From an optimization exercise on the open Yosys and OpenROAD flow, aimed at small area; shortcuts taken in it are not production practice.
The RTL was checked by simulation tests, not by an equivalence proof against the original design.
The series may have gaps, and a smaller design here may also do less where the tests do not look.
The clock cells of run 10 come from the design's own scripts or RTL, not from TritonCTS.
The flow treats the clock pin as an ideal source. Dropping or thinning the clock tree relies on that and would not hold on a real chip.

run_1/cell_density.png
Bar = 50 um. The die is cut into 18 by 18 equal tiles; dark purple is low, yellow is high, 0 to 100% covered.
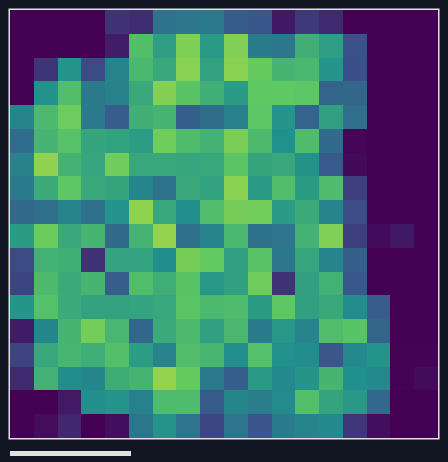
run_1/ir_drop.png
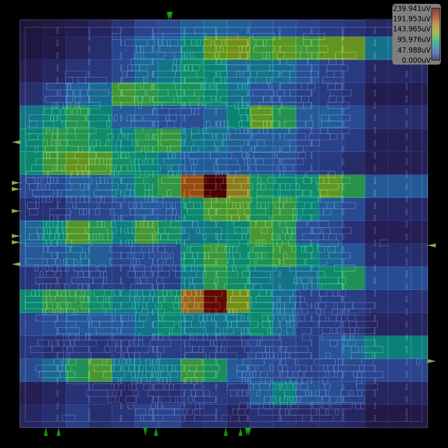
run_1/io_placement.png
Pins as bars across the die edge, other pins in grey.
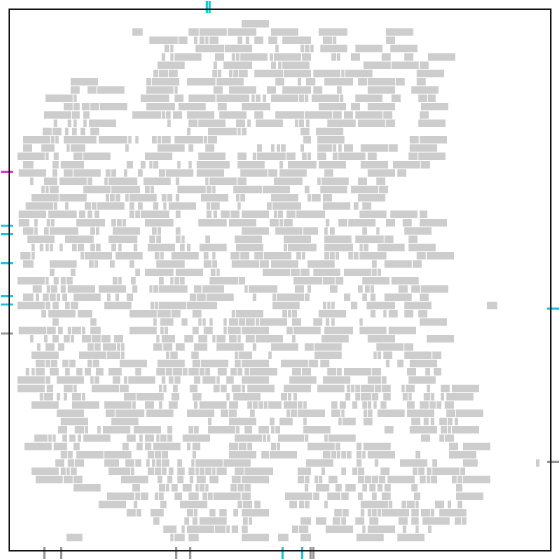
==> flow/design.v <==
module main_clock( clock, reset, clock_out );
input clock, reset;
output reg clock_out;
reg[7:0] counter;
always @(posedge clock or negedge reset)
begin
    if (!reset)
    begin
        counter <= 8'h00;
        clock_out <= 1'h0;
    end
    else
    begin
        if (counter==8'h00)
        begin
            counter <= 0;
            clock_out <= ~clock_out;
        end
        else        
        begin
            counter <= counter+1;
            clock_out <= clock_out;
        end
    end
end
endmodule
module two_mhz_clock( clock_in, reset, clock_out );
input clock_in, reset;
output reg clock_out;
reg[11:0] counter;
always @(posedge clock_in or negedge reset)
begin
    if (!reset)
    begin
        counter <= 0;
        clock_out <= 0;
    end
    else
    begin
        if (counter==12'd49)
        begin
            counter <= 0;
            clock_out <= ~clock_out;
        end
        else
        begin
            counter <= counter+1;
            clock_out <= clock_out;
        end
    end
end
endmodule
module modulator( clock, ce, reset, trigger_signal, output_signal );
input clock, ce, reset, trigger_signal;
output reg output_signal;
reg[15:0] clock_counter;
reg[5:0] counter;
always @(negedge reset or posedge clock)
begin
    if (~reset)
    begin
        clock_counter <= 0;
        output_signal <= 1'b0;
        counter <= 0;
    end
    else if (ce)
    begin
    if (trigger_signal)
    begin
        if (counter==0)
        begin
            counter <= counter+1;
            clock_counter <= clock_counter+1;
            if (clock_counter<=16'd448)
                output_signal <= 1'b0;
            else if (clock_counter<=16'd6000)
                output_signal <= 1'b1;
            else
                output_signal <= 1'b0;
        end
        else
        begin
            counter <= counter+1;
            if (counter==6'd49)
                counter <= 0;
        end
    end
    else
    begin
        clock_counter <= 16'd0;
        output_signal <= 1'b0;
        counter <= 0;
    end
    end
end
endmodule
module data_source( clock, ce, reset, trigger, input_data, output_data );
input clock, ce, reset;
input trigger;
input[9:0] input_data;
output reg output_data;
localparam [7:0] data1 = 8'b10010010;
localparam [7:0] data4 = 8'b00000000;
reg[143:0] state;
reg[15:0] counter;
reg[7:0] data2;
reg[7:0] data3;
always @(posedge clock or negedge reset)
begin
    if (!reset)
    begin
        output_data <= 0;
        data2 <= 8'b10101010;
        data3 <= 8'b00000010;
        state[143:0] <= {data1,data1,data1,data1,data1,data1, 8'b10101010,8'b10101010,8'b10101010, 8'b00000010,8'b00000010,8'b00000010, data1,data1,data1, data4,data4,data4};
        counter <= 0;
    end
    else if (ce)
    begin
    if (trigger)
    begin
        if (counter==16'd0)
        begin
            counter <= counter+1;
            state <= {state[142:0],state[143]};
            output_data <= state[143];
        end
        else
        begin
            counter <= counter + 1;
            if (counter==16'd49)
                counter <= 0;
        end
    end
    else
    begin
        output_data <= 0;
        data2 <= input_data[7:0];
        data3[1:0] <= input_data[9:8];
        data3[7:2] <= 6'b000000;
        state[143:0] <= {data1,data1,data1,data1,data1,data1, data2,data2,data2, data3,data3,data3, data1,data1,data1, data4,data4,data4};        
        counter <= 0;
    end
    end
end
endmodule
module whitening( clock, ce_rise, ce_fall, reset, input_data, trigger, output_whitening );
input clock, ce_rise, ce_fall, reset;
input trigger;
input input_data;
output reg output_whitening;
reg[15:0] counter;
reg[6:0] state;
always @(posedge clock or negedge reset)
begin
    if (!reset)
    begin
        counter <= 0;
        state[0] <= 0;
        state[1] <= 0;
        state[2] <= 0;
        state[3] <= 0;
        state[4] <= 0;
        state[5] <= 0;
        state[6] <= 0;
    end
    else if (ce_rise)
    begin
    if (trigger)
    begin
        if (counter==16'd0)
        begin
            counter <= counter+1;
            state[6] <= state[5];
            state[5] <= state[4];
            state[4] <= state[3];
            state[3] <= state[2];
            state[2] <= state[1];
            state[1] <= state[0];
            state[0] <= input_data;
        end
        else
        begin
            counter <= counter + 1;
            if (counter==16'd49)
                counter <= 0;
        end
    end
    else
    begin
        counter <= 0;
        state[0] <= 0;
        state[1] <= 0;
        state[2] <= 0;
        state[3] <= 0;
        state[4] <= 0;
        state[5] <= 0;
        state[6] <= 0;
    end
    end
end
reg[15:0] output_counter;
always @(posedge clock or negedge reset)
begin
    if (!reset)
    begin
        output_whitening <= 0;
        output_counter <= 0;
    end
    else if (ce_fall)
    begin
    if (trigger)
    begin
        if (output_counter==16'd0)
        begin
            output_counter <= output_counter+1;
            output_whitening <= input_data ^ state[6] ^ state[3];
        end
        else
        begin
            output_counter <= output_counter + 1;
            if (output_counter==16'd49)
                output_counter <= 0;
        end
    end
    else
    begin
        output_whitening <= 0;
    end
    end
end
endmodule
module dbpsk_modulator( clock, ce, reset, input_data, trigger, output_dbpsk);
input clock, ce, reset;
input trigger;
input input_data;
output reg output_dbpsk;
reg[15:0] counter;
always @(posedge clock or negedge reset)
begin
    if (!reset)
    begin
        output_dbpsk <= 0;
        counter <= 0;
    end
    else if (ce)
    begin
    if (trigger)
    begin
        if (counter==16'd0)
        begin
            counter <= counter+1;
            if (input_data==0)
                output_dbpsk <= output_dbpsk;
            else
                output_dbpsk <= ~output_dbpsk;
        end
        else
        begin
            counter <= counter + 1;
            if (counter==16'd49)
                counter <= 0;
        end
    end
    else
    begin
        output_dbpsk <= 0;
        counter <= 0;
    end
    end
end
endmodule
module hitchhike_tx(
    clock,
    input_data,
    reset,
    trigger_signal,
    RSS_EN,
    clock_out,
    output_data_rate,
    output_signal,
    ref_signal,
    signal_into_switch
);
input        clock;
input  [9:0] input_data;
input        reset;
input        trigger_signal;
output       RSS_EN;
output       clock_out;
output       output_data_rate;
output       output_signal;
output       ref_signal;
output       signal_into_switch;
wire         ref_signal_net_0;
wire         output_signal_net_0;
wire         output_data_rate_net_0;
wire         data_source_0_output_data;
wire         whitening_0_output_whitening;
wire         data_path_signal;
wire         ce_rise;
wire         ce_fall;
assign RSS_EN             = 1'b1;
assign ref_signal         = ref_signal_net_0;
assign output_signal      = output_signal_net_0;
assign output_data_rate   = output_data_rate_net_0;
assign ce_rise = ~ref_signal_net_0;
assign ce_fall =  ref_signal_net_0;
assign data_path_signal   = (ref_signal_net_0 & output_data_rate_net_0) |
                            (~ref_signal_net_0 & ~output_data_rate_net_0);
assign signal_into_switch = (data_path_signal & output_signal_net_0) |
                            (ref_signal_net_0 & ~output_signal_net_0);
main_clock main_clock_0(
        .clock     ( clock ),
        .reset     ( reset ),
        .clock_out ( ref_signal_net_0 )
        );
two_mhz_clock two_mhz_clock_0(
        .clock_in  ( clock ),
        .reset     ( reset ),
        .clock_out ( clock_out )
        );
modulator modulator_0(
        .clock          ( clock ),
        .ce             ( ce_rise ),
        .reset          ( reset ),
        .trigger_signal ( trigger_signal ),
        .output_signal  ( output_signal_net_0 )
        );
data_source data_source_0(
        .clock       ( clock ),
        .ce          ( ce_rise ),
        .reset       ( reset ),
        .trigger     ( output_signal_net_0 ),
        .input_data  ( input_data ),
        .output_data ( data_source_0_output_data )
        );
whitening whitening_0(
        .clock            ( clock ),
        .ce_rise          ( ce_rise ),
        .ce_fall          ( ce_fall ),
        .reset            ( reset ),
        .input_data       ( data_source_0_output_data ),
        .trigger          ( output_signal_net_0 ),
        .output_whitening ( whitening_0_output_whitening )
        );
dbpsk_modulator dbpsk_modulator_0(
        .clock        ( clock ),
        .ce           ( ce_rise ),
        .reset        ( reset ),
        .input_data   ( whitening_0_output_whitening ),
        .trigger      ( output_signal_net_0 ),
        .output_dbpsk ( output_data_rate_net_0 )
        );
endmodule
==> flow/run.sh <==
#!/bin/bash
# synth_recipe.tcl (not shown) runs the flow's synth.tcl, then flattens the netlist and writes it again
# the make line also repeats each setting of config.mk as NAME=value (left out here)
make -C /OpenROAD-flow-scripts/flow DESIGN_CONFIG=/design/flow/config.mk WORK_HOME=/design/flow/orfs CLKGATE_MAP_FILE= SYNTH_SCRIPT=/design/flow/synth_recipe.tcl finish
==> flow/config.mk <==
export PLATFORM = sky130hd
export DESIGN_NAME = hitchhike_tx
export DESIGN_NICKNAME = hitchhike_tx
export VERILOG_FILES = /design/flow/design.v
export SDC_FILE = /design/flow/constraint.sdc
export NUM_CORES = 4
export LEC_CHECK = 0
export CAP_MARGIN = 20
export CORE_MARGIN = 2
export CORE_UTILIZATION = 40
export SLEW_MARGIN = 20
==> flow/constraint.sdc <==
create_clock -name core_clock -period 5.0 [get_ports {clock}]
set_input_delay 1.0000 -clock core_clock [delete_from_list [all_inputs] [get_ports {clock}]]
set_output_delay 1.0000 -clock core_clock [all_outputs]
set_load 0.01 [all_outputs]
==> run summary, run 1 <==
* Hold buffer count at CTS at 0
* CTS Buffer Depth at 3
* Placed wire-length estimate at 13,500 um
* Port Buffers at 17
* Die Ht at 177 um
* Post-DR vias/cell at 5.32
* CTS H-tree depth at 1
* DR pass1 iterations at 4
* Final Hold Viols at 0
* Most common cell after layout, fill and taps aside: dfrtp_1
* Post-synthesis mux area share at less than 1%
* Core Area at between 20,000 and 30,000 sq um
* FFs w/ async S/R, synth at 100%
* Die W at ~180 um
* R2R depth at 8
* Outcome: complete, no violations
* Share of cells above drive strength 1 at a little over a tenth
* Setup TNS after final layout at 0 ns
* Synth Area in Adders at roughly 2.2%
* Unrepaired setup endpoints after global routing: false
* Initial DRC Count at 596
* Hold_ws at about 0.45 ns
* Slew HR at 34.7%
* Hold Path Stages at 2
* Total track usage at 15.3%
* DP Cell Count at 1,495
* Clk sinks at 272
* Initial antenna violation count at 0
* Required time of the worst setup path at 4.00 ns
* Post-CTS setup-driven buffer insertion count at 0
* I/O pin cnt at 19
* Max Fanout on Critical Path at 47
* Max FFs per register at 144
* Register area share after synthesis at between 50% and 60%
* Hold Crit Start: data_source_0.data3[1]
* Hold endpoint: data_source_0.data3[1]
* Post-Syn Instances at 1,138
* Number of remaining DRC errors at 0
* GPL Wtd Cong at 0.809
* Worst-path clk slew at ~0.06 ns
* Die ar. at ~31,000 sq um
* Main combinational cell family by area after synthesis: simple AND/OR/NAND/NOR gates
* Crit. End Element: output port
* Worst Max-Slew Pin Slew at between 0.9 and 1 ns
* Synth Area in Simple Gates at 19.3%
* Final setup fails at 0
* Final Slew Violations at 0
* Fin cells at 1,551
* Vias in the first global route at 8,155
* Class of the worst hold path: flop to flop
* Row Count at 63
* Avg Cell Area, Syn at 10.5 sq um
* CTS root buffer: clkbuf_16
* Number of synthesized flops with an enable pin at 0
* CTS tree: yes
* Multi-input logic area at 4820 sq um
* Routed Antenna Nets at 0
* Crit Path Class: flop to output port
* Biggest register: data_source_0.state
* Compound-Gate Fraction of Synth Area at 13.4%
* Layout Skew at 0.0112 ns
* Post-layout util at 45.9%
* Commonest non-fill, non-tap cells in the layout: dfrtp_1, nand2_1, a22o_1, nand3_1, nor2_1
* Synth Cell Area at 12,000 sq um
* Top_reg_cell synth: dfrtp_1
* Area Overhead vs Synth at 13.1%
* Initial cell density of the core at just over 40%
* Flop2flop setup slack at 2.37 ns
* Synth warnings at 6
* FMAX at 309 MHz
* Skew-Pair Late Insertion Delay at 0.54 ns
* #FFs+latches synth at approximately 270
* CP Launch Type: flop
* Critical R2R Launch: data_source_0.counter[0]
* First-pass GRT wire length at 40,800 um
* Synth Area in XOR/XNOR at under 10%
* CP arrival at 2.24 ns
* R2r endpoint: data_source_0.state[126]
* Max cap viols at 0
* Layout Nets at 1,171
* Synth cell types at 55
* Via count at about 8,300
* Wirelength per Cell at 14.9 um
* Final Routed Wirelength at about 23,000 um
* Period utilization at 64.8%
* Post-CTS sizing at 0
* # fillers at 2,768
* FF+latch area at between 6000 and 7000 sq um
* Total congestion overflow at 0
* Ant. Diodes at 0
* Largest net degree at the start of global routing at 147
* Syn_nets at 1,172
* Fin crit period at 3.24 ns
* CTS buffer count at 30
About cell_density.png:
The emptiest ninth of the die: north-east. The fullest tile reaches 84%. 7.4% of the tiles are over 75% full.

About ir_drop.png:

About io_placement.png:
Cyan marks input_data, pins 10, direction input, edge 5 west, 2 south, 2 north, 1 east. Magenta marks clock_out, pins 1, direction output, edge west.
All pins by edge: 8 south, 7 west, 2 east, 2 north.

[run 1: how the worst max path moves through the flow]
stage | startpoint | endpoint | slack [ns] | cells past startpoint
finish | main_clock_0.clock_out | signal_into_switch | 1.76 | 3
detailed placement | trigger_signal | modulator_0.clock_counter[15] | 1.76 | 5
CTS | main_clock_0.clock_out | signal_into_switch | 1.73 | 3
global placement | trigger_signal | modulator_0.clock_counter[15] | 1.87 | 5
global route | main_clock_0.clock_out | signal_into_switch | 1.62 | 3
floorplan | main_clock_0.clock_out | signal_into_switch | 2.43 | 5
[run 1: synthesized netlist by cell type, types with 13 or more instances]
cell type | count | share of area, %
xnor2_1 | 33 | 2.4
nand4_1 | 28 | 1.5
a21oi_1 | 52 | 2.2
xor2_1 | 32 | 2.3
dfrtp_1 | 225 | 47
or4_1 | 13 | 0.81
ha_1 | 21 | 2.2
nor4_1 | 14 | 0.73
a22o_1 | 95 | 6.9
nor3_1 | 13 | 0.54
nand2_1 | 163 | 5.1
and3_1 | 17 | 0.89
nor2b_1 | 14 | 0.73
clkbuf_1 | 42 | 1.3
dfstp_2 | 47 | 10
inv_1 | 26 | 0.81
nor2_1 | 64 | 2.0
nand3_1 | 70 | 2.9
o21ai_0 | 58 | 2.4
[run 1: per-stage QoR]
stage               setup slack, ns  cell area, sq um
finish                         1.76             13600
global route                   1.62             13600
CTS                            1.73             13600
detailed placement             1.76             12600
global placement               1.87             12600
floorplan                      2.43             12000
[run 1: worst max-delay path, cell delays in order (launching register included)]
cell and delay (ns):
dfrtp_2 0.50, buf_4 0.46, xnor2_1 0.17, clkdlybuf4s50_1 0.55
[run 1: layer usage]
metal	GRT usage, %	wire, um	vias up
met1	22.9	11800	4091
met4	3.68	335	0
met2	23.5	10300	99
met3	2.15	710	26
met5	0	0	-
li1	-	-	4036
[run 1: area by class of cell]
cell class	instances	share of cell area, %
Tap cell	390	3.59
Timing Repair Buffer	28	2.08
Sequential cell	272	50.6
Clock buffer	43	6.41
Clock inverter	13	1.13
Inverter	26	0.719
Multi-Input combinational cell	779	35.5
run_1/detail.png
Window x 64 to 114, y 99 to 149 um. Cells in grey, sequential cells in the stronger grey; small squares are vias.
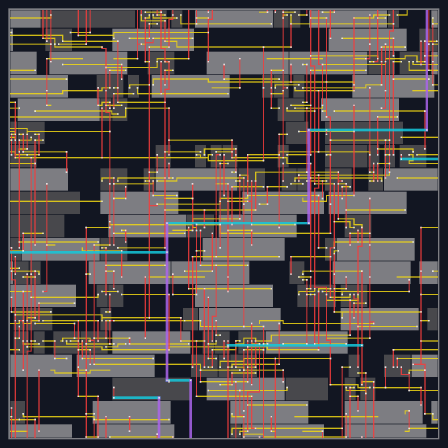

==> run 1 -> run 2 <==
==> flow/design.v (replaced) <==
module hitchhike_tx(
    clock,
    input_data,
    reset,
    trigger_signal,
    RSS_EN,
    clock_out,
    output_data_rate,
    output_signal,
    ref_signal,
    signal_into_switch
);
input        clock;
input  [9:0] input_data;
input        reset;
input        trigger_signal;
output       RSS_EN;
output       clock_out;
output       output_data_rate;
output       output_signal;
output       ref_signal;
output       signal_into_switch;
localparam [7:0] A = 8'b10010010;
reg        ref_r;
reg  [4:0] c25;
reg        clk_out_r;
reg  [5:0] phase;
reg [15:0] sym;
reg        os;
reg        dr;
reg  [9:0] pq;
reg  [4:0] byte_i;
reg  [2:0] bit_i;
reg        src;
reg  [6:0] sr;
wire rise    = ~ref_r;
wire in_win  = (sym >= 16'd449) && (sym <= 16'd6000);
wire os_next = trigger_signal && (phase == 6'd0) && in_win;
wire rot     = os && (phase == 6'd1);
reg  [7:0] fbyte;
always @(*) begin
    if (byte_i < 5'd6)       fbyte = A;
    else if (byte_i < 5'd9)  fbyte = pq[7:0];
    else if (byte_i < 5'd12) fbyte = {6'b0, pq[9:8]};
    else if (byte_i < 5'd15) fbyte = A;
    else                     fbyte = 8'h00;
end
wire fbit = fbyte[~bit_i];
assign RSS_EN             = 1'b1;
assign ref_signal         = ref_r;
assign clock_out          = clk_out_r;
assign output_signal      = os;
assign output_data_rate   = dr;
assign signal_into_switch = os ? ~(ref_r ^ dr) : ref_r;
always @(posedge clock or negedge reset) begin
    if (!reset) begin
        ref_r     <= 1'b0;
        c25       <= 5'd0;
        clk_out_r <= 1'b0;
    end else begin
        ref_r <= ~ref_r;
        if (ref_r) begin
            if (c25 == 5'd24) begin
                c25       <= 5'd0;
                clk_out_r <= ~clk_out_r;
            end else begin
                c25 <= c25 + 5'd1;
            end
        end
    end
end
always @(posedge clock or negedge reset) begin
    if (!reset) begin
        phase <= 6'd0;
        sym   <= 16'd0;
        os    <= 1'b0;
        dr    <= 1'b0;
    end else if (rise) begin
        if (!trigger_signal) begin
            phase <= 6'd0;
            sym   <= 16'd0;
            os    <= 1'b0;
        end else begin
            phase <= (phase == 6'd49) ? 6'd0 : phase + 6'd1;
            if (phase == 6'd0) begin
                sym <= sym + 16'd1;
                os  <= in_win;
            end
        end
        if (!os)
            dr <= 1'b0;
        else if (rot)
            dr <= dr ^ src ^ sr[3] ^ sr[6];
    end
end
always @(posedge clock) begin
    if (rise) begin
        if (!os) begin
            src    <= 1'b0;
            sr     <= 7'd0;
            byte_i <= 5'd0;
            bit_i  <= 3'd0;
            if (!os_next)
                pq <= input_data;
        end else if (rot) begin
            src   <= fbit;
            sr    <= {sr[5:0], src};
            bit_i <= bit_i + 3'd1;
            if (bit_i == 3'd7)
                byte_i <= (byte_i == 5'd17) ? 5'd0 : byte_i + 5'd1;
        end
    end
end
endmodule
run_2/detail.png
Window x 20 to 70, y 38 to 88 um. Cells in grey, sequential cells in the stronger grey; small squares are vias.
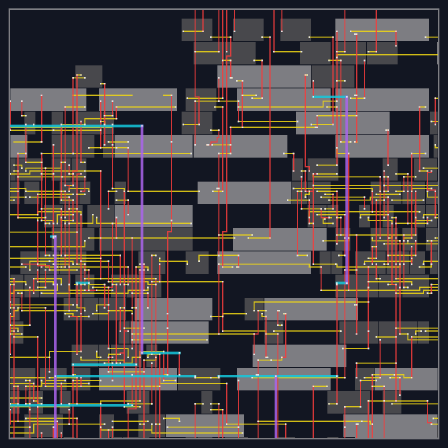
Red marks metal 2. Cyan marks metal 3. Yellow marks metal 1. Purple marks metal 4.
Most frequent: edfxtp_1 (15), clkdlybuf4s50_1 (10). 122 logic cells have their middle in the window. Sequential cells in the window: 23. Netlist names of flops here include pq (10), sym (7), bit_i (2).

run_2/congestion.png
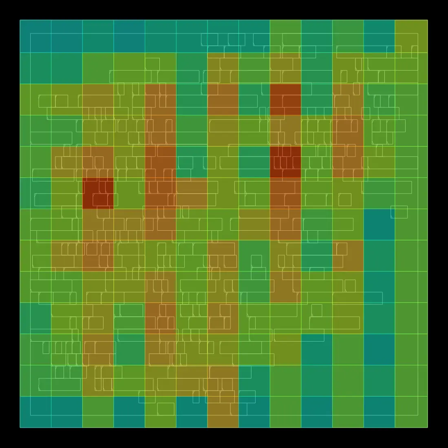
met1 usage: 19.1%
met2 Usage GRT: 22.4%

==> run 2 against run 1 <==
Effect of this change:
- hold slack better by 0.013 ns
- sequential share of layout area is 5.0 points lower
- via count is 75% lower
- cell count is 74% lower
- wire length is 77% lower
- maximum frequency is 2.2% higher
==> run summary, run 2 <==
* Final setup fails at 0 (unchanged)
* Class of the worst hold path: flop to flop (unchanged)
* Area Overhead vs Synth at 15.4% (was 13.1%)
* Synth Cell Area at 2960 sq um (was 12,000 sq um)
* CTS H-tree depth at 3 (was 1)
* CTS Buffer Depth at 2 (was 3)
* Worst Max-Slew Pin Slew at 0.744 ns (was 0.980 ns)
* Die Ht at 90.0 um (was 177 um)
* Total track usage at 14.4% (was 15.3%)
* Post-CTS sizing at 0 (unchanged)
* Placement Cell Area at 3240 sq um (was 12,600 sq um)
* Initial DRC Count at 92 (was 596)
* Routed Antenna Nets at 0 (unchanged)
* First-pass GRT wire length at 9430 um (was 40,800 um)
* Wirelength per Cell at 13.3 um (was 14.9 um)
* Syn_nets at 309 (was 1,172)
* Main combinational cell family by area after synthesis: simple AND/OR/NAND/NOR gates (unchanged)
* CTS root buffer: clkbuf_8 (was clkbuf_16)
* Synth warnings at 1 (was 6)
* Layout Nets at 330 (was 1,171)
* Ranking of synthesized cells by area: edfxtp_1, dfrtp_1, ha_1 (was dfrtp_1, dfstp_2, a22o_1)
* Ant. Diodes at 0 (unchanged)
* Clk sinks at 57 (was 272)
* Crit Path Class: flop to output port (unchanged)
* Post-route cell area at 3420 sq um (was 13,600 sq um)
* Synth Area in Simple Gates at 21.1% (was 19.3%)
* Row Count at 31 (was 63)
* Hold_ws at 0.468 ns (was 0.455 ns)
* #FFs+latches synth at 57 (was 272)
* Cell taking the most area after synthesis: edfxtp_1 (was dfrtp_1)
* GPL Wtd Cong at 0.841 (was 0.809)
* FFs w/ async S/R, synth at 54.4% (was 100%)
* I/O pin cnt at 19 (unchanged)
* CTS buffer count at 9 (was 30)
* Multi-input logic area at 1310 sq um (was 4820 sq um)
* Biggest register: sym (was data_source_0.state)
* Slew HR at 50.0% (was 34.7%)
* Via count at 2,070 (was 8,252)
* Max cap viols at 0 (unchanged)
* DR pass1 iterations at 4 (unchanged)
* Outcome: complete, no violations (unchanged)
* Synth cell types at 49 (was 55)
* Port Buffers at 17 (unchanged)
* Synth Area in XOR/XNOR at 7.99% (was 4.74%)
* Top_reg_cell synth: dfrtp_1 (unchanged)
* Die ar. at 8100 sq um (was 31,400 sq um)
* Post-Syn Instances at 284 (was 1,138)
* Layout Skew at 0.00427 ns (was 0.0112 ns)
* Register area share after synthesis at 52.6% (was 57.2%)
* Compound-Gate Fraction of Synth Area at 8.50% (was 13.4%)
* Worst-path clk slew at 0.06 ns (about the same)
* Final Routed Wirelength at 5420 um (was 23,100 um)
* Setup TNS after final layout at 0 ns (unchanged)
* Skew-Pair Late Insertion Delay at 0.33 ns (was 0.54 ns)
* FF+latch area at 1560 sq um (was 6870 sq um)
* FMAX at 316 MHz (was 309 MHz)
* Commonest non-fill, non-tap cells in the layout: nor2_1, dfrtp_1, edfxtp_1, nand2_1, clkdlybuf4s50_1 (was dfrtp_1, nand2_1, a22o_1, nand3_1, nor2_1)
* Max FFs per register at 16 (was 144)
run_2/io_placement.png
Pins as bars across the die edge, other pins in grey.
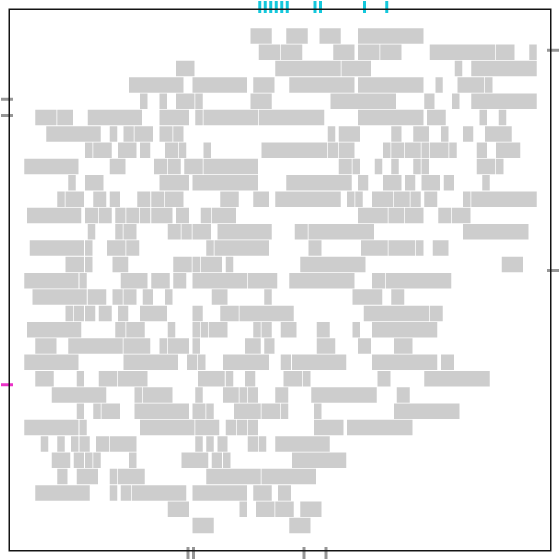
Magenta marks clock_out, pins 1, direction output, edge west. Cyan marks input_data, pins 10, direction input, edge north.

run_2/cell_density.png
Bar = 20 um. The die is cut into 9 by 9 equal tiles; dark purple is low, yellow is high, 0 to 100% covered.
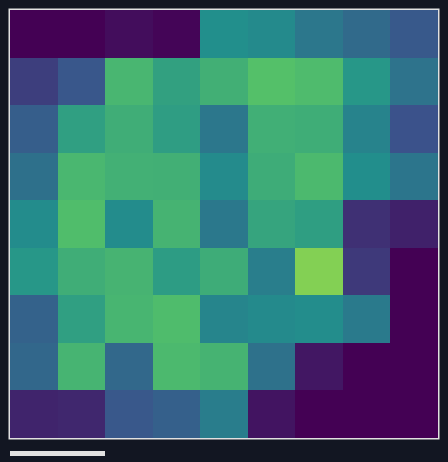
Core Area: 7210 sq um
post-layout util: 47.3%
initial cell density of the core: 41.0%

run 2: cell count changes in the layout (fill, tap and decap cells not counted), moves of 26 or more:
cell,change
a21oi_1,-44
a22o_1,-92
clkbuf_16,-31
dfrtp_1,-192
dfstp_2,-47
edfxtp_1,+26
nand2_1,-139
nand3_1,-56
nor2_1,-29
o21ai_0,-45
run 2: kinds of logic (layout without fill, tap and decap cells):
kind of cell | Yosys count | after routing
muxes | 4 | 4
adders and majority gates | 12 | 12
buffers and inverters | 24 | 50
and+or+nand+nor | 121 | 121
xor gates and xnor gates | 27 | 27
AOI/OAI and AO/OA | 38 | 38
DFF | 57 | 57
other | 1 | 1
run 2: path summary, 6_finish.rpt:
kind                       cells past startpoint  slack, ns                 end       from
setup / recovery                               3       1.83  signal_into_switch      ref_r
hold / removal                                 1       0.47           clk_out_r  clk_out_r
setup reg to reg                               6       2.33           byte_i[0]   phase[2]
hold reg to reg                                1       0.47           clk_out_r  clk_out_r
max in group asynchronous                      2       3.65               ref_r      reset
min in group asynchronous                      2       1.06              sym[9]      reset
run 2: final cells by class:
type                    count  share of cell area (%)
inverters                  13                    1.43
repair buffers             21                    5.86
well taps                  99                    3.63
flip-flops and latches     57                    45.6
multi-input cells         203                    38.3
clock buffers              11                    3.85
clock inverters             5                    1.36
run 2: routing by layer:
layer	up-vias	GRT usage (%)	wire (um)
met5	-	0	0
met4	0	7.69	109
met3	9	2.85	135
met2	23	22.4	2590
met1	1000	19.1	2580
li1	1038	-	-
run 2: per-stage QoR:
step / util, % / instances
detailed placement: 44.9 / 393
global route: 47.3 / 409
CTS: 47.3 / 409
floorplan: - / 284
finish: 47.3 / 409
global placement: 44.9 / 393
run 2: worst max-delay path, stage by stage (launching register included):
cell and delay [ns]:
dfrtp_1 0.78, inv_1 0.29, xnor2_1 0.22, clkdlybuf4s50_1 0.55
run_2/ir_drop.png
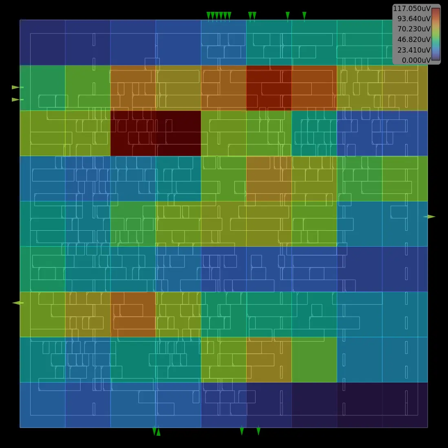

==> run 2 -> run 3 <==
==> flow/design.v (replaced) <==
module hitchhike_tx(
    clock,
    input_data,
    reset,
    trigger_signal,
    RSS_EN,
    clock_out,
    output_data_rate,
    output_signal,
    ref_signal,
    signal_into_switch
);
input        clock;
input  [9:0] input_data;
input        reset;
input        trigger_signal;
output       RSS_EN;
output       clock_out;
output       output_data_rate;
output       output_signal;
output       ref_signal;
output       signal_into_switch;
reg        ref_r;
reg  [4:0] c25;
reg        clko;
wire       c49    = ref_r & c25[4] & c25[3];           
wire [4:0] c25_t  = {c25_t[3:0] & c25[3:0], ref_r};    
wire [4:0] c25_n  = c49 ? 5'd0 : c25 ^ c25_t;
always @(posedge clock or negedge reset) begin
    if (!reset) begin
        ref_r <= 1'b0;
        c25   <= 5'd0;
        clko  <= 1'b0;
    end else begin
        ref_r <= ~ref_r;
        c25   <= c25_n;
        clko  <= clko ^ c49;
    end
end
reg  [5:0] phase;
reg  [8:0] hi;
reg  [2:0] t;
reg  [1:0] r;
reg  [2:0] bi;
reg        os;
wire rise  = ~ref_r;
wire en    = rise & trigger_signal;
wire clr   = rise & ~trigger_signal;
wire ph_z  = ~|phase[5:1];
wire ph0   = ph_z & ~phase[0];
wire ph1   = ph_z &  phase[0];
wire ph49  = phase[5] & phase[4] & phase[0];           
wire [5:0] ph_t = {ph_t[4:0] & phase[4:0], en};
wire [5:0] phase_n = (clr | (en & ph49)) ? 6'd0 : phase ^ ph_t;
wire s_449  = (hi == 9'd3) & ~t[2] & ~t[0] & r[1] & (&bi);
wire s_6001 = hi[5] & hi[3] & hi[0] & t[1] & ~t[0] & (&bi);
wire s_last = (&hi[8:6]) & (&hi[2:0]) & r[1] & bi[2] & bi[0];
wire se    = en & ph0;                                 
wire sclr  = clr | (se & s_last);
wire [2:0] bi_t = {bi_t[1:0] & bi[1:0], se};
wire bi_c  = bi_t[2] & bi[2];                          
wire r_c   = bi_c & r[1];                              
wire t_c   = r_c & t[2] & ~t[1];                       
wire [8:0] hi_t = {hi_t[7:0] & hi[7:0], t_c};
wire [2:0] bi_n = sclr ? 3'd6 : bi ^ bi_t;
wire [1:0] r_n  = (sclr | r_c) ? 2'd0 : bi_c ? {r[0], ~r[0] & ~r[1]} : r;
wire [2:0] t_n  = sclr ? 3'd0 : r_c ? {t[1:0], ~t[2]} : t;
wire [8:0] hi_n = sclr ? 9'd0 : hi ^ hi_t;
wire os_set = s_449 | (os & ~s_6001);
wire os_n   = clr ? 1'b0 : (se ? os_set : os);
always @(posedge clock or negedge reset) begin
    if (!reset) begin
        phase <= 6'd0;
        hi    <= 9'd0;
        t     <= 3'd0;
        r     <= 2'd0;
        bi    <= 3'd6;
        os    <= 1'b0;
    end else begin
        phase <= phase_n;
        hi    <= hi_n;
        t     <= t_n;
        r     <= r_n;
        bi    <= bi_n;
        os    <= os_n;
    end
end
reg  [9:0] pq;                                         
wire tr_p = t[2] & t[0];                               
wire tr_q = t[1] & ~t[0];                              
wire tr_0 = ~t[2] & ~t[0];                             
wire a_bit = (bi == 3'd0) | (bi == 3'd3) | (bi == 3'd6);
wire p_bit = pq[~bi];
wire q_bit = bi[2] & bi[1] & (bi[0] ? pq[8] : pq[9]);
wire fbit  = tr_p ? p_bit : tr_q ? q_bit : tr_0 ? 1'b0 : a_bit;
reg        src;
reg  [6:0] sr;
reg        dr;
wire shift = rise & ph1;
always @(posedge clock) begin
    if (shift) begin
        src <= fbit;
        sr  <= {sr[5:0], src};
    end
    if (rise & ~os & ~(ph0 & s_449))
        pq <= input_data;
end
always @(posedge clock or negedge reset) begin
    if (!reset)
        dr <= 1'b0;
    else if (rise)
        dr <= os & (dr ^ (ph1 & (src ^ sr[3] ^ sr[6])));
end
assign RSS_EN             = 1'b1;
assign ref_signal         = ref_r;
assign clock_out          = clko;
assign output_signal      = os;
assign output_data_rate   = dr;
assign signal_into_switch = os ? ~(ref_r ^ dr) : ref_r;
endmodule
--- a/flow/config.mk
+++ b/flow/config.mk
@@ -9,3 +9,6 @@
 export CORE_MARGIN = 2
 export CORE_UTILIZATION = 40
+export CTS_BUF_LIST = sky130_fd_sc_hd__clkbuf_8
+export CTS_CLUSTER_DIAMETER = 500
+export CTS_CLUSTER_SIZE = 100
 export SLEW_MARGIN = 20
run_3/ir_drop.png
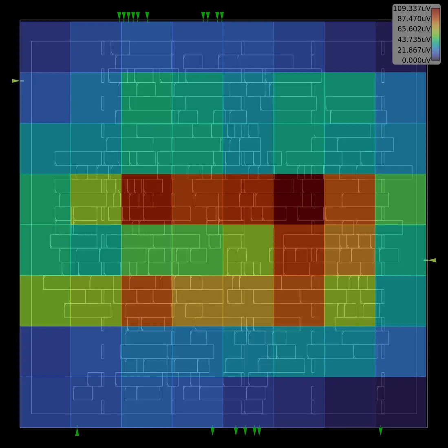

run_3/cell_density.png
Bar = 20 um. The die is cut into 8 by 8 equal tiles; dark purple is low, yellow is high, 0 to 100% covered.
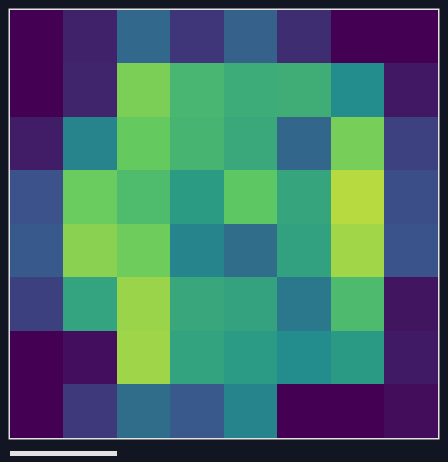
16% of the tiles are over 75% full. The fullest tile reaches 89%. The mean over all tiles is 40%. 13% of the tiles are nearly empty.

==> run 3 against run 2 <==
Effect of this change:
- highest routed layer unchanged
- via count shrank 36%
- hold slack worse by 0.037 ns
- largest cell class unchanged
- wire length fell by 31%
- area after synthesis decreased by 21%
- critical endpoint is now hi[8]
- still clean on timing, DRC and antenna
- flip-flop and latch count decreased by 7
==> run summary, run 3 <==
* Ant. Diodes at 0 (unchanged)
* Layout Skew at 0.00553 ns (was 0.00427 ns)
* Synth warnings at 1 (unchanged)
* Biggest register: pq (was sym)
* Period utilization at 85.7% (was 63.4%)
* Hold Path Stages at 0 (was 1)
* Crit Path Class: input port to flop (was flop to output port)
* First-pass GRT wire length at 6290 um (was 9430 um)
* Post-CTS setup-driven buffer insertion count at 0 (unchanged)
* Crit. End Element: flop (was output port)
* Fin cells at 270 (was 409)
* Area share of the largest cell type after synthesis at 32.2% (was 26.4%)
* Row Count at 27 (was 31)
* R2R depth at 18 (was 6)
* Die Ht at 80.3 um (was 90.0 um)
* Die ar. at 6450 sq um (was 8100 sq um)
* Placed wire-length estimate at 2650 um (was 3600 um)
* Required time of the worst setup path at 5.18 ns (was 4.00 ns)
* Largest net degree at the start of global routing at 33 (was 32)
* Setup TNS after final layout at 0 ns (unchanged)
* I/O pin cnt at 19 (unchanged)
* Post-CTS sizing at 0 (unchanged)
* Hold buffer count at CTS at 0 (unchanged)
* Hold endpoint: sr[2] (was clk_out_r)
* Most common cell in the netlist: dfrtp_1 (was nor2_1)
* Total congestion overflow at 0 (unchanged)
* Port Buffers at 17 (unchanged)
* Number of synthesized flops with an enable pin at 18 (was 26)
* Skew-Pair Late Insertion Delay at 0.29 ns (was 0.33 ns)
* Fin crit period at 4.29 ns (was 3.17 ns)
* CTS Buffer Depth at 2 (unchanged)
* Layout Nets at 230 (was 330)
* Final Slew Violations at 0 (unchanged)
* Final Routed Wirelength at 3710 um (was 5420 um)
* Via count at 1,320 (was 2,070)
* Initial antenna violation count at 0 (unchanged)
* FFs w/ async S/R, synth at 64.0% (was 54.4%)
* R2r endpoint: hi[8] (was byte_i[0])
* Cell taking the most area after synthesis: dfrtp_1 (was edfxtp_1)
* Critical R2R Launch: phase[5] (was phase[2])
* CP Launch Type: input port (was flop)
* DR pass1 iterations at 2 (was 4)
* Worst path buffer plus inverter count at 1 (was 2)
* Top_reg_cell synth: dfrtp_1 (unchanged)
* Register area share after synthesis at 57.6% (was 52.6%)
* Top post-synthesis cells by count: dfrtp_1, ha_1, edfxtp_1 (was nor2_1, dfrtp_1, edfxtp_1)
* Commonest non-fill, non-tap cells in the layout: dfrtp_1, ha_1, edfxtp_1, clkdlybuf4s50_1, nor2b_1 (was nor2_1, dfrtp_1, edfxtp_1, nand2_1, clkdlybuf4s50_1)
* Hold Crit Start: sr[1] (was clk_out_r)
* Post-Syn Instances at 177 (was 284)
* Family with the most delay on the worst path: adder cells (was buffers and inverters)
* Flop2flop setup slack at 1.06 ns (was 2.33 ns)
* Initial DRC Count at 54 (was 92)
* Vias in the first global route at 1,373 (was 1,943)
* Post-DR vias/cell at 4.89 (was 5.06)
* Worst-path clk slew at 0.08 ns (was 0.06 ns)
* Cell at the slowest stage of the critical path: clkdlybuf4s50_1 (was dfrtp_1)
* DP Cell Count at 262 (was 393)
* Most common cell after layout, fill and taps aside: dfrtp_1 (was nor2_1)
* Clk sinks at 50 (was 57)
* Area Overhead vs Synth at 15.1% (was 15.4%)
* Ranking of synthesized cells by area: dfrtp_1, edfxtp_1, ha_1 (was edfxtp_1, dfrtp_1, ha_1)
* Class of the worst hold path: flop to flop (unchanged)
* Max cap viols at 0 (unchanged)
* Outcome: complete, no violations (unchanged)
* Routed Antenna Nets at 0 (unchanged)
run_3/detail.png
Window x 15 to 65, y 30 to 80 um. Cells in grey, sequential cells in the stronger grey; small squares are vias.
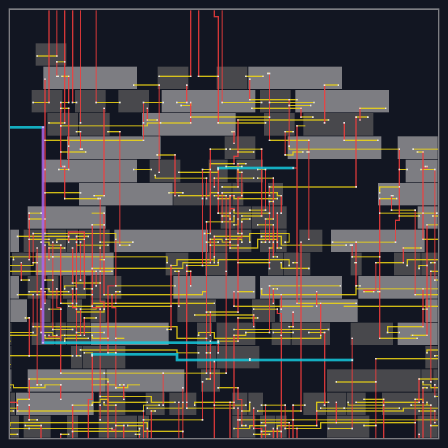

run_3/congestion.png
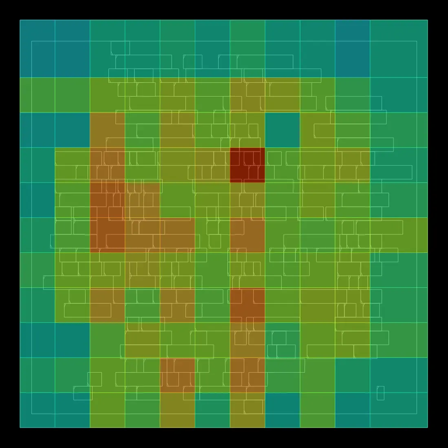
grt met3 use: 3.15%
met2 Usage GRT: 20.2%
Most Crowded Layer GR: met2
total track usage: 12.6%
Wirelength per Cell: 13.8 um

[run 3: worst max-delay path by stage]
stage	start	endpoint	slack, ns	depth (start not counted)
after floorplan	trigger_signal	hi[8]	1.17	17
after global placement	trigger_signal	hi[8]	0.51	18
after detailed placement	trigger_signal	hi[8]	0.42	18
after CTS	trigger_signal	hi[8]	0.72	18
after global routing	trigger_signal	hi[8]	0.50	18
final	trigger_signal	hi[8]	0.71	18
[run 3: through the flow]
stage                     instance area [sq um]  setup slack (ns)
after floorplan                            2330              1.17
after global placement                     2580             0.509
after detailed placement                   2580             0.425
after CTS                                  2680             0.723
after global routing                       2680             0.502
final                                      2680             0.714
[run 3: layout make-up]
class,instances,area [sq um]
clock buffers,5,68.8
clock inverters,3,37.5
fillers,498,2890
inverters,1,3.75
multi-input cells,119,946
flip-flops and latches,50,1340
well taps,72,90.1
repair buffers,20,193
[run 3: logic make-up after synthesis]
kind of cell / count (synthesis) / share of synthesized area, %
xor+xnor: 8 / 3.01
compound gates: 15 / 4.83
buf+inv: 8 / 1.77
flops: 50 / 57.6
mux: 8 / 4.03
fa+ha+maj: 20 / 10.7
simple gates: 67 / 17.8
other cells: 1 / 0.161
[run 3: layer usage]
metal / vias up / track usage [%] / part of all wire, %
met4: 0 / 3.73 / 0.67
met2: 7 / 20.2 / 49
met3: 2 / 3.15 / 2.4
met5: - / 0 / 0
li1: 660 / - / -
met1: 651 / 17.0 / 48
==> run 3 -> run 4 <==
--- a/flow/config.mk
+++ b/flow/config.mk
@@ -9,6 +9,3 @@
 export CORE_MARGIN = 2
 export CORE_UTILIZATION = 40
-export CTS_BUF_LIST = sky130_fd_sc_hd__clkbuf_8
-export CTS_CLUSTER_DIAMETER = 500
-export CTS_CLUSTER_SIZE = 100
 export SLEW_MARGIN = 20
run_4/io_placement.png
Pins as bars across the die edge, other pins in grey.
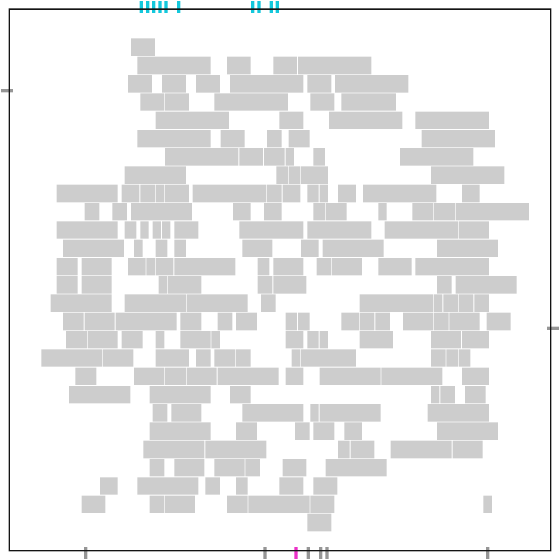
Port Buffers: 17
Die Ht: 80.3 um
Die W: 80.3 um

run_4/ir_drop.png
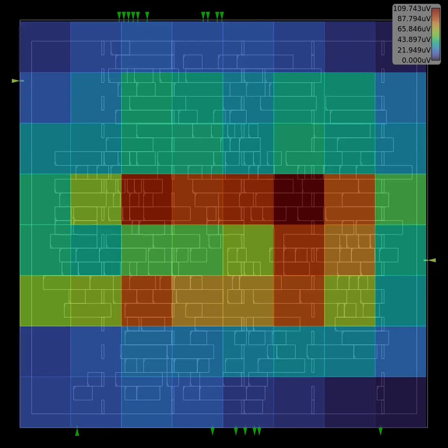

==> run 4 against run 3 <==
Effect of this change:
- wire length is 0.22% lower
- critical path depth stayed put
- die area stayed put
- register-to-register slack hardly changed
- design area stayed put
- first-iteration DRC count is 7.4% lower
- via count is 1.4% higher
- setup slack better by 0.0082 ns
- global-route usage stayed put
==> run summary, run 4 <==
* Outcome: complete, no violations (unchanged)
* Share of cells above drive strength 1 at 12.6% (unchanged)
* Critical R2R Launch: phase[5] (unchanged)
* Layout Nets at 230 (unchanged)
* CTS tree: yes (unchanged)
* Critical Path Max Stage Delay at 0.49 ns (about the same)
* Area Overhead vs Synth at 15.1% (unchanged)
* CTS root buffer: clkbuf_8 (unchanged)
* Largest net degree at the start of global routing at 33 (unchanged)
* Total congestion overflow at 0 (unchanged)
* Critical Path Most Common Cell: ha_1 (unchanged)
* Final Worst Setup Slack at 0.722 ns (was 0.714 ns)
* Flop2flop setup slack at 1.07 ns (was 1.06 ns)
* CTS buffer count at 5 (unchanged)
* Hold buffer count at CTS at 0 (unchanged)
* Total track usage at 12.6% (unchanged)
* Met2 Usage GRT at 20.2% (unchanged)
* # fillers at 498 (unchanged)
* Most common cell in the netlist: dfrtp_1 (unchanged)
* Final Hold Viols at 0 (unchanged)
* Final setup fails at 0 (unchanged)
* Critical Path Stages at 18 (unchanged)
* Most Crowded Layer GR: met2 (unchanged)
* Pre-CTS setup slack at 0.425 ns (unchanged)
* Number of remaining DRC errors at 0 (unchanged)
* Met1 usage at 17.0% (unchanged)
* CTS Buffer Depth at 2 (unchanged)
* Crit. End Element: flop (unchanged)
* Setup TNS after final layout at 0 ns (unchanged)
* Routed Antenna Nets at 0 (unchanged)
* Row Count at 27 (unchanged)
* CTS H-tree depth at 2 (unchanged)
* Hold_ws at 0.431 ns (about the same)
* Biggest register: pq (unchanged)
* Worst-path clk slew at 0.08 ns (about the same)
* Synth cell types at 42 (unchanged)
* Post-CTS setup-driven buffer insertion count at 0 (unchanged)
* Final Slew Violations at 0 (unchanged)
* Core Area at 5570 sq um (unchanged)
* #FFs+latches synth at 50 (unchanged)
* FMAX at 234 MHz (was 233 MHz)
* Cell at the slowest stage of the critical path: clkdlybuf4s50_1 (unchanged)
* Grt met3 use at 3.15% (unchanged)
* Vias in the first global route at 1,373 (unchanged)
* Initial DRC Count at 50 (was 54)
* Ranking of synthesized cells by area: dfrtp_1, edfxtp_1, ha_1 (unchanged)
* Max cap viols at 0 (unchanged)
* Hold Crit Start: sr[1] (unchanged)
* Post-Syn Instances at 177 (unchanged)
* FFs w/ async S/R, synth at 64.0% (unchanged)
* Number of synthesized flops with an enable pin at 18 (unchanged)
* First-pass GRT wire length at 6290 um (unchanged)
* Fin crit period at 4.28 ns (was 4.29 ns)
* DR pass1 iterations at 4 (was 2)
* Max Fanout on Critical Path at 6 (unchanged)
* Post-DR vias/cell at 4.96 (was 4.89)
* Layout Skew at 0.00591 ns (was 0.00553 ns)
* Cell taking the most area after synthesis: dfrtp_1 (unchanged)
* Worst path buffer plus inverter count at 1 (unchanged)
* Die ar. at 6450 sq um (unchanged)
* Top post-synthesis cells by count: dfrtp_1, ha_1, edfxtp_1 (unchanged)
* Via count at 1,338 (was 1,320)
* Crit path cell chain: clkdlybuf4s50_1 > nor2b_1 > and2b_1 > ha_1 > ha_1 > ha_1 > nand2_1 > nor3b_1 > ha_1 > ha_1 > ha_1 > ha_1 > ha_1 > ha_1 > ha_1 > ha_1 > xor2_1 > and2_1 (unchanged)
* Clk sinks at 50 (unchanged)
* Top_reg_cell synth: dfrtp_1 (unchanged)
* Unrepaired setup endpoints after global routing: false (unchanged)
* R2R depth at 18 (unchanged)
* Post-layout util at 48.1% (unchanged)
* Synth warnings at 1 (unchanged)
* CP Launch Type: input port (unchanged)
* Commonest non-fill, non-tap cells in the layout: dfrtp_1, ha_1, edfxtp_1, clkdlybuf4s50_1, nor2b_1 (unchanged)
* Placed wire-length estimate at 2650 um (unchanged)
* Period utilization at 85.6% (was 85.7%)
* Wirelength per Cell at 13.7 um (was 13.8 um)
* Required time of the worst setup path at 5.18 ns (about the same)
* Hold endpoint: sr[2] (unchanged)
* Family with the most delay on the worst path: adder cells (unchanged)
* Skew-Pair Late Insertion Delay at 0.29 ns (about the same)
* Register area share after synthesis at 57.6% (unchanged)
* Initial cell density of the core at 41.8% (unchanged)
* I/O pin cnt at 19 (unchanged)
* Synth Cell Area at 2330 sq um (unchanged)
* Avg Cell Area, Syn at 13.2 sq um (unchanged)
* Most common cell after layout, fill and taps aside: dfrtp_1 (unchanged)
* Ant. Diodes at 0 (unchanged)
* Class of the worst hold path: flop to flop (unchanged)
* Area share of the largest cell type after synthesis at 32.2% (unchanged)
* CP arrival at 4.46 ns (was 4.47 ns)
* Initial antenna violation count at 0 (unchanged)
* Post-CTS sizing at 0 (unchanged)
* R2r endpoint: hi[8] (unchanged)
* GPL Wtd Cong at 0.808 (unchanged)
* Max FFs per register at 10 (unchanged)
* Final Routed Wirelength at 3710 um (about the same)
* Hold Path Stages at 0 (unchanged)
run_4/detail.png
Window x 15 to 65, y 30 to 80 um. Cells in grey, sequential cells in the stronger grey; small squares are vias.
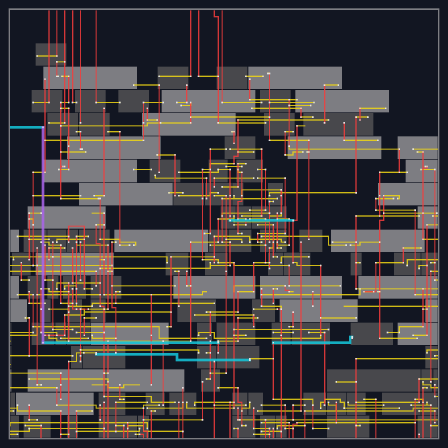
Cyan marks metal 3. Red marks metal 2. Yellow marks metal 1. Purple marks metal 4.
Sequential cells in the window: 22. 106 logic cells have their middle in the window. Most frequent: edfxtp_1 (13), clkdlybuf4s50_1 (10), nand2_1 (8). Netlist names of flops here include pq (10), bi (3), t (3).

-- run 4: metrics by stage --
stage / instances / cell area (sq um)
4_1_cts: 270 / 2680
6_report: 270 / 2680
3_5_place_dp: 262 / 2580
2_1_floorplan: 177 / 2330
5_1_grt: 270 / 2680
3_3_place_gp: 262 / 2580
-- run 4: how the worst max path moves through the flow --
| stage | startpoint | to |
|---|---|---|
| after floorplan | trigger_signal | hi[8] |
| after global placement | trigger_signal | hi[8] |
| after detailed placement | trigger_signal | hi[8] |
| after CTS | trigger_signal | hi[8] |
| after global routing | trigger_signal | hi[8] |
| final | trigger_signal | hi[8] |
-- run 4: metal layers --
layer	vias to the layer above	share of wire, %
met5	-	0
met4	0	0.67
met3	2	2.3
met2	8	48
met1	667	49
li1	661	-
-- run 4: worst register-to-register path, cell delays in order, from the launching register on --
cell	delay, ns
dfrtp_1	0.41
or3_4	0.40
or4_4	0.47
and2b_1	0.22
ha_1	0.14
ha_1	0.15
ha_1	0.27
nand2_1	0.15
nor3b_1	0.21
ha_1	0.18
ha_1	0.14
ha_1	0.14
ha_1	0.14
ha_1	0.14
ha_1	0.14
ha_1	0.14
ha_1	0.16
xor2_1	0.14
and2_1	0.13
-- run 4: cell families (layout without fill, tap and decap cells) --
group	Yosys count	in the layout	share of synthesized area, %
and+or+nand+nor	67	67	17.8
other	1	1	0.161
DFF	50	50	57.6
xor gates and xnor gates	8	8	3.01
buffers and inverters	8	29	1.77
adders and majority gates	20	20	10.7
muxes	8	8	4.03
AOI/OAI and AO/OA	15	15	4.83
-- run 4: cell type report --
cell class	count	area (sq um)	share of cell area (%)
flip-flops and latches	50	1340	50.1
multi-input cells	119	946	35.3
repair buffers	20	193	7.18
well taps	72	90.1	3.36
clock buffers	6	72.6	2.71
clock inverters	2	33.8	1.26
inverters	1	3.75	0.140
==> run 4 -> run 5 <==
==> flow/flow/run.sh (new file) <==
#!/bin/bash
# The standard ORFS layout (standard.sh, unchanged synthesis) with two changes:
# - ports are buffered with buf_1 instead of the resizer's default choice;
# - clock tree synthesis inserts no dummy loads.
set -euo pipefail
export BUFFER_PORTS_ARGS="-buffer_cell sky130_fd_sc_hd__buf_1"
export CTS_ARGS="-sink_clustering_enable -repair_clock_nets -dont_use_dummy_load -buf_list sky130_fd_sc_hd__clkbuf_8"
bash standard.sh > standard_flow.log 2>&1
==> flow/standard.sh (new file) <==
#!/bin/bash
# synth_recipe.tcl (not shown) runs the flow's synth.tcl, then flattens the netlist and writes it again
# the make line also repeats each setting of config.mk as NAME=value (left out here)
make -C /OpenROAD-flow-scripts/flow DESIGN_CONFIG=/design/flow/config.mk WORK_HOME=/design/flow/orfs CLKGATE_MAP_FILE= SYNTH_SCRIPT=/design/flow/synth_recipe.tcl "${@:-finish}"
removed: flow/run.sh
run_5/cell_density.png
Bar = 20 um. The die is cut into 8 by 8 equal tiles; dark purple is low, yellow is high, 0 to 100% covered.
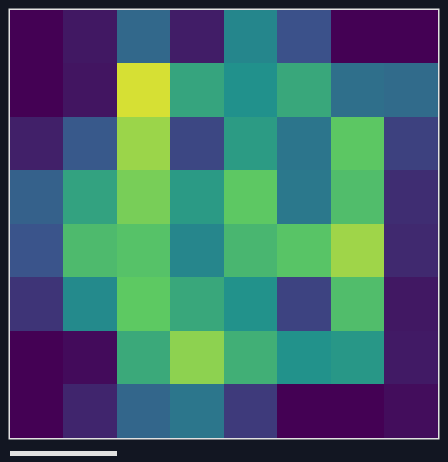
The mean over all tiles is 38%. 13% of the tiles are nearly empty. 7.8% of the tiles are over 75% full.

run_5/detail.png
Window x 15 to 65, y 30 to 80 um. Cells in grey, sequential cells in the stronger grey; small squares are vias.
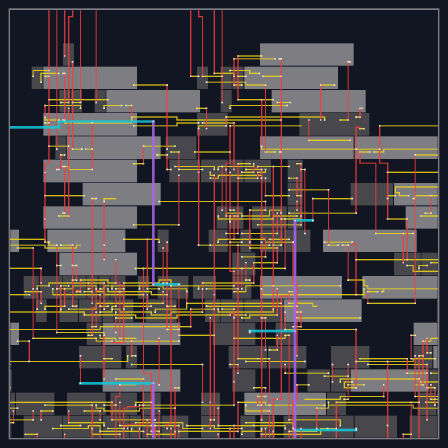
Yellow marks metal 1. Purple marks metal 4. Red marks metal 2. Cyan marks metal 3.
104 logic cells have their middle in the window. Most frequent: edfxtp_1 (13), buf_1 (10), ha_1 (9). Netlist names of flops here include pq (10), bi (3), r (2). Sequential cells in the window: 22.

==> run 5 against run 4 <==
Effect of this change:
- still clean on timing, DRC and antenna
- area after synthesis did not move
- cell count shrank 1.1%
- critical path depth is the same
- maximum frequency up 9.0%
- setup slack improved by 0.35 ns
- critical path type is now flop to flop
- critical endpoint unchanged
- largest cell class unchanged
==> run summary, run 5 <==
* Outcome: complete, no violations (unchanged)
* Post-layout util at 45.5% (was 48.1%)
* GPL Wtd Cong at 0.782 (was 0.808)
* CP Capture Point: hi[8] (unchanged)
* Placed wire-length estimate at 2690 um (was 2650 um)
* Post-CTS setup-driven buffer insertion count at 0 (unchanged)
* Critical R2R Launch: phase[5] (unchanged)
* Synth cell types at 42 (unchanged)
* Synth warnings at 1 (unchanged)
* Synth Cell Area at 2330 sq um (unchanged)
* Class of the worst hold path: flop to flop (unchanged)
* Number of remaining DRC errors at 0 (unchanged)
* Max Fanout on Critical Path at 6 (unchanged)
* CTS tree: yes (unchanged)
* Vias in the first global route at 1,331 (was 1,373)
* Syn_nets at 210 (unchanged)
* Register area share after synthesis at 57.6% (unchanged)
* Port Buffers at 17 (unchanged)
* Top_reg_cell synth: dfrtp_1 (unchanged)
* Max cap viols at 0 (unchanged)
* FFs w/ async S/R, synth at 64.0% (unchanged)
* Worst setup startpoint: phase[5] (was trigger_signal)
* Ranking of synthesized cells by area: dfrtp_1, edfxtp_1, ha_1 (unchanged)
* Skew-Pair Late Insertion Delay at 0.30 ns (was 0.29 ns)
* Initial cell density of the core at 41.8% (unchanged)
* Flop2flop setup slack at 1.07 ns (about the same)
* Placement Cell Area at 2470 sq um (was 2580 sq um)
* Initial antenna violation count at 0 (unchanged)
* CTS root buffer: clkbuf_8 (unchanged)
* Critical Path Most Common Cell: ha_1 (unchanged)
* First-pass GRT wire length at 6160 um (was 6290 um)
* I/O pin cnt at 19 (unchanged)
* CTS Buffer Depth at 2 (unchanged)
* Area share of the largest cell type after synthesis at 32.2% (unchanged)
* Max FFs per register at 10 (unchanged)
* Final Routed Wirelength at 3730 um (was 3710 um)
* Layout Nets at 230 (unchanged)
* Clk sinks at 50 (unchanged)
* Avg Cell Area, Syn at 13.2 sq um (unchanged)
* CP Launch Type: flop (was input port)
* CP arrival at 4.16 ns (was 4.46 ns)
* Crit. End Element: flop (unchanged)
* Cell at the slowest stage of the critical path: or4_4 (was clkdlybuf4s50_1)
* # fillers at 526 (was 498)
* CTS buffer count at 5 (unchanged)
* R2r endpoint: hi[8] (unchanged)
* Total congestion overflow at 0 (unchanged)
* Crit path cell chain: or3_4 > or4_4 > and2b_1 > ha_1 > ha_1 > ha_1 > nand2_1 > nor3b_1 > ha_1 > ha_1 > ha_1 > ha_1 > ha_1 > ha_1 > ha_1 > ha_1 > xor2_1 > and2_1 (was clkdlybuf4s50_1 > nor2b_1 > and2b_1 > ha_1 > ha_1 > ha_1 > nand2_1 > nor3b_1 > ha_1 > ha_1 > ha_1 > ha_1 > ha_1 > ha_1 > ha_1 > ha_1 > xor2_1 > and2_1)
* Fin cells at 267 (was 270)
* Ant. Diodes at 0 (unchanged)
* Fin crit period at 3.93 ns (was 4.28 ns)
* Required time of the worst setup path at 5.23 ns (was 5.18 ns)
* Most common cell in the netlist: dfrtp_1 (unchanged)
* DR pass1 iterations at 4 (unchanged)
* Crit Path Class: flop to flop (was input port to flop)
* Final setup fails at 0 (unchanged)
* Initial DRC Count at 56 (was 50)
* Biggest register: pq (unchanged)
* Post-route cell area at 2540 sq um (was 2680 sq um)
* #FFs+latches synth at 50 (unchanged)
* Hold_ws at 0.436 ns (was 0.431 ns)
* Post-DR vias/cell at 5.03 (was 4.96)
run_5/io_placement.png
Pins as bars across the die edge, other pins in grey.
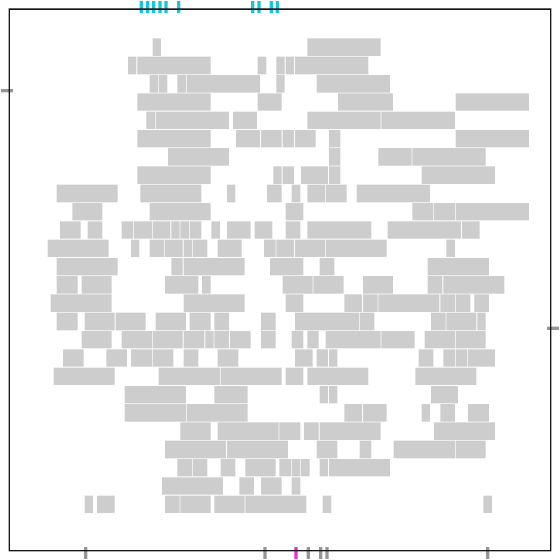
Cyan marks input_data, pins 10, direction input, edge north. Magenta marks clock_out, pins 1, direction output, edge south.
All pins by edge: 10 north, 7 south, 1 west, 1 east.

run_5/congestion.png
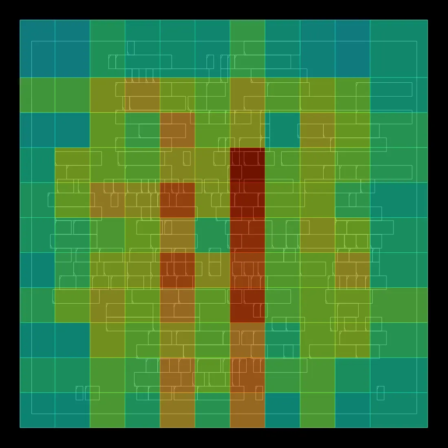
total track usage: 12.6%
met2 Usage GRT: 19.7%

## run 5: how the worst min path moves through the flow
stage / startpoint / to / slack, ns / cells past startpoint
after global placement: sr[1] / sr[2] / 0.41 / 0
after CTS: sr[1] / sr[2] / 0.44 / 0
after detailed placement: sr[2] / sr[3] / 0.41 / 0
final: sr[4] / sr[5] / 0.44 / 0
after global routing: sr[1] / sr[2] / 0.46 / 0
after floorplan: sr[0] / sr[1] / 0.40 / 0
## run 5: through the flow
stage / setup slack [ns]
2_1_floorplan: 1.17
3_3_place_gp: 0.883
3_5_place_dp: 0.820
4_1_cts: 1.05
5_1_grt: 0.797
6_report: 1.07
## run 5: area by class of cell
type	instances	area, sq um	share of cell area, %
clock buffer	5	68.8	2.71
inverter	1	3.75	0.148
multi-input combinational	119	946	37.3
sequential	50	1340	52.9
tap	72	90.1	3.55
timing repair buffer	20	86.3	3.40
## run 5: logic make-up (layout without fill, tap and decap cells)
group | Yosys count | in the layout | share of synthesized area, %
muxes | 8 | 8 | 4.03
xor gates and xnor gates | 8 | 8 | 3.01
AOI/OAI and AO/OA | 15 | 15 | 4.83
other | 1 | 1 | 0.161
and+or+nand+nor | 67 | 67 | 17.8
DFF | 50 | 50 | 57.6
buffers and inverters | 8 | 26 | 1.77
adders and majority gates | 20 | 20 | 10.7
## run 5: routing by layer
| layer | vias to the layer above | routed length (um) | global-route usage, % |
|---|---|---|---|
| met3 | 8 | 90 | 3.71 |
| met4 | 0 | 54 | 4.58 |
| met1 | 667 | 1840 | 16.6 |
| li1 | 659 | - | - |
| met5 | - | 0 | 0 |
| met2 | 9 | 1750 | 19.7 |
## run 5: critical path, delay by kind of cell, from the launching register on
kind | cells | cell delay [ns]
adder cells (fa/ha/maj) | 11 | 1.74
AND/OR/NAND/NOR | 6 | 1.61
flip-flops | 1 | 0.41
XOR/XNOR | 1 | 0.13
run_5/ir_drop.png
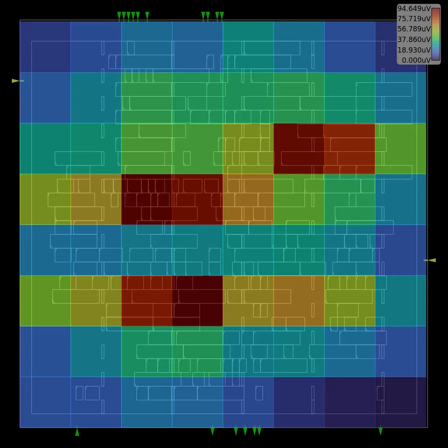

==> run 5 -> run 6 <==
==> flow/flow/run.sh (replaced) <==
#!/bin/bash
# Layout flow: the standard flow (standard.sh) with these changes:
# - after the standard synthesis, Yosys/ABC re-map the combinational logic
#   for area (flip-flops and their names are kept; the result is checked
#   for equivalence with the standard netlist, and dropped if that fails);
# - ports are buffered with buf_1 instead of the resizer's default choice;
# - clock tree synthesis inserts no dummy loads.
set -euo pipefail
W=$PWD
F=$W/flow
RES=$W/orfs/results/${FLOW_PLATFORM}/hitchhike_tx/base
LIB=$FLOW_HOME/platforms/${FLOW_PLATFORM}/lib/sky130_fd_sc_hd__tt_025C_1v80.lib
Y=$(command -v yosys || echo "$FLOW_HOME/../tools/install/yosys/bin/yosys")

export BUFFER_PORTS_ARGS="-buffer_cell sky130_fd_sc_hd__buf_1"
export CTS_ARGS="-sink_clustering_enable -repair_clock_nets -dont_use_dummy_load -buf_list sky130_fd_sc_hd__clkbuf_8"

bash standard.sh synth > log_synth.txt 2>&1

cp "$RES/1_2_yosys.v" "$W/netlist_standard.v"
DONTUSE=$(grep -o 'cell *( *"\?sky130_fd_sc_hd__\(lpflow_[a-z0-9_]*\|probe[a-z0-9_]*\)' "$LIB" | sed 's/.*(\s*"\?//; s/^/-dont_use /' | sort -u | tr '\n' ' ')
sed -e "s#{LIB}#$LIB#g" -e "s#{IN}#$W/netlist_standard.v#" -e "s#{OUT}#$W/netlist_remap.v#" \
    -e "s#{TOP}#$FLOW_TOP#" -e "s#{DONTUSE}#$DONTUSE#" "$F/remap.ys" > "$W/remap_run.ys"
sed -e "s#{LIB}#$LIB#g" -e "s#{GOLD}#$W/netlist_standard.v#" -e "s#{GATE}#$W/netlist_remap.v#" \
    -e "s#{TOP}#$FLOW_TOP#g" "$F/equiv.ys" > "$W/equiv_run.ys"
if "$Y" -l "$W/log_remap.txt" -q "$W/remap_run.ys" > /dev/null 2>&1 \
   && "$Y" -l "$W/log_equiv.txt" -q "$W/equiv_run.ys" > /dev/null 2>&1; then
    cp "$W/netlist_remap.v" "$RES/1_2_yosys.v"
    rm -f "$RES/1_synth.odb" "$RES/1_synth.sdc"
    echo "using the re-mapped netlist"
else
    echo "re-mapping failed or not equivalent: using the standard netlist"
fi

bash standard.sh > log_layout.txt 2>&1
==> flow/flow/equiv.ys (new file) <==
# Check the re-mapped netlist against the standard one.
read_liberty -ignore_miss_func {LIB}
read_verilog {GOLD}
rename {TOP} gold
read_verilog {GATE}
rename {TOP} gate
flatten
opt_clean
async2sync
equiv_make gold gate eq
hierarchy -top eq
equiv_simple -undef
equiv_induct -undef
equiv_status -assert
==> flow/flow/remap.ys (new file) <==
# Re-map the combinational logic of the standard synthesis netlist for area.
# Flip-flops (and the tie cell) stay as they are, with their instance names.
read_liberty -ignore_miss_func {LIB}
read_verilog {IN}
hierarchy -top {TOP}
blackbox sky130_fd_sc_hd__df* sky130_fd_sc_hd__edf* sky130_fd_sc_hd__sdf* sky130_fd_sc_hd__conb_1
flatten
opt_clean
abc -liberty {LIB} {DONTUSE} -script +strash;dch,-f;amap;strash;dc2;dch,-f;amap;strash;dch,-f;amap;topo
opt_clean -purge
stat -liberty {LIB}
write_verilog -noattr {OUT}
run_6/ir_drop.png
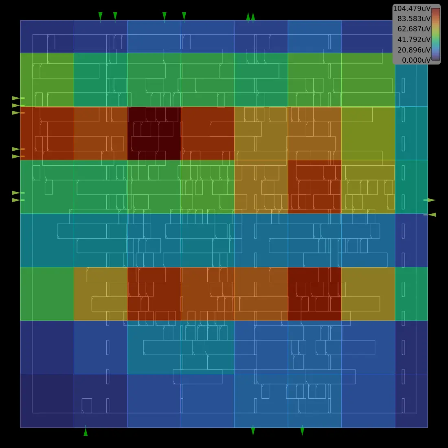

run_6/layer_met3.png
Bar = 20 um.
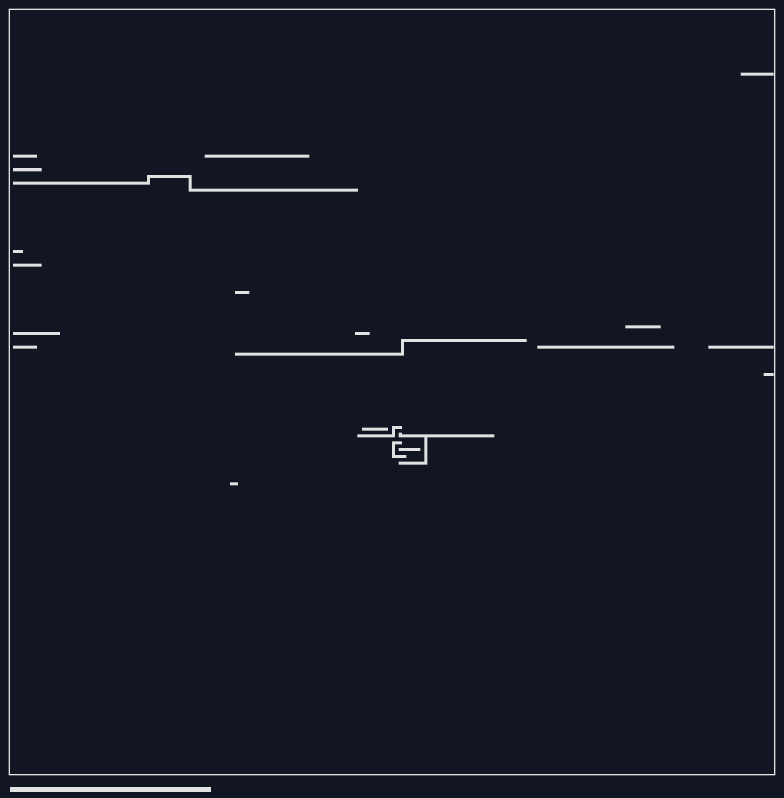
19 nets have wire on it. The wires run mostly horizontal. The longest straight run is 16.6 um.

run_6/detail.png
Window x 13 to 63, y 26 to 76 um. Cells in grey, sequential cells in the stronger grey; small squares are vias.
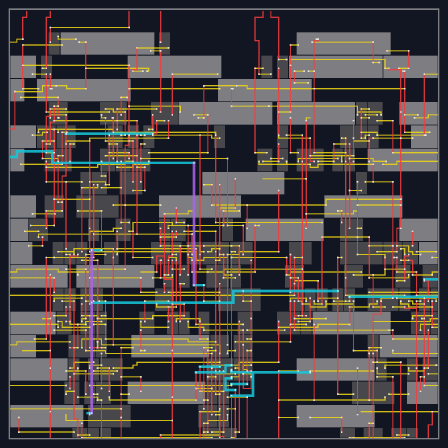

run_6/congestion.png
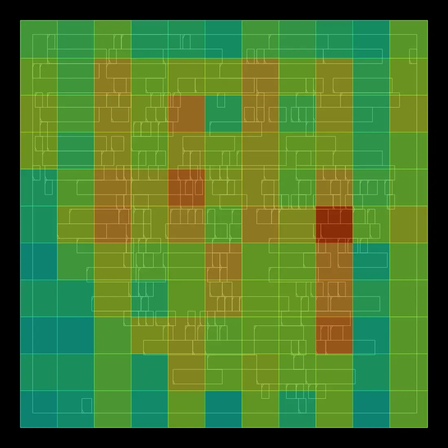
met1 usage: 19.6%
post-layout util: 45.5%

==> run 6 against run 5 <==
Effect of this change:
- register-to-register slack better by 0.55 ns
- setup slack better by 0.54 ns
- sequential share of layout area rose by 5.3 points
- die area fell by 10%
- utilization is 0.081 points lower
- cell count grew 8.6%
- design area shrank 9.1%
- maximum frequency up 16%
- clock-buffer cell count unchanged
- largest cell class unchanged
==> run summary, run 6 <==
* Fin cells at 290 (was 267)
* Required time of the worst setup path at 5.21 ns (was 5.23 ns)
* Hold buffer count at CTS at 0 (unchanged)
* Syn_nets at 210 (unchanged)
* CTS root buffer: clkbuf_8 (unchanged)
* Port Buffers at 17 (unchanged)
* Routed Antenna Nets at 0 (unchanged)
* Post-CTS setup-driven buffer insertion count at 0 (unchanged)
* Largest net degree at the start of global routing at 33 (unchanged)
* Core Area at 5070 sq um (was 5570 sq um)
* Period utilization at 67.8% (was 78.5%)
* Initial antenna violation count at 0 (unchanged)
* Die Ht at 76.1 um (was 80.3 um)
* Slew HR at 47.2%
* Row Count at 26 (was 27)
* Skew-Pair Late Insertion Delay at 0.30 ns (about the same)
* Max cap viols at 0 (unchanged)
* DP Cell Count at 285 (was 262)
* Avg Cell Area, Syn at 10.5 sq um (was 13.2 sq um)
* Die W at 76.1 um (was 80.3 um)
* Area Overhead vs Synth at 11.0% (was 8.91%)
* Max Fanout on Critical Path at 6 (unchanged)
* Biggest register: pq (unchanged)
* Synth warnings at 1 (unchanged)
* Final Hold Viols at 0 (unchanged)
* Wirelength per Cell at 12.6 um (was 14.0 um)
* GPL Wtd Cong at 0.800 (was 0.782)
* Final Slew Violations at 0 (unchanged)
* Initial DRC Count at 67 (was 56)
* Total track usage at 13.8% (was 12.6%)
* CTS buffer count at 5 (unchanged)
* Vias in the first global route at 1,396 (was 1,331)
* Unrepaired setup endpoints after global routing: false (unchanged)
* CTS Buffer Depth at 2 (unchanged)
* DR pass1 iterations at 6 (was 4)
* Worst Max-Slew Pin Slew at 0.792 ns
* Outcome: complete, no violations (unchanged)
* Total congestion overflow at 0 (unchanged)
* Post-CTS sizing at 0 (unchanged)
* I/O pin cnt at 19 (unchanged)
* Post-DR vias/cell at 5.12 (was 5.03)
* Fin crit period at 3.39 ns (was 3.93 ns)
* Class of the worst hold path: flop to flop (unchanged)
==> run 6: path summary, 6_finish.rpt <==
kind                                start    end  depth (start not counted)  slack (ns)
max                        trigger_signal  hi[7]                         14        1.61
max reg2reg                      phase[4]  hi[7]                         15        1.62
min reg2reg                         sr[2]  sr[3]                          0        0.43
min                                 sr[2]  sr[3]                          0        0.43
min in group asynchronous           reset   t[1]                          1        0.77
max in group asynchronous           reset   r[1]                          1        3.72
==> run 6: area by class of cell <==
cell class	count	area, sq um
fill	520	2770
sequential	50	1340
multi-input combinational	127	659
tap	70	87.6
inverter	20	75.1
timing repair buffer	18	72.6
clock buffer	5	68.8
==> run 6: metal layers <==
metal	global-route usage, %	vias up	routed length, um
met5	0	-	0
met4	3.82	0	33
met3	3.20	5	146
met2	21.3	31	1670
met1	19.6	691	1790
li1	-	759	-
==> run 6: worst max-delay path: stages <==
cell and delay [ns]:
buf_1 0.12, clkinv_1 0.09, or3_1 0.40, nor3_1 0.30
nand2_1 0.13, nor2_1 0.30, nand2_1 0.14, nor3_1 0.31
nand2_1 0.15, clkinv_1 0.08, and3_1 0.20, and3_1 0.19
nor2_1 0.04, nor3_1 0.16
==> run 6: through the flow <==
step	util, %	hold WS [ns]	setup slack (ns)	area (sq um)
2_1_floorplan	-	0.400	1.76	2080
3_3_place_gp	44.1	0.404	1.40	2240
3_5_place_dp	44.1	0.405	1.29	2240
4_1_cts	45.5	0.426	1.60	2310
5_1_grt	45.5	0.444	1.20	2310
6_report	45.5	0.428	1.61	2310
run_6/io_placement.png
Pins as bars across the die edge, other pins in grey.
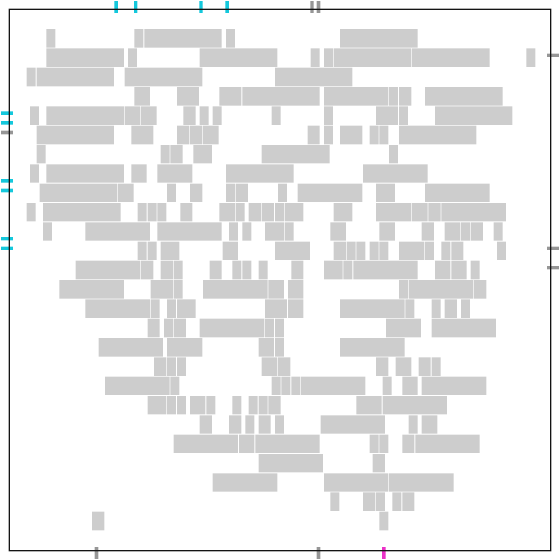

==> run 6 -> run 7 <==
--- a/flow/design.v
+++ b/flow/design.v
@@ -86,21 +86,26 @@
     end
 end
+localparam [7:0] A = 8'b10010010;
 reg  [9:0] pq;                                         
-wire tr_p = t[2] & t[0];                               
-wire tr_q = t[1] & ~t[0];                              
-wire tr_0 = ~t[2] & ~t[0];                             
-wire a_bit = (bi == 3'd0) | (bi == 3'd3) | (bi == 3'd6);
-wire p_bit = pq[~bi];
-wire q_bit = bi[2] & bi[1] & (bi[0] ? pq[8] : pq[9]);
-wire fbit  = tr_p ? p_bit : tr_q ? q_bit : tr_0 ? 1'b0 : a_bit;
-reg        src;
-reg  [6:0] sr;
+function [7:0] tbyte;
+    input [2:0] tj;
+    begin
+        if (tj[2] & tj[0])        tbyte = pq[7:0];           
+        else if (tj[1] & ~tj[0])  tbyte = {6'b0, pq[9:8]};   
+        else if (~tj[2] & ~tj[0]) tbyte = 8'h00;             
+        else                      tbyte = A;
+    end
+endfunction
+wire [2:0] t_back = {~t[0], t[2:1]};
+wire [7:0] cb = tbyte(t);
+wire [7:0] pb = (r == 2'd0) ? tbyte(t_back) : cb;
+wire [15:0] win = {pb, cb};                            
+wire [3:0] pos  = {1'b1, bi};                          
+wire tap1 = win[4'd15 - (pos - 4'd1)];
+wire tap5 = win[4'd15 - (pos - 4'd5)];
+wire tap8 = win[4'd15 - (pos - 4'd8)];
+wire wbit = tap1 ^ tap5 ^ tap8;
 reg        dr;
-wire shift = rise & ph1;
 always @(posedge clock) begin
-    if (shift) begin
-        src <= fbit;
-        sr  <= {sr[5:0], src};
-    end
     if (rise & ~os & ~(ph0 & s_449))
         pq <= input_data;
@@ -110,5 +115,5 @@
         dr <= 1'b0;
     else if (rise)
-        dr <= os & (dr ^ (ph1 & (src ^ sr[3] ^ sr[6])));
+        dr <= os & (dr ^ (ph1 & wbit));
 end
 assign RSS_EN             = 1'b1;
--- a/flow/flow/run.sh
+++ b/flow/flow/run.sh
@@ -20,15 +20,36 @@
 cp "$RES/1_2_yosys.v" "$W/netlist_standard.v"
 DONTUSE=$(grep -o 'cell *( *"\?sky130_fd_sc_hd__\(lpflow_[a-z0-9_]*\|probe[a-z0-9_]*\)' "$LIB" | sed 's/.*(\s*"\?//; s/^/-dont_use /' | sort -u | tr '\n' ' ')
-sed -e "s#{LIB}#$LIB#g" -e "s#{IN}#$W/netlist_standard.v#" -e "s#{OUT}#$W/netlist_remap.v#" \
-    -e "s#{TOP}#$FLOW_TOP#" -e "s#{DONTUSE}#$DONTUSE#" "$F/remap.ys" > "$W/remap_run.ys"
-sed -e "s#{LIB}#$LIB#g" -e "s#{GOLD}#$W/netlist_standard.v#" -e "s#{GATE}#$W/netlist_remap.v#" \
-    -e "s#{TOP}#$FLOW_TOP#g" "$F/equiv.ys" > "$W/equiv_run.ys"
-if "$Y" -l "$W/log_remap.txt" -q "$W/remap_run.ys" > /dev/null 2>&1 \
-   && "$Y" -l "$W/log_equiv.txt" -q "$W/equiv_run.ys" > /dev/null 2>&1; then
-    cp "$W/netlist_remap.v" "$RES/1_2_yosys.v"
-    rm -f "$RES/1_synth.odb" "$RES/1_synth.sdc"
-    echo "using the re-mapped netlist"
+# Several ABC scripts; keep the smallest result that is equivalent.
+SCRIPTS=(
+  "+strash;dch,-f;amap;strash;dc2;dch,-f;amap;strash;dch,-f;amap;topo"
+  "+strash;dch,-f;amap;topo"
+  "+strash;dc2;dch,-f;amap;topo"
+  "+strash;dch,-f;map,-a;amap;topo"
+  "+strash;dch,-f;amap;strash;dch,-f;amap;topo"
+)
+best=""
+best_area=""
+for i in "${!SCRIPTS[@]}"; do
+  sed -e "s#{LIB}#$LIB#g" -e "s#{IN}#$W/netlist_standard.v#" -e "s#{OUT}#$W/netlist_remap_$i.v#" \
+      -e "s#{TOP}#$FLOW_TOP#" -e "s#{DONTUSE}#$DONTUSE#" -e "s#{SCRIPT}#${SCRIPTS[$i]}#" "$F/remap.ys" > "$W/remap_run_$i.ys"
+  sed -e "s#{LIB}#$LIB#g" -e "s#{GOLD}#$W/netlist_standard.v#" -e "s#{GATE}#$W/netlist_remap_$i.v#" \
+      -e "s#{TOP}#$FLOW_TOP#g" "$F/equiv.ys" > "$W/equiv_run_$i.ys"
+  if "$Y" -l "$W/log_remap_$i.txt" -q "$W/remap_run_$i.ys" > /dev/null 2>&1 \
+     && "$Y" -l "$W/log_equiv_$i.txt" -q "$W/equiv_run_$i.ys" > /dev/null 2>&1; then
+    area=$(grep 'Chip area' "$W/log_remap_$i.txt" | awk '{print $NF}')
+    echo "script $i: area $area"
+    if [[ -z "$best" ]] || awk "BEGIN{exit !($area < $best_area)}"; then
+      best=$i; best_area=$area
+    fi
+  else
+    echo "script $i: failed or not equivalent"
+  fi
+done
+if [[ -n "$best" ]]; then
+  cp "$W/netlist_remap_$best.v" "$RES/1_2_yosys.v"
+  rm -f "$RES/1_synth.odb" "$RES/1_synth.sdc"
+  echo "using re-mapped netlist $best ($best_area um2)"
 else
-    echo "re-mapping failed or not equivalent: using the standard netlist"
+  echo "no re-mapped netlist: using the standard netlist"
 fi
 
--- a/flow/flow/remap.ys
+++ b/flow/flow/remap.ys
@@ -7,5 +7,5 @@
 flatten
 opt_clean
-abc -liberty {LIB} {DONTUSE} -script +strash;dch,-f;amap;strash;dc2;dch,-f;amap;strash;dch,-f;amap;topo
+abc -liberty {LIB} {DONTUSE} -script {SCRIPT}
 opt_clean -purge
 stat -liberty {LIB}
run_7/io_placement.png
Pins as bars across the die edge, other pins in grey.
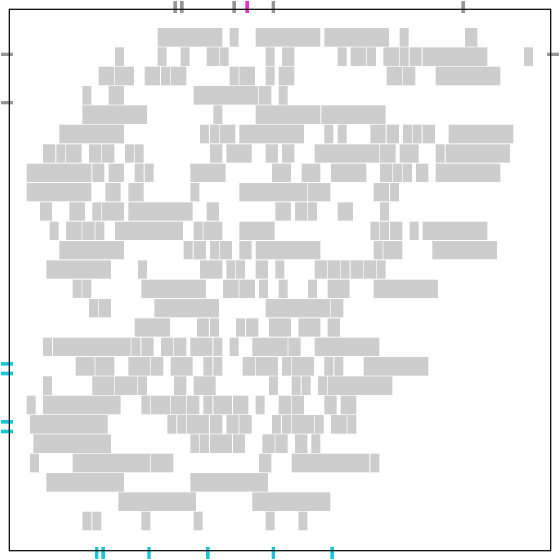
Die W: 75.9 um
Die Ht: 75.9 um

run_7/ir_drop.png
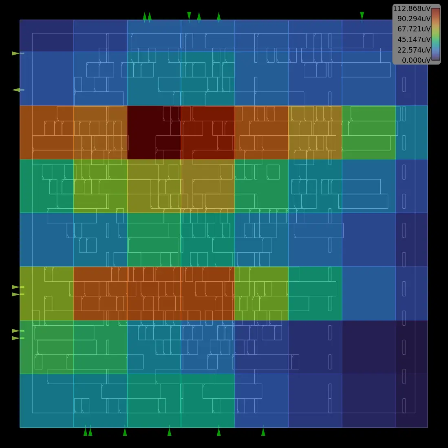

==> run 7 against run 6 <==
Effect of this change:
- flip-flop and latch count down 8
- non-clock buffer count is the same
==> run summary, run 7 <==
* Largest net degree at the start of global routing at 33 (unchanged)
* Crit. End Element: flop (unchanged)
* Synth Cell Area at 2070 sq um (was 2080 sq um)
* Avg Cell Area, Syn at 9.04 sq um (was 10.5 sq um)
* Syn_nets at 242 (was 210)
* Share of cells above drive strength 1 at 3.57% (was 4.09%)
* Initial antenna violation count at 0 (unchanged)
* Layout Skew at 0.0139 ns (was 0.0193 ns)
* Port Buffers at 17 (unchanged)
* DR pass1 iterations at 5 (was 6)
* Hold buffer count at CTS at 0 (unchanged)
* Clk sinks at 42 (was 50)
* Row Count at 26 (unchanged)
* Vias in the first global route at 1,575 (was 1,396)
* Routed Antenna Nets at 0 (unchanged)
* GPL Wtd Cong at 0.851 (was 0.800)
* Final Slew Violations at 0 (unchanged)
* Skew-Pair Late Insertion Delay at 0.29 ns (was 0.30 ns)
* FMAX at 275 MHz (was 295 MHz)
* Post-CTS sizing at 0 (unchanged)
* Total track usage at 16.0% (was 13.8%)
* Number of remaining DRC errors at 0 (unchanged)
* Worst Max-Slew Pin Slew at 0.765 ns (was 0.792 ns)
* Layout Nets at 267 (was 235)
* Fin crit period at 3.64 ns (was 3.39 ns)
* Required time of the worst setup path at 5.20 ns (was 5.21 ns)
* Post-CTS setup-driven buffer insertion count at 0 (unchanged)
* Max FFs per register at 10 (unchanged)
* Outcome: complete, no violations (unchanged)
* CTS buffer count at 5 (unchanged)
* Period utilization at 72.8% (was 67.8%)
* Final setup fails at 0 (unchanged)
* Post-DR vias/cell at 5.31 (was 5.12)
* Biggest register: pq (unchanged)
* CTS tree: yes (unchanged)
* CTS root buffer: clkbuf_8 (unchanged)
* Max cap viols at 0 (unchanged)
* Wirelength per Cell at 13.3 um (was 12.6 um)
* Die ar. at 5770 sq um (was 5790 sq um)
* Placed wire-length estimate at 3200 um (was 2650 um)
* Worst-path clk slew at 0.08 ns (about the same)
* Unrepaired setup endpoints after global routing: false (unchanged)
* Most common cell after layout, fill and taps aside: nor2_1 (unchanged)
* Core Area at 5040 sq um (was 5070 sq um)
* Initial DRC Count at 109 (was 67)
* Post-layout util at 45.6% (was 45.5%)
* Final Routed Wirelength at 4280 um (was 3650 um)
* CP Launch Type: flop (was input port)
* Slew HR at 49.0% (was 47.2%)
* First-pass GRT wire length at 7580 um (was 6490 um)
* Class of the worst hold path: flop to flop (unchanged)
* Setup TNS after final layout at 0 ns (unchanged)
* Max Fanout on Critical Path at 9 (was 6)
* Commonest non-fill, non-tap cells in the layout: nor2_1, dfrtp_1, nor3_1, clkinv_1, buf_1 (was nor2_1, dfrtp_1, nor3_1, clkinv_1, edfxtp_1)
* Synth warnings at 1 (unchanged)
* I/O pin cnt at 19 (unchanged)
* CTS H-tree depth at 2 (unchanged)
* Initial cell density of the core at 41.0% (about the same)
* Post-Syn Instances at 229 (was 197)
* Crit Path Class: flop to flop (was input port to flop)
run_7/detail.png
Window x 13 to 63, y 26 to 76 um. Cells in grey, sequential cells in the stronger grey; small squares are vias.
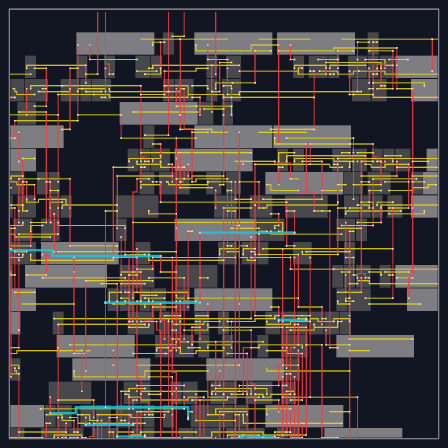
Cyan marks metal 3. Yellow marks metal 1. Red marks metal 2.
Sequential cells in the window: 20. 145 logic cells have their middle in the window. Most frequent: nor2_1 (28), dfrtp_1 (18), nor3_1 (14). Netlist names of flops here include c25 (4), hi (4), bi (3).

run_7/cell_density.png
Bar = 20 um. The die is cut into 8 by 8 equal tiles; dark purple is low, yellow is high, 0 to 100% covered.
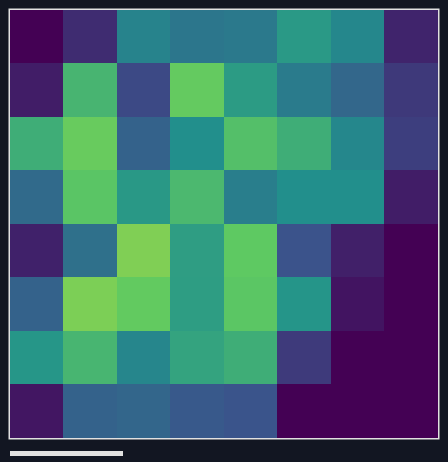
The fullest tile reaches 80%. 7.8% of the tiles are over 75% full. The densest ninth of the die: centre. 13% of the tiles are nearly empty.

==> run 7: cell type report <==
class / count / area (sq um)
repair buffers: 18 / 72.6
multi-input cells: 165 / 883
flip-flops and latches: 42 / 1100
clock buffers: 5 / 68.8
well taps: 70 / 87.6
inverters: 22 / 82.6
fillers: 491 / 2740
==> run 7: final timing paths <==
path                       start     end  slack [ns]  cells past startpoint
max reg2reg                bi[0]   hi[7]        1.36                     13
min reg2reg                 clko    clko        0.47                      1
min                         clko    clko        0.47                      1
min in group asynchronous  reset  c25[3]        0.77                      1
max                        bi[0]   hi[7]        1.36                     13
max in group asynchronous  reset   bi[0]        3.73                      1
==> run 7: through the flow <==
stage | instances | cell area [sq um] | hold slack [ns] | setup WS [ns]
global route | 322 | 2300 | 0.499 | 0.890
detailed placement | 317 | 2230 | 0.459 | 1.29
floorplan | 229 | 2070 | 0.455 | 1.80
finish | 322 | 2300 | 0.468 | 1.36
global placement | 317 | 2230 | 0.449 | 1.42
CTS | 322 | 2300 | 0.470 | 1.38
==> run 7: layer usage <==
metal / vias up / routed length [um] / GRT usage, %
li1: 881 / - / -
met1: 782 / 2220 / 23.6
met2: 44 / 1860 / 24.3
met3: 2 / 183 / 3.57
met4: 0 / 21 / 3.82
met5: - / 0 / 0
==> run 7: critical path, stage by stage (launching register included) <==
cell	delay, ns
dfrtp_1	0.49
clkinv_1	0.31
a21oi_1	0.47
nand2_1	0.21
nor3_1	0.33
nand2_1	0.19
nor3_1	0.38
nand2_1	0.12
nor2_1	0.16
nand2_1	0.12
nor3_1	0.35
and2_0	0.22
nor2_1	0.05
nor3_1	0.17
run_7/congestion.png
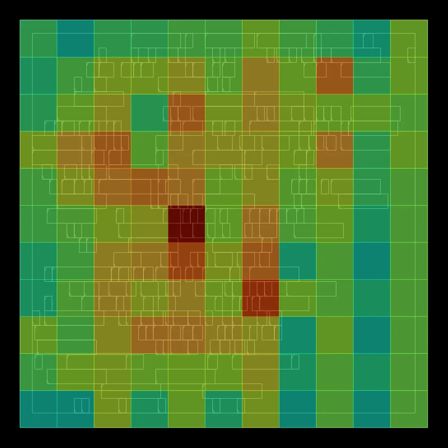

==> run 7 -> run 8 <==
--- a/flow/config.mk
+++ b/flow/config.mk
@@ -8,4 +8,4 @@
 export CAP_MARGIN = 20
 export CORE_MARGIN = 2
-export CORE_UTILIZATION = 40
+export CORE_UTILIZATION = 60
 export SLEW_MARGIN = 20
run_8/congestion.png
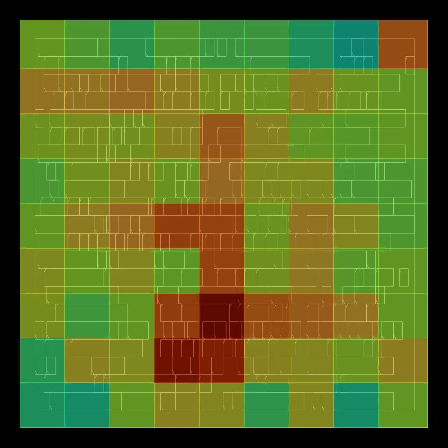
Most Crowded Layer GR: met1
grt met3 use: 5.95%
Wirelength per Cell: 15.3 um
met2 Usage GRT: 36.7%

run_8/cell_density.png
Bar = 20 um. The die is cut into 6 by 6 equal tiles; dark purple is low, yellow is high, 0 to 100% covered.
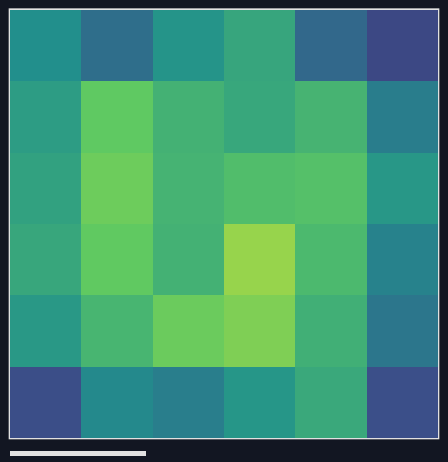
The emptiest ninth of the die: north-east. 17% of the tiles are over 75% full. The fullest tile reaches 84%.

run_8/io_placement.png
Pins as bars across the die edge, other pins in grey.
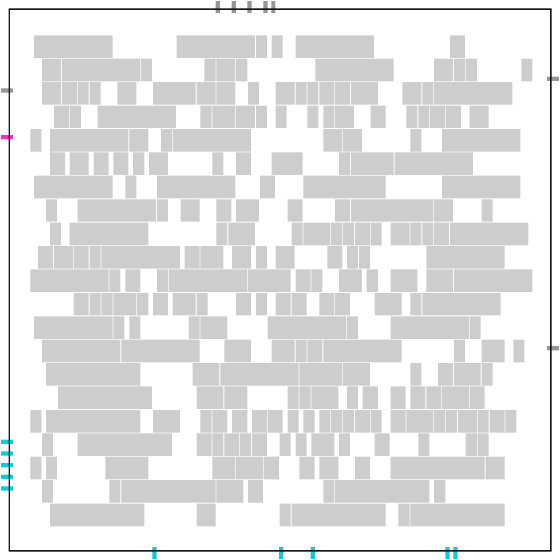
Magenta marks clock_out, pins 1, direction output, edge west. Cyan marks input_data, pins 10, direction input, edge 5 west, 5 south.
All pins by edge: 7 west, 5 south, 5 north, 2 east.

run_8/clk_routes.png
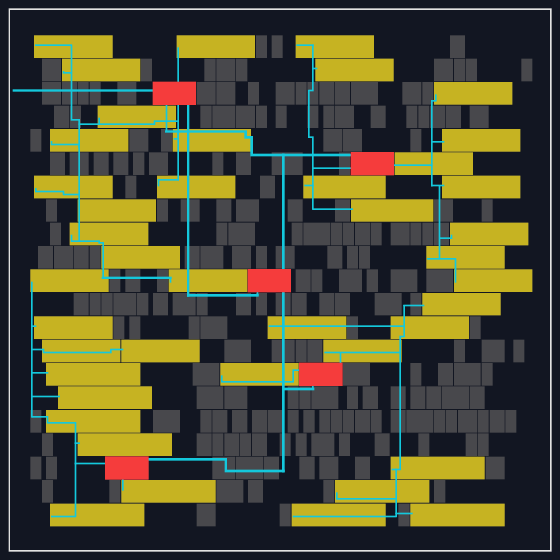
Yellow marks flip-flops, count 42. Cyan marks clock wires, length 474 um. Red marks clock drivers, count 5.
Position of the flops: all over the die.

==> run 8 against run 7 <==
Effect of this change:
- utilization rose by 23 points
- first-iteration DRC count increased by 61%
- synthesized cell count is the same
- cell count down 7.1%
- maximum frequency decreased by 7.5%
- flip-flop and latch count is the same
- critical path type unchanged
- still clean on timing, DRC and antenna
- hold slack gained 0.011 ns
==> run summary, run 8 <==
* Final setup fails at 0 (unchanged)
* Row Count at 21 (was 26)
* Die ar. at 3940 sq um (was 5770 sq um)
* Worst Max-Slew Pin Slew at 0.552 ns (was 0.765 ns)
* Required time of the worst setup path at 5.22 ns (was 5.20 ns)
* CTS H-tree depth at 2 (unchanged)
* Top Registers: pq (10), hi (9), phase (6) (unchanged)
* # fillers at 302 (was 491)
* Port Buffers at 17 (unchanged)
* Die W at 62.7 um (was 75.9 um)
* Most common cell after layout, fill and taps aside: nor2_1 (unchanged)
* Fin cells at 299 (was 322)
* Initial cell density of the core at 62.0% (was 41.0%)
* Layout Skew at 0.0114 ns (was 0.0139 ns)
* Fin crit period at 3.94 ns (was 3.64 ns)
* Hold_ws at 0.479 ns (was 0.468 ns)
* CTS Buffer Depth at 2 (unchanged)
* Initial antenna violation count at 0 (unchanged)
* Total track usage at 25.3% (was 16.0%)
* Number of remaining DRC errors at 0 (unchanged)
* Clk sinks at 42 (unchanged)
* Biggest register: pq (unchanged)
* Post-Syn Instances at 229 (unchanged)
* Synth warnings at 1 (unchanged)
* Crit. End Element: flop (unchanged)
* Crit Path Class: flop to flop (unchanged)
* Period utilization at 78.7% (was 72.8%)
* Max Fanout on Critical Path at 9 (unchanged)
* DR pass1 iterations at 6 (was 5)
* Final Routed Wirelength at 4590 um (was 4280 um)
* CP Launch Type: flop (unchanged)
* Layout Nets at 268 (was 267)
* Outcome: complete, no violations (unchanged)
* Core Area at 3340 sq um (was 5040 sq um)
* Final Hold Viols at 0 (unchanged)
* Post-CTS sizing at 0 (unchanged)
* Max FFs per register at 10 (unchanged)
* CTS root buffer: clkbuf_8 (unchanged)
* I/O pin cnt at 19 (unchanged)
* Post-CTS setup-driven buffer insertion count at 0 (unchanged)
* Ant. Diodes at 0 (unchanged)
* Slew HR at 63.2% (was 49.0%)
* DP Cell Count at 294 (was 317)
* GPL Wtd Cong at 0.880 (was 0.851)
* Area Overhead vs Synth at 9.92% (was 11.1%)
* Setup TNS after final layout at 0 ns (unchanged)
* Via count at 1,851 (was 1,709)
* CTS buffer count at 5 (unchanged)
* Hold buffer count at CTS at 0 (unchanged)
* Unrepaired setup endpoints after global routing: false (unchanged)
* Share of cells above drive strength 1 at 3.56% (was 3.57%)
* Avg Cell Area, Syn at 9.04 sq um (unchanged)
* Vias in the first global route at 1,681 (was 1,575)
* Syn_nets at 242 (unchanged)
* Class of the worst hold path: flop to flop (unchanged)
* Placement Cell Area at 2210 sq um (was 2230 sq um)
* Final Slew Violations at 0 (unchanged)
* Worst-path clk slew at 0.07 ns (was 0.08 ns)
* Multi-input logic area at 883 sq um (unchanged)
* Synth Cell Area at 2070 sq um (unchanged)
* First-pass GRT wire length at 7800 um (was 7580 um)
* Post-route cell area at 2270 sq um (was 2300 sq um)
* Die Ht at 62.7 um (was 75.9 um)
* Initial DRC Count at 176 (was 109)
* FF+latch area at 1100 sq um (unchanged)
* Routed Antenna Nets at 0 (unchanged)
* CTS tree: yes (unchanged)
* Total congestion overflow at 0 (unchanged)
* FMAX at 254 MHz (was 275 MHz)
* Max cap viols at 0 (unchanged)
* Largest net degree at the start of global routing at 33 (unchanged)
* Placed wire-length estimate at 3370 um (was 3200 um)
* Post-DR vias/cell at 6.19 (was 5.31)
* Commonest non-fill, non-tap cells in the layout: nor2_1, dfrtp_1, nor3_1, clkinv_1, buf_1 (unchanged)
* Skew-Pair Late Insertion Delay at 0.30 ns (was 0.29 ns)
* CP arrival at 4.15 ns (was 3.84 ns)
-- run 8: per-layer routing --
metal  vias to the layer above  global-route usage, %  part of all wire [%]
li1                        881                      -                     -
met1                       869                   36.9                    45
met2                        91                   36.7                    44
met3                        10                   5.95                   8.9
met4                         0                   10.6                   2.0
met5                         -                      0                     0
-- run 8: area by class of cell --
class,count,share of cell area [%]
Sequential cell,42,48.5
Clock buffer,5,3.03
Multi-Input combinational cell,165,38.8
Tap cell,46,2.53
Inverter,22,3.63
Timing Repair Buffer,19,3.47
-- run 8: worst max-delay path, cell delays in order, from the launching register on --
cell	delay (ns)
dfrtp_1	0.52
clkinv_1	0.35
a21oi_1	0.55
nand2_1	0.24
nor3_1	0.35
nand2_1	0.20
nor3_1	0.37
nand2_1	0.14
nor2_1	0.17
nand2_1	0.13
nor3_1	0.39
and2_0	0.25
nor2_1	0.06
nor3_1	0.15
-- run 8: final timing paths --
path	to	from	slack [ns]	depth (start not counted)
max in group asynchronous	bi[1]	reset	3.97	2
setup reg to reg	hi[7]	bi[0]	1.06	13
setup / recovery	hi[7]	bi[0]	1.06	13
min in group asynchronous	hi[2]	reset	0.71	2
hold / removal	clko	clko	0.48	1
hold reg to reg	clko	clko	0.48	1
-- run 8: metrics by stage --
step / util [%] / setup slack [ns]
6_report: 68.2 / 1.06
3_5_place_dp: 66.1 / 1.23
2_1_floorplan: - / 1.80
3_3_place_gp: 66.1 / 1.41
4_1_cts: 68.2 / 1.22
5_1_grt: 68.2 / 0.667
run_8/ir_drop.png
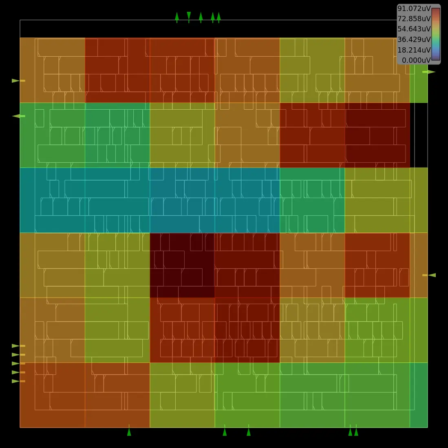

==> run 8 -> run 9 <==
--- a/flow/config.mk
+++ b/flow/config.mk
@@ -8,4 +8,5 @@
 export CAP_MARGIN = 20
 export CORE_MARGIN = 2
-export CORE_UTILIZATION = 60
+export CORE_UTILIZATION = 40
+export GPL_TIMING_DRIVEN = 0
 export SLEW_MARGIN = 20
run_9/ir_drop.png
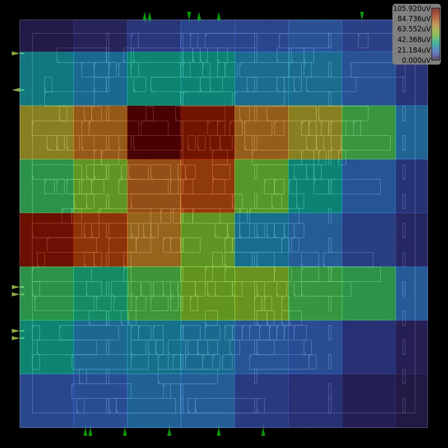

run_9/layer_met3.png
Bar = 20 um.
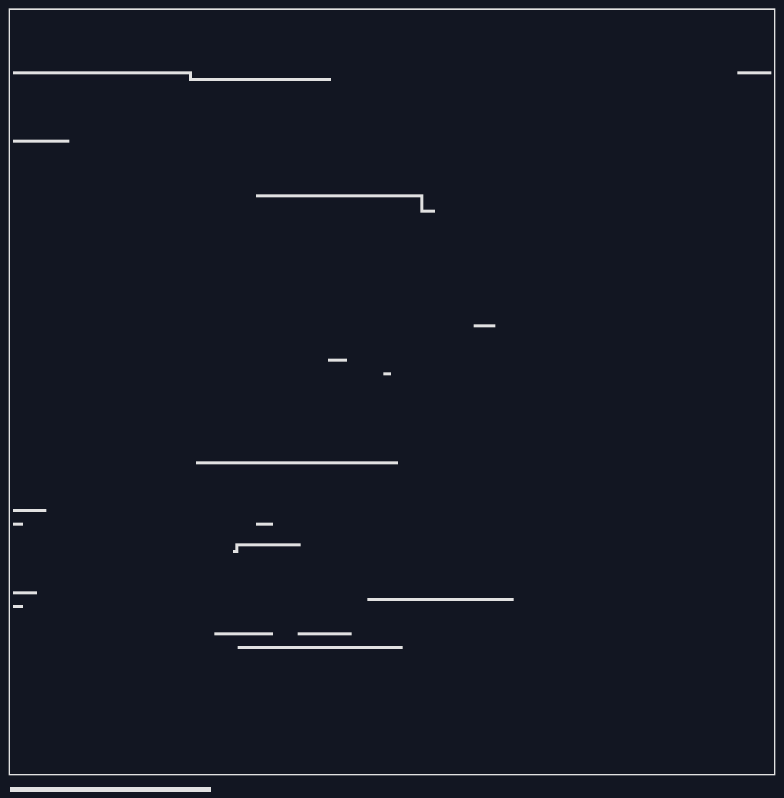
The layer carries 139 um of wire. The longest straight run is 19.8 um. The wires run mostly horizontal.

==> run 9 against run 8 <==
Effect of this change:
- flip-flop and latch count unchanged
- clock skew grew 0.0075 ns
- critical path type unchanged
- largest cell class unchanged
- highest routed layer unchanged
==> run summary, run 9 <==
* Outcome: complete, no violations (unchanged)
* Area Overhead vs Synth at 12.3% (was 9.92%)
* Wirelength per Cell at 13.8 um (was 15.3 um)
* # fillers at 498 (was 302)
* Vias in the first global route at 1,648 (was 1,681)
* Total track usage at 16.6% (was 25.3%)
* Critical R2R Launch: bi[0] (unchanged)
* Worst path buffer plus inverter count at 1 (unchanged)
* Final Worst Setup Slack at 1.14 ns (was 1.06 ns)
* Total congestion overflow at 0 (unchanged)
* Worst setup startpoint: bi[0] (unchanged)
* R2R depth at 13 (unchanged)
* DR pass1 iterations at 4 (was 6)
* Hold buffer count at CTS at 0 (unchanged)
* Final setup fails at 0 (unchanged)
* Clk sinks at 42 (unchanged)
* Class of the worst hold path: flop to flop (unchanged)
* Crit. End Element: flop (unchanged)
* Fin crit period at 3.86 ns (was 3.94 ns)
* I/O pin cnt at 19 (unchanged)
* Layout Skew at 0.0189 ns (was 0.0114 ns)
* Unrepaired setup endpoints after global routing: false (unchanged)
* Port Buffers at 17 (unchanged)
* Critical Path Max Stage Delay at 0.52 ns (was 0.55 ns)
* Row Count at 26 (was 21)
* Synth Cell Area at 2070 sq um (unchanged)
* Die W at 75.9 um (was 62.7 um)
* Hold Crit Start: clko (unchanged)
* Synth warnings at 1 (unchanged)
* Max FFs per register at 10 (unchanged)
* CP Launch Type: flop (unchanged)
* CTS root buffer: clkbuf_8 (unchanged)
* Routed Antenna Nets at 0 (unchanged)
* Critical Path Stages at 13 (unchanged)
* Hold Path Stages at 1 (unchanged)
* Avg Cell Area, Syn at 9.04 sq um (unchanged)
* Worst-path clk slew at 0.08 ns (was 0.07 ns)
* FMAX at 259 MHz (was 254 MHz)
* Crit path cell chain: clkinv_1 > a21oi_1 > nand2_1 > nor3_1 > nand2_1 > nor3_1 > nand2_1 > nor2_1 > nand2_1 > nor3_1 > and2_0 > nor2_1 > nor3_1 (unchanged)
* Commonest non-fill, non-tap cells in the layout: nor2_1, dfrtp_1, clkinv_1, nor3_1, buf_1 (was nor2_1, dfrtp_1, nor3_1, clkinv_1, buf_1)
* Cell at the slowest stage of the critical path: a21oi_1 (unchanged)
* Post-Syn Instances at 229 (unchanged)
* Final Slew Violations at 0 (unchanged)
* Hold_ws at 0.471 ns (was 0.479 ns)
* CTS tree: yes (unchanged)
run_9/detail.png
Window x 13 to 63, y 26 to 76 um. Cells in grey, sequential cells in the stronger grey; small squares are vias.
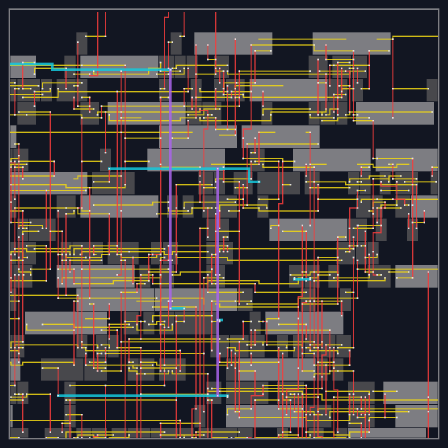
Cyan marks metal 3. Purple marks metal 4. Yellow marks metal 1. Red marks metal 2.
Sequential cells in the window: 24. Netlist names of flops here include hi (8), c25 (5), bi (3). Most frequent: nor2_1 (28), dfrtp_1 (22). 139 logic cells have their middle in the window.

run_9/io_placement.png
Pins as bars across the die edge, other pins in grey.
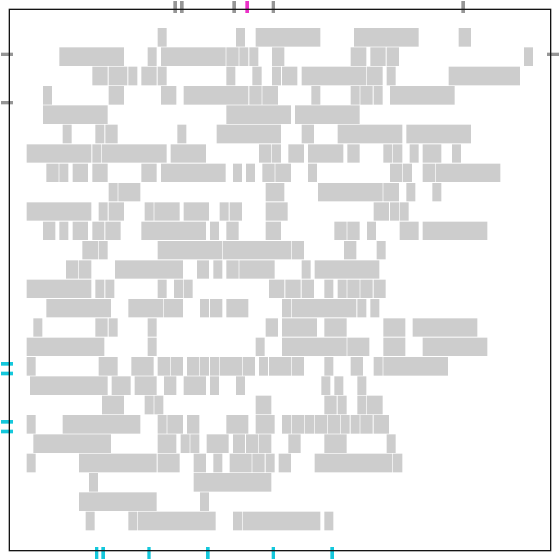

==> run 9: cell type report <==
type | instances | area, sq um | area share, %
clock buffer | 5 | 68.8 | 2.96
sequential | 42 | 1100 | 47.5
inverter | 22 | 82.6 | 3.55
timing repair buffer | 18 | 92.6 | 3.98
multi-input combinational | 165 | 888 | 38.2
tap | 70 | 87.6 | 3.77
==> run 9: metal layers <==
layer	track usage, %	vias up	share of wire [%]
met5	0	-	0
met4	4.91	0	1.2
met3	3.57	5	3.1
met2	24.6	27	44
met1	24.7	818	52
li1	-	888	-
==> run 9: worst reg2reg max path, stage by stage (launching register included) <==
cell      delay [ns]
dfrtp_1         0.51
clkinv_1        0.33
a21oi_1         0.52
nand2_1         0.24
nor3_1          0.37
nand2_1         0.19
nor3_1          0.40
nand2_1         0.13
nor2_1          0.18
nand2_1         0.12
nor3_1          0.36
and2_0          0.21
nor2_1          0.05
nor3_1          0.16
==> run 9: stage by stage <==
step	instances	area, sq um
4_1_cts	322	2320
2_1_floorplan	229	2070
6_report	322	2320
3_5_place_dp	317	2250
5_1_grt	322	2320
3_3_place_gp	316	2220
==> run 9: worst paths after layout <==
kind | slack (ns) | to
setup / recovery | 1.14 | hi[7]
hold / removal | 0.47 | clko
setup reg to reg | 1.14 | hi[7]
hold reg to reg | 0.47 | clko
max in group asynchronous | 3.84 | bi[2]
min in group asynchronous | 0.64 | c25[3]
run_9/congestion.png
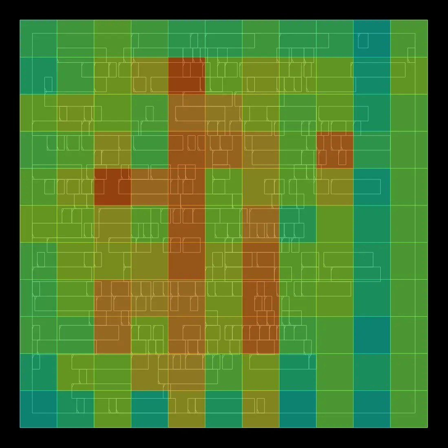

==> run 9 -> run 10 <==
--- a/flow/flow/run.sh
+++ b/flow/flow/run.sh
@@ -5,5 +5,7 @@
 #   for equivalence with the standard netlist, and dropped if that fails);
 # - ports are buffered with buf_1 instead of the resizer's default choice;
-# - clock tree synthesis inserts no dummy loads.
+# - clock tree synthesis inserts no dummy loads, and after it the clock tree
+#   is replaced by 2 to 4 leaf buffers fed from the clock port, the smallest
+#   set that keeps the flip-flops' clock-pin slew low (flow/post_cts.tcl).
 set -euo pipefail
 W=$PWD
@@ -14,4 +16,6 @@
 
 export BUFFER_PORTS_ARGS="-buffer_cell sky130_fd_sc_hd__buf_1"
+export POST_CTS_TCL="$F/post_cts.tcl"
+export CLOCK_SLEW_TARGET_PS=110
 export CTS_ARGS="-sink_clustering_enable -repair_clock_nets -dont_use_dummy_load -buf_list sky130_fd_sc_hd__clkbuf_8"
 
==> flow/flow/post_cts.tcl (new file) <==
source [file join [file dirname [info script]] rebuild_clock.tcl]
set cands {
  {2 sky130_fd_sc_hd__clkbuf_4}
  {3 sky130_fd_sc_hd__clkbuf_4}
  {2 sky130_fd_sc_hd__clkbuf_8}
  {4 sky130_fd_sc_hd__clkbuf_4}
  {3 sky130_fd_sc_hd__clkbuf_8}
  {2 sky130_fd_sc_hd__clkbuf_16}
  {4 sky130_fd_sc_hd__clkbuf_8}
  {3 sky130_fd_sc_hd__clkbuf_16}
  {4 sky130_fd_sc_hd__clkbuf_16}
}
foreach c $cands {
  set ::env(CLOCK_LEAVES) [lindex $c 0]
  set ::env(CLOCK_LEAF_CELL) [lindex $c 1]
  rebuild_clock_tree
  detailed_placement
  estimate_parasitics -placement
  set worst 0
  foreach p [all_registers -clock_pins -edge_triggered] {
    foreach e {rise fall} { foreach a {min max} {
      set s [expr {[sta::time_ui_sta [get_property $p slew_${a}_$e]] * 1e12}]
      if {$s > $worst} { set worst $s }
    } }
  }
  puts "clock tree [lindex $c 0] x [lindex $c 1]: worst clock-pin slew $worst ps"
  if {$worst <= $::env(CLOCK_SLEW_TARGET_PS)} break
}
check_placement -verbose
==> flow/flow/rebuild_clock.tcl (new file) <==
# Replace the clock tree with CLOCK_LEAVES buffers of type CLOCK_LEAF_CELL,
# driven straight from the clock port, each driving the flip-flops of one
# vertical strip of the core.
proc rebuild_clock_tree {} {
  set block [ord::get_db_block]
  set db [ord::get_db]
  set nleaf $::env(CLOCK_LEAVES)
  set master [$db findMaster $::env(CLOCK_LEAF_CELL)]
  set port_net [$block findNet clock]
  # collect the sinks below the tree and the tree's cells
  set todo [list $port_net]
  set kill {}
  set sinks {}
  while {[llength $todo]} {
    set n [lindex $todo 0]; set todo [lrange $todo 1 end]
    foreach it [$n getITerms] {
      if {[$it isOutputSignal]} continue
      set inst [$it getInst]
      set mn [[$inst getMaster] getName]
      if {[string match clkbuf_* [$inst getName]] || [string match clkload* [$inst getName]]} {
        lappend kill $inst
        foreach o [$inst getITerms] { if {[$o isOutputSignal] && [$o getNet] ne "NULL"} { lappend todo [$o getNet] } }
      } else {
        lappend sinks $it
      }
    }
  }
  set nets {}
  foreach inst $kill {
    foreach o [$inst getITerms] { set n [$o getNet]; if {$n ne "NULL" && $n ne $port_net} { lappend nets $n } }
    odb::dbInst_destroy $inst
  }
  foreach n [lsort -unique $nets] { odb::dbNet_destroy $n }
  # sort the sinks by x and cut them into nleaf groups
  set xs {}
  foreach it $sinks {
    set b [[$it getInst] getBBox]
    lappend xs [list [expr {([$b xMin] + [$b xMax]) / 2}] [expr {([$b yMin] + [$b yMax]) / 2}] $it]
  }
  set xs [lsort -integer -index 0 $xs]
  set n [llength $xs]
  for {set g 0} {$g < $nleaf} {incr g} {
    set lo [expr {$g * $n / $nleaf}]
    set hi [expr {($g + 1) * $n / $nleaf - 1}]
    set grp [lrange $xs $lo $hi]
    set sx 0; set sy 0
    foreach e $grp { incr sx [lindex $e 0]; incr sy [lindex $e 1] }
    set cx [expr {$sx / [llength $grp]}]; set cy [expr {$sy / [llength $grp]}]
    set net [odb::dbNet_create $block "clknet_leaf_$g"]
    $net setSigType CLOCK
    set buf [odb::dbInst_create $block $master "clkbuf_leaf_$g"]
    $buf setLocation $cx $cy
    $buf setPlacementStatus PLACED
    foreach it [$buf getITerms] {
      if {[$it isOutputSignal]} { $it connect $net } elseif {[$it isInputSignal]} { $it connect $port_net }
    }
    foreach e $grp { set it [lindex $e 2]; $it disconnect; $it connect $net }
  }
  puts "rebuild_clock_tree: $n sinks, $nleaf x $::env(CLOCK_LEAF_CELL), removed [llength $kill] cells"
}
--- a/flow/config.mk
+++ b/flow/config.mk
@@ -9,4 +9,3 @@
 export CORE_MARGIN = 2
 export CORE_UTILIZATION = 40
-export GPL_TIMING_DRIVEN = 0
 export SLEW_MARGIN = 20
run_10/congestion.png
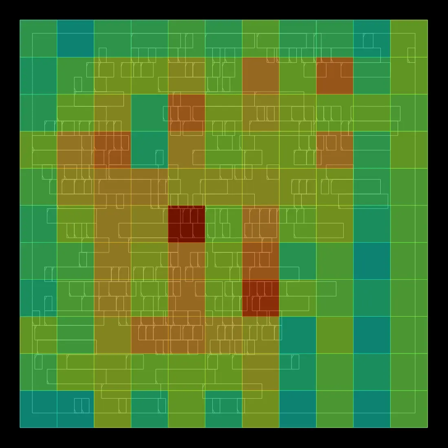
post-layout util: 45.0%
total track usage: 16.0%
met1 usage: 22.8%
Most Crowded Layer GR: met2
Wirelength per Cell: 13.4 um

run_10/ir_drop.png
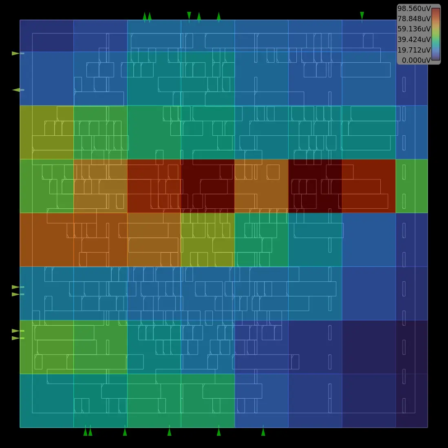

==> run 10 against run 9 <==
Effect of this change:
- wire length down 3.8%
- still clean on timing, DRC and antenna
- maximum frequency up 5.0%
- flip-flop and latch count unchanged
- global-route usage down 0.66 points
- cell count down 0.62%
==> run summary, run 10 <==
* Outcome: complete, no violations (unchanged)
* Unrepaired setup endpoints after global routing: false (unchanged)
* Most common cell after layout, fill and taps aside: nor2_1 (unchanged)
* Post-Syn Instances at 229 (unchanged)
* Max Fanout on Critical Path at 9 (unchanged)
* Fin cells at 320 (was 322)
* Area Overhead vs Synth at 9.73% (was 12.3%)
* Placed wire-length estimate at 3200 um (was 3260 um)
* Die ar. at 5770 sq um (unchanged)
* Worst-path clk slew at 0.09 ns (was 0.08 ns)
* Multi-input logic area at 883 sq um (was 888 sq um)
* Max FFs per register at 10 (unchanged)
* R2R depth at 13 (unchanged)
* FMAX at 272 MHz (was 259 MHz)
* Skew-Pair Late Insertion Delay at 0.15 ns (was 0.29 ns)
* DP Cell Count at 317 (unchanged)
* Period utilization at 73.6% (was 77.3%)
* Clk sinks at 42 (unchanged)
* Synth Cell Area at 2070 sq um (unchanged)
* Final Hold Viols at 0 (unchanged)
* Core Area at 5040 sq um (unchanged)
* Layout Nets at 265 (was 267)
* Flop2flop setup slack at 1.32 ns (was 1.14 ns)
* # fillers at 497 (was 498)
* Placement Cell Area at 2230 sq um (was 2250 sq um)
* Die W at 75.9 um (unchanged)
* Initial cell density of the core at 41.0% (unchanged)
* Hold_ws at 0.470 ns (was 0.471 ns)
* Hold Path Stages at 1 (unchanged)
* I/O pin cnt at 19 (unchanged)
* Initial DRC Count at 113 (was 143)
* FF+latch area at 1100 sq um (unchanged)
* Crit Path Class: flop to flop (unchanged)
* Final Worst Setup Slack at 1.32 ns (was 1.14 ns)
* Met2 Usage GRT at 25.2% (was 24.6%)
* Max cap viols at 0 (unchanged)
* Grt met3 use at 3.10% (was 3.57%)
* Via count at 1,725 (was 1,738)
* CP arrival at 3.74 ns (was 4.06 ns)
* Final setup fails at 0 (unchanged)
* Routed Antenna Nets at 0 (unchanged)
* Die Ht at 75.9 um (unchanged)
* Critical R2R Launch: bi[0] (unchanged)
* Class of the worst hold path: flop to flop (unchanged)
run_10/layer_met3.png
Bar = 20 um.
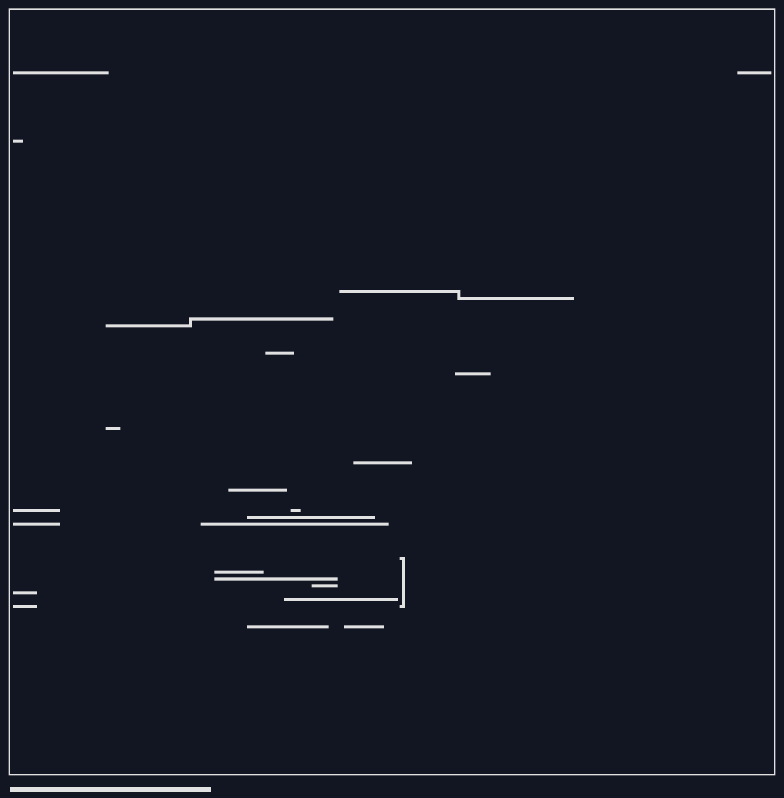
19 nets have wire on it. The layer holds 3.9% of the routed length. The wires run mostly horizontal.

run_10/io_placement.png
Pins as bars across the die edge, other pins in grey.
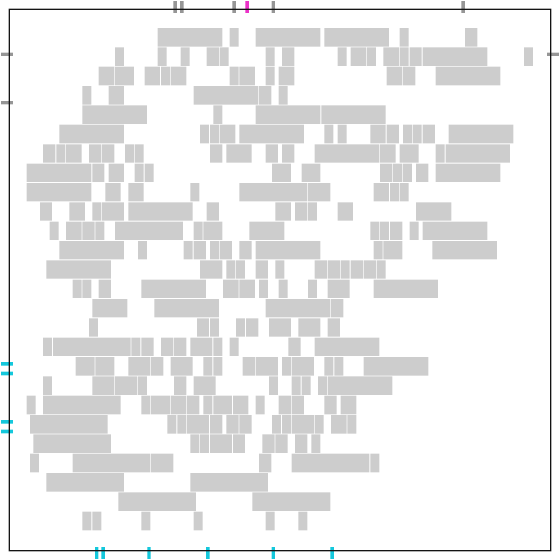

==> run 10: stage by stage <==
stage | util [%]
after floorplan | -
after global placement | 44.2
after detailed placement | 44.2
after global routing | 45.0
final | 45.0
==> run 10: area by class of cell <==
type / count / area share (%)
Inverter: 22 / 3.64
Multi-Input combinational cell: 165 / 38.9
Timing Repair Buffer: 18 / 3.20
Buffer: 3 / 1.82
Sequential cell: 42 / 48.6
Tap cell: 70 / 3.86
==> run 10: layer usage <==
layer,up-vias,wire [um]
li1,879,-
met1,804,2180
met2,37,1870
met3,5,168
met4,0,51
met5,-,0
==> run 10: worst max-delay path by stage <==
stage	start	end	slack [ns]
2_1_floorplan	trigger_signal	hi[7]	1.80
3_3_place_gp	r[1]	dr	1.42
3_5_place_dp	trigger_signal	hi[7]	1.29
5_1_grt	bi[0]	hi[7]	0.85
6_report	bi[0]	hi[7]	1.32
==> run 10: critical path, stage by stage, from the launching register on <==
cell and delay [ns]:
dfrtp_1 0.50, clkinv_1 0.31, a21oi_1 0.48, nand2_1 0.21
nor3_1 0.32, nand2_1 0.19, nor3_1 0.38, nand2_1 0.12
nor2_1 0.16, nand2_1 0.12, nor3_1 0.35, and2_0 0.22
nor2_1 0.05, nor3_1 0.17

==> notes/layouts.md <==
Pictures saved along the way, in no particular order.

Cell density map.
Bar = 20 um. The die is cut into 8 by 8 equal tiles; dark purple is low, yellow is high, 0 to 100% covered.
panel A
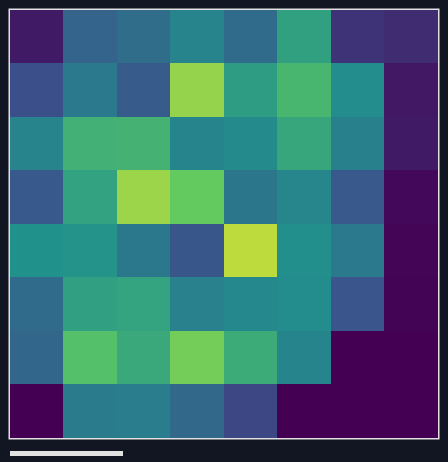
panel B
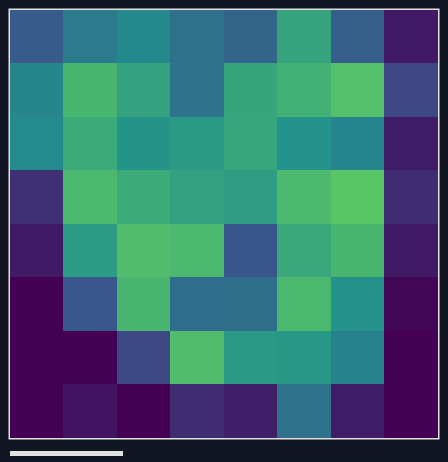
panel C
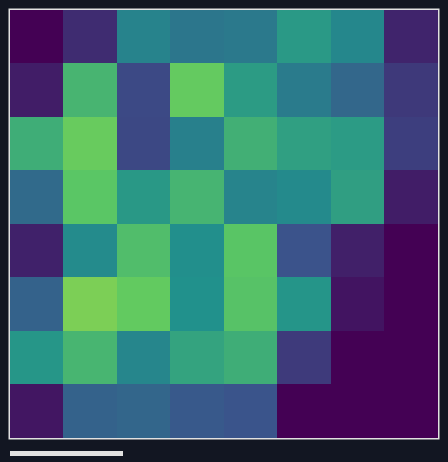
Panel B comes from run 6.
Panel A comes from run 9.
Panel C comes from run 10.

Key to panel A:
13% of the tiles are nearly empty. The fullest tile reaches 90%. The mean over all tiles is 39%. 7.8% of the tiles are over 75% full.


==> gallery <==
Signal wires on met3.
shot_01.png
Bar = 20 um.
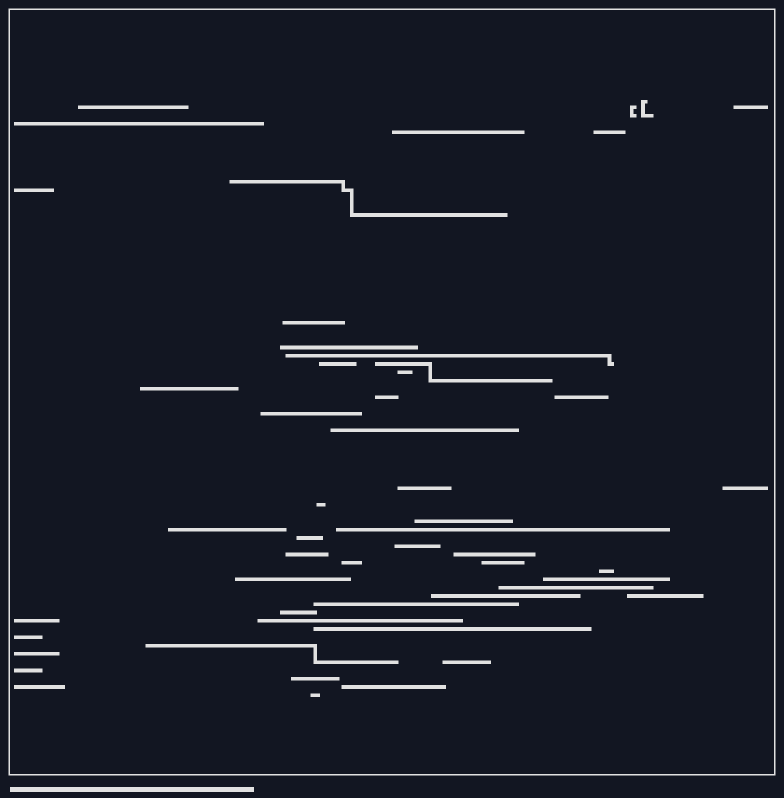
shot_02.png
Bar = 20 um.
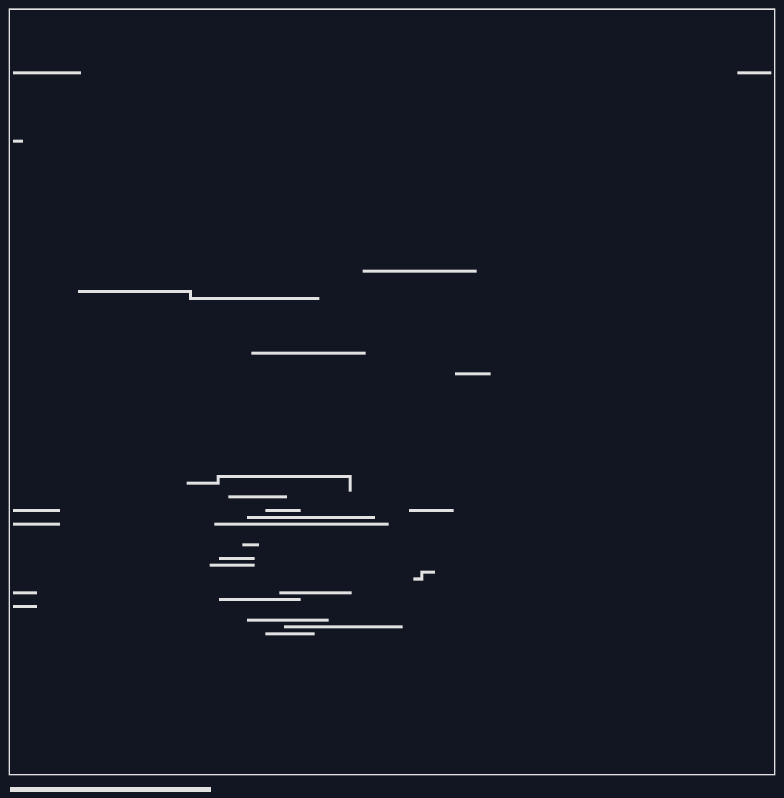
shot_03.png
Bar = 50 um.
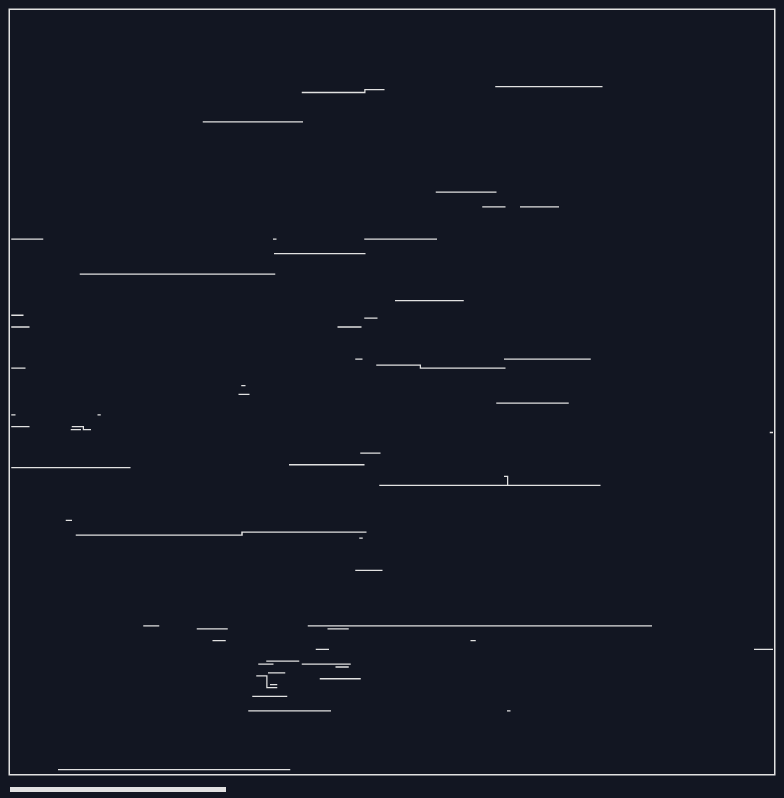
- run 8 = shot_01.png
- run 1 = shot_03.png
- run 7 = shot_02.png
- largest die: shot_03.png

Key to shot_03.png:
36 nets have wire on it. The layer carries 711 um of wire.

-- what the ideal ports hide --
The flow's constraints put no driver on any port. The routed layouts listed below were extracted and timed again, unchanged, in two steps.
Step 1 assumes that a clkbuf_16 drives the clock port and a buf_2 every other input.
Step 2 adds t to the input delays and takes it off the output delays; t is the mean of the earliest and latest rising clock arrival at the registers after step 1. Input paths then give back, and output paths get back, about the clock's delay inside the block.
Three values: ideal ports, drivers, drivers and shift; two values: the first two.
run	shift t [ns]	setup WS [ns]	worst hold slack (ns)	worst setup path at the end	worst slew at a driven data input, ns
run 1	0.581	1.762 / 1.718 / 1.685	0.455 / 0.455 / 0.455	input to register	0.05
run 2	0.356	1.832 / 1.803 / 1.889	0.468 / 0.468 / 0.468	input to register	0.04
run 3	0.313	0.714 / 0.718 / 0.405	0.431 / 0.431 / 0.431	input to register	0.04
run 4	0.317	0.722 / 0.727 / 0.410	0.431 / 0.431 / 0.431	input to register	0.04
run 5	0.318	1.073 / 1.073 / 0.818	0.436 / 0.436 / 0.436	input to register	0.03
run 6	0.315	1.609 / 1.609 / 1.294	0.428 / 0.428 / 0.428	input to register	0.03
run 7	0.308	1.359 / 1.359 / 1.230	0.468 / 0.468 / 0.468	input to register	0.03
run 8	0.317	1.064 / 1.064 / 1.064	0.479 / 0.479 / 0.479	register to register	0.03
run 9	0.310	1.137 / 1.137 / 1.068	0.471 / 0.471 / 0.471	input to register	0.03
run 10	0.191	1.321 / 1.321 / 1.211	0.470 / 0.470 / 0.470	input to register	0.03
After both steps every run listed still meets setup and hold. The setup slack of run 6, which loses most, moves by 0.000 ns with the drivers and by -0.315 ns with both steps.
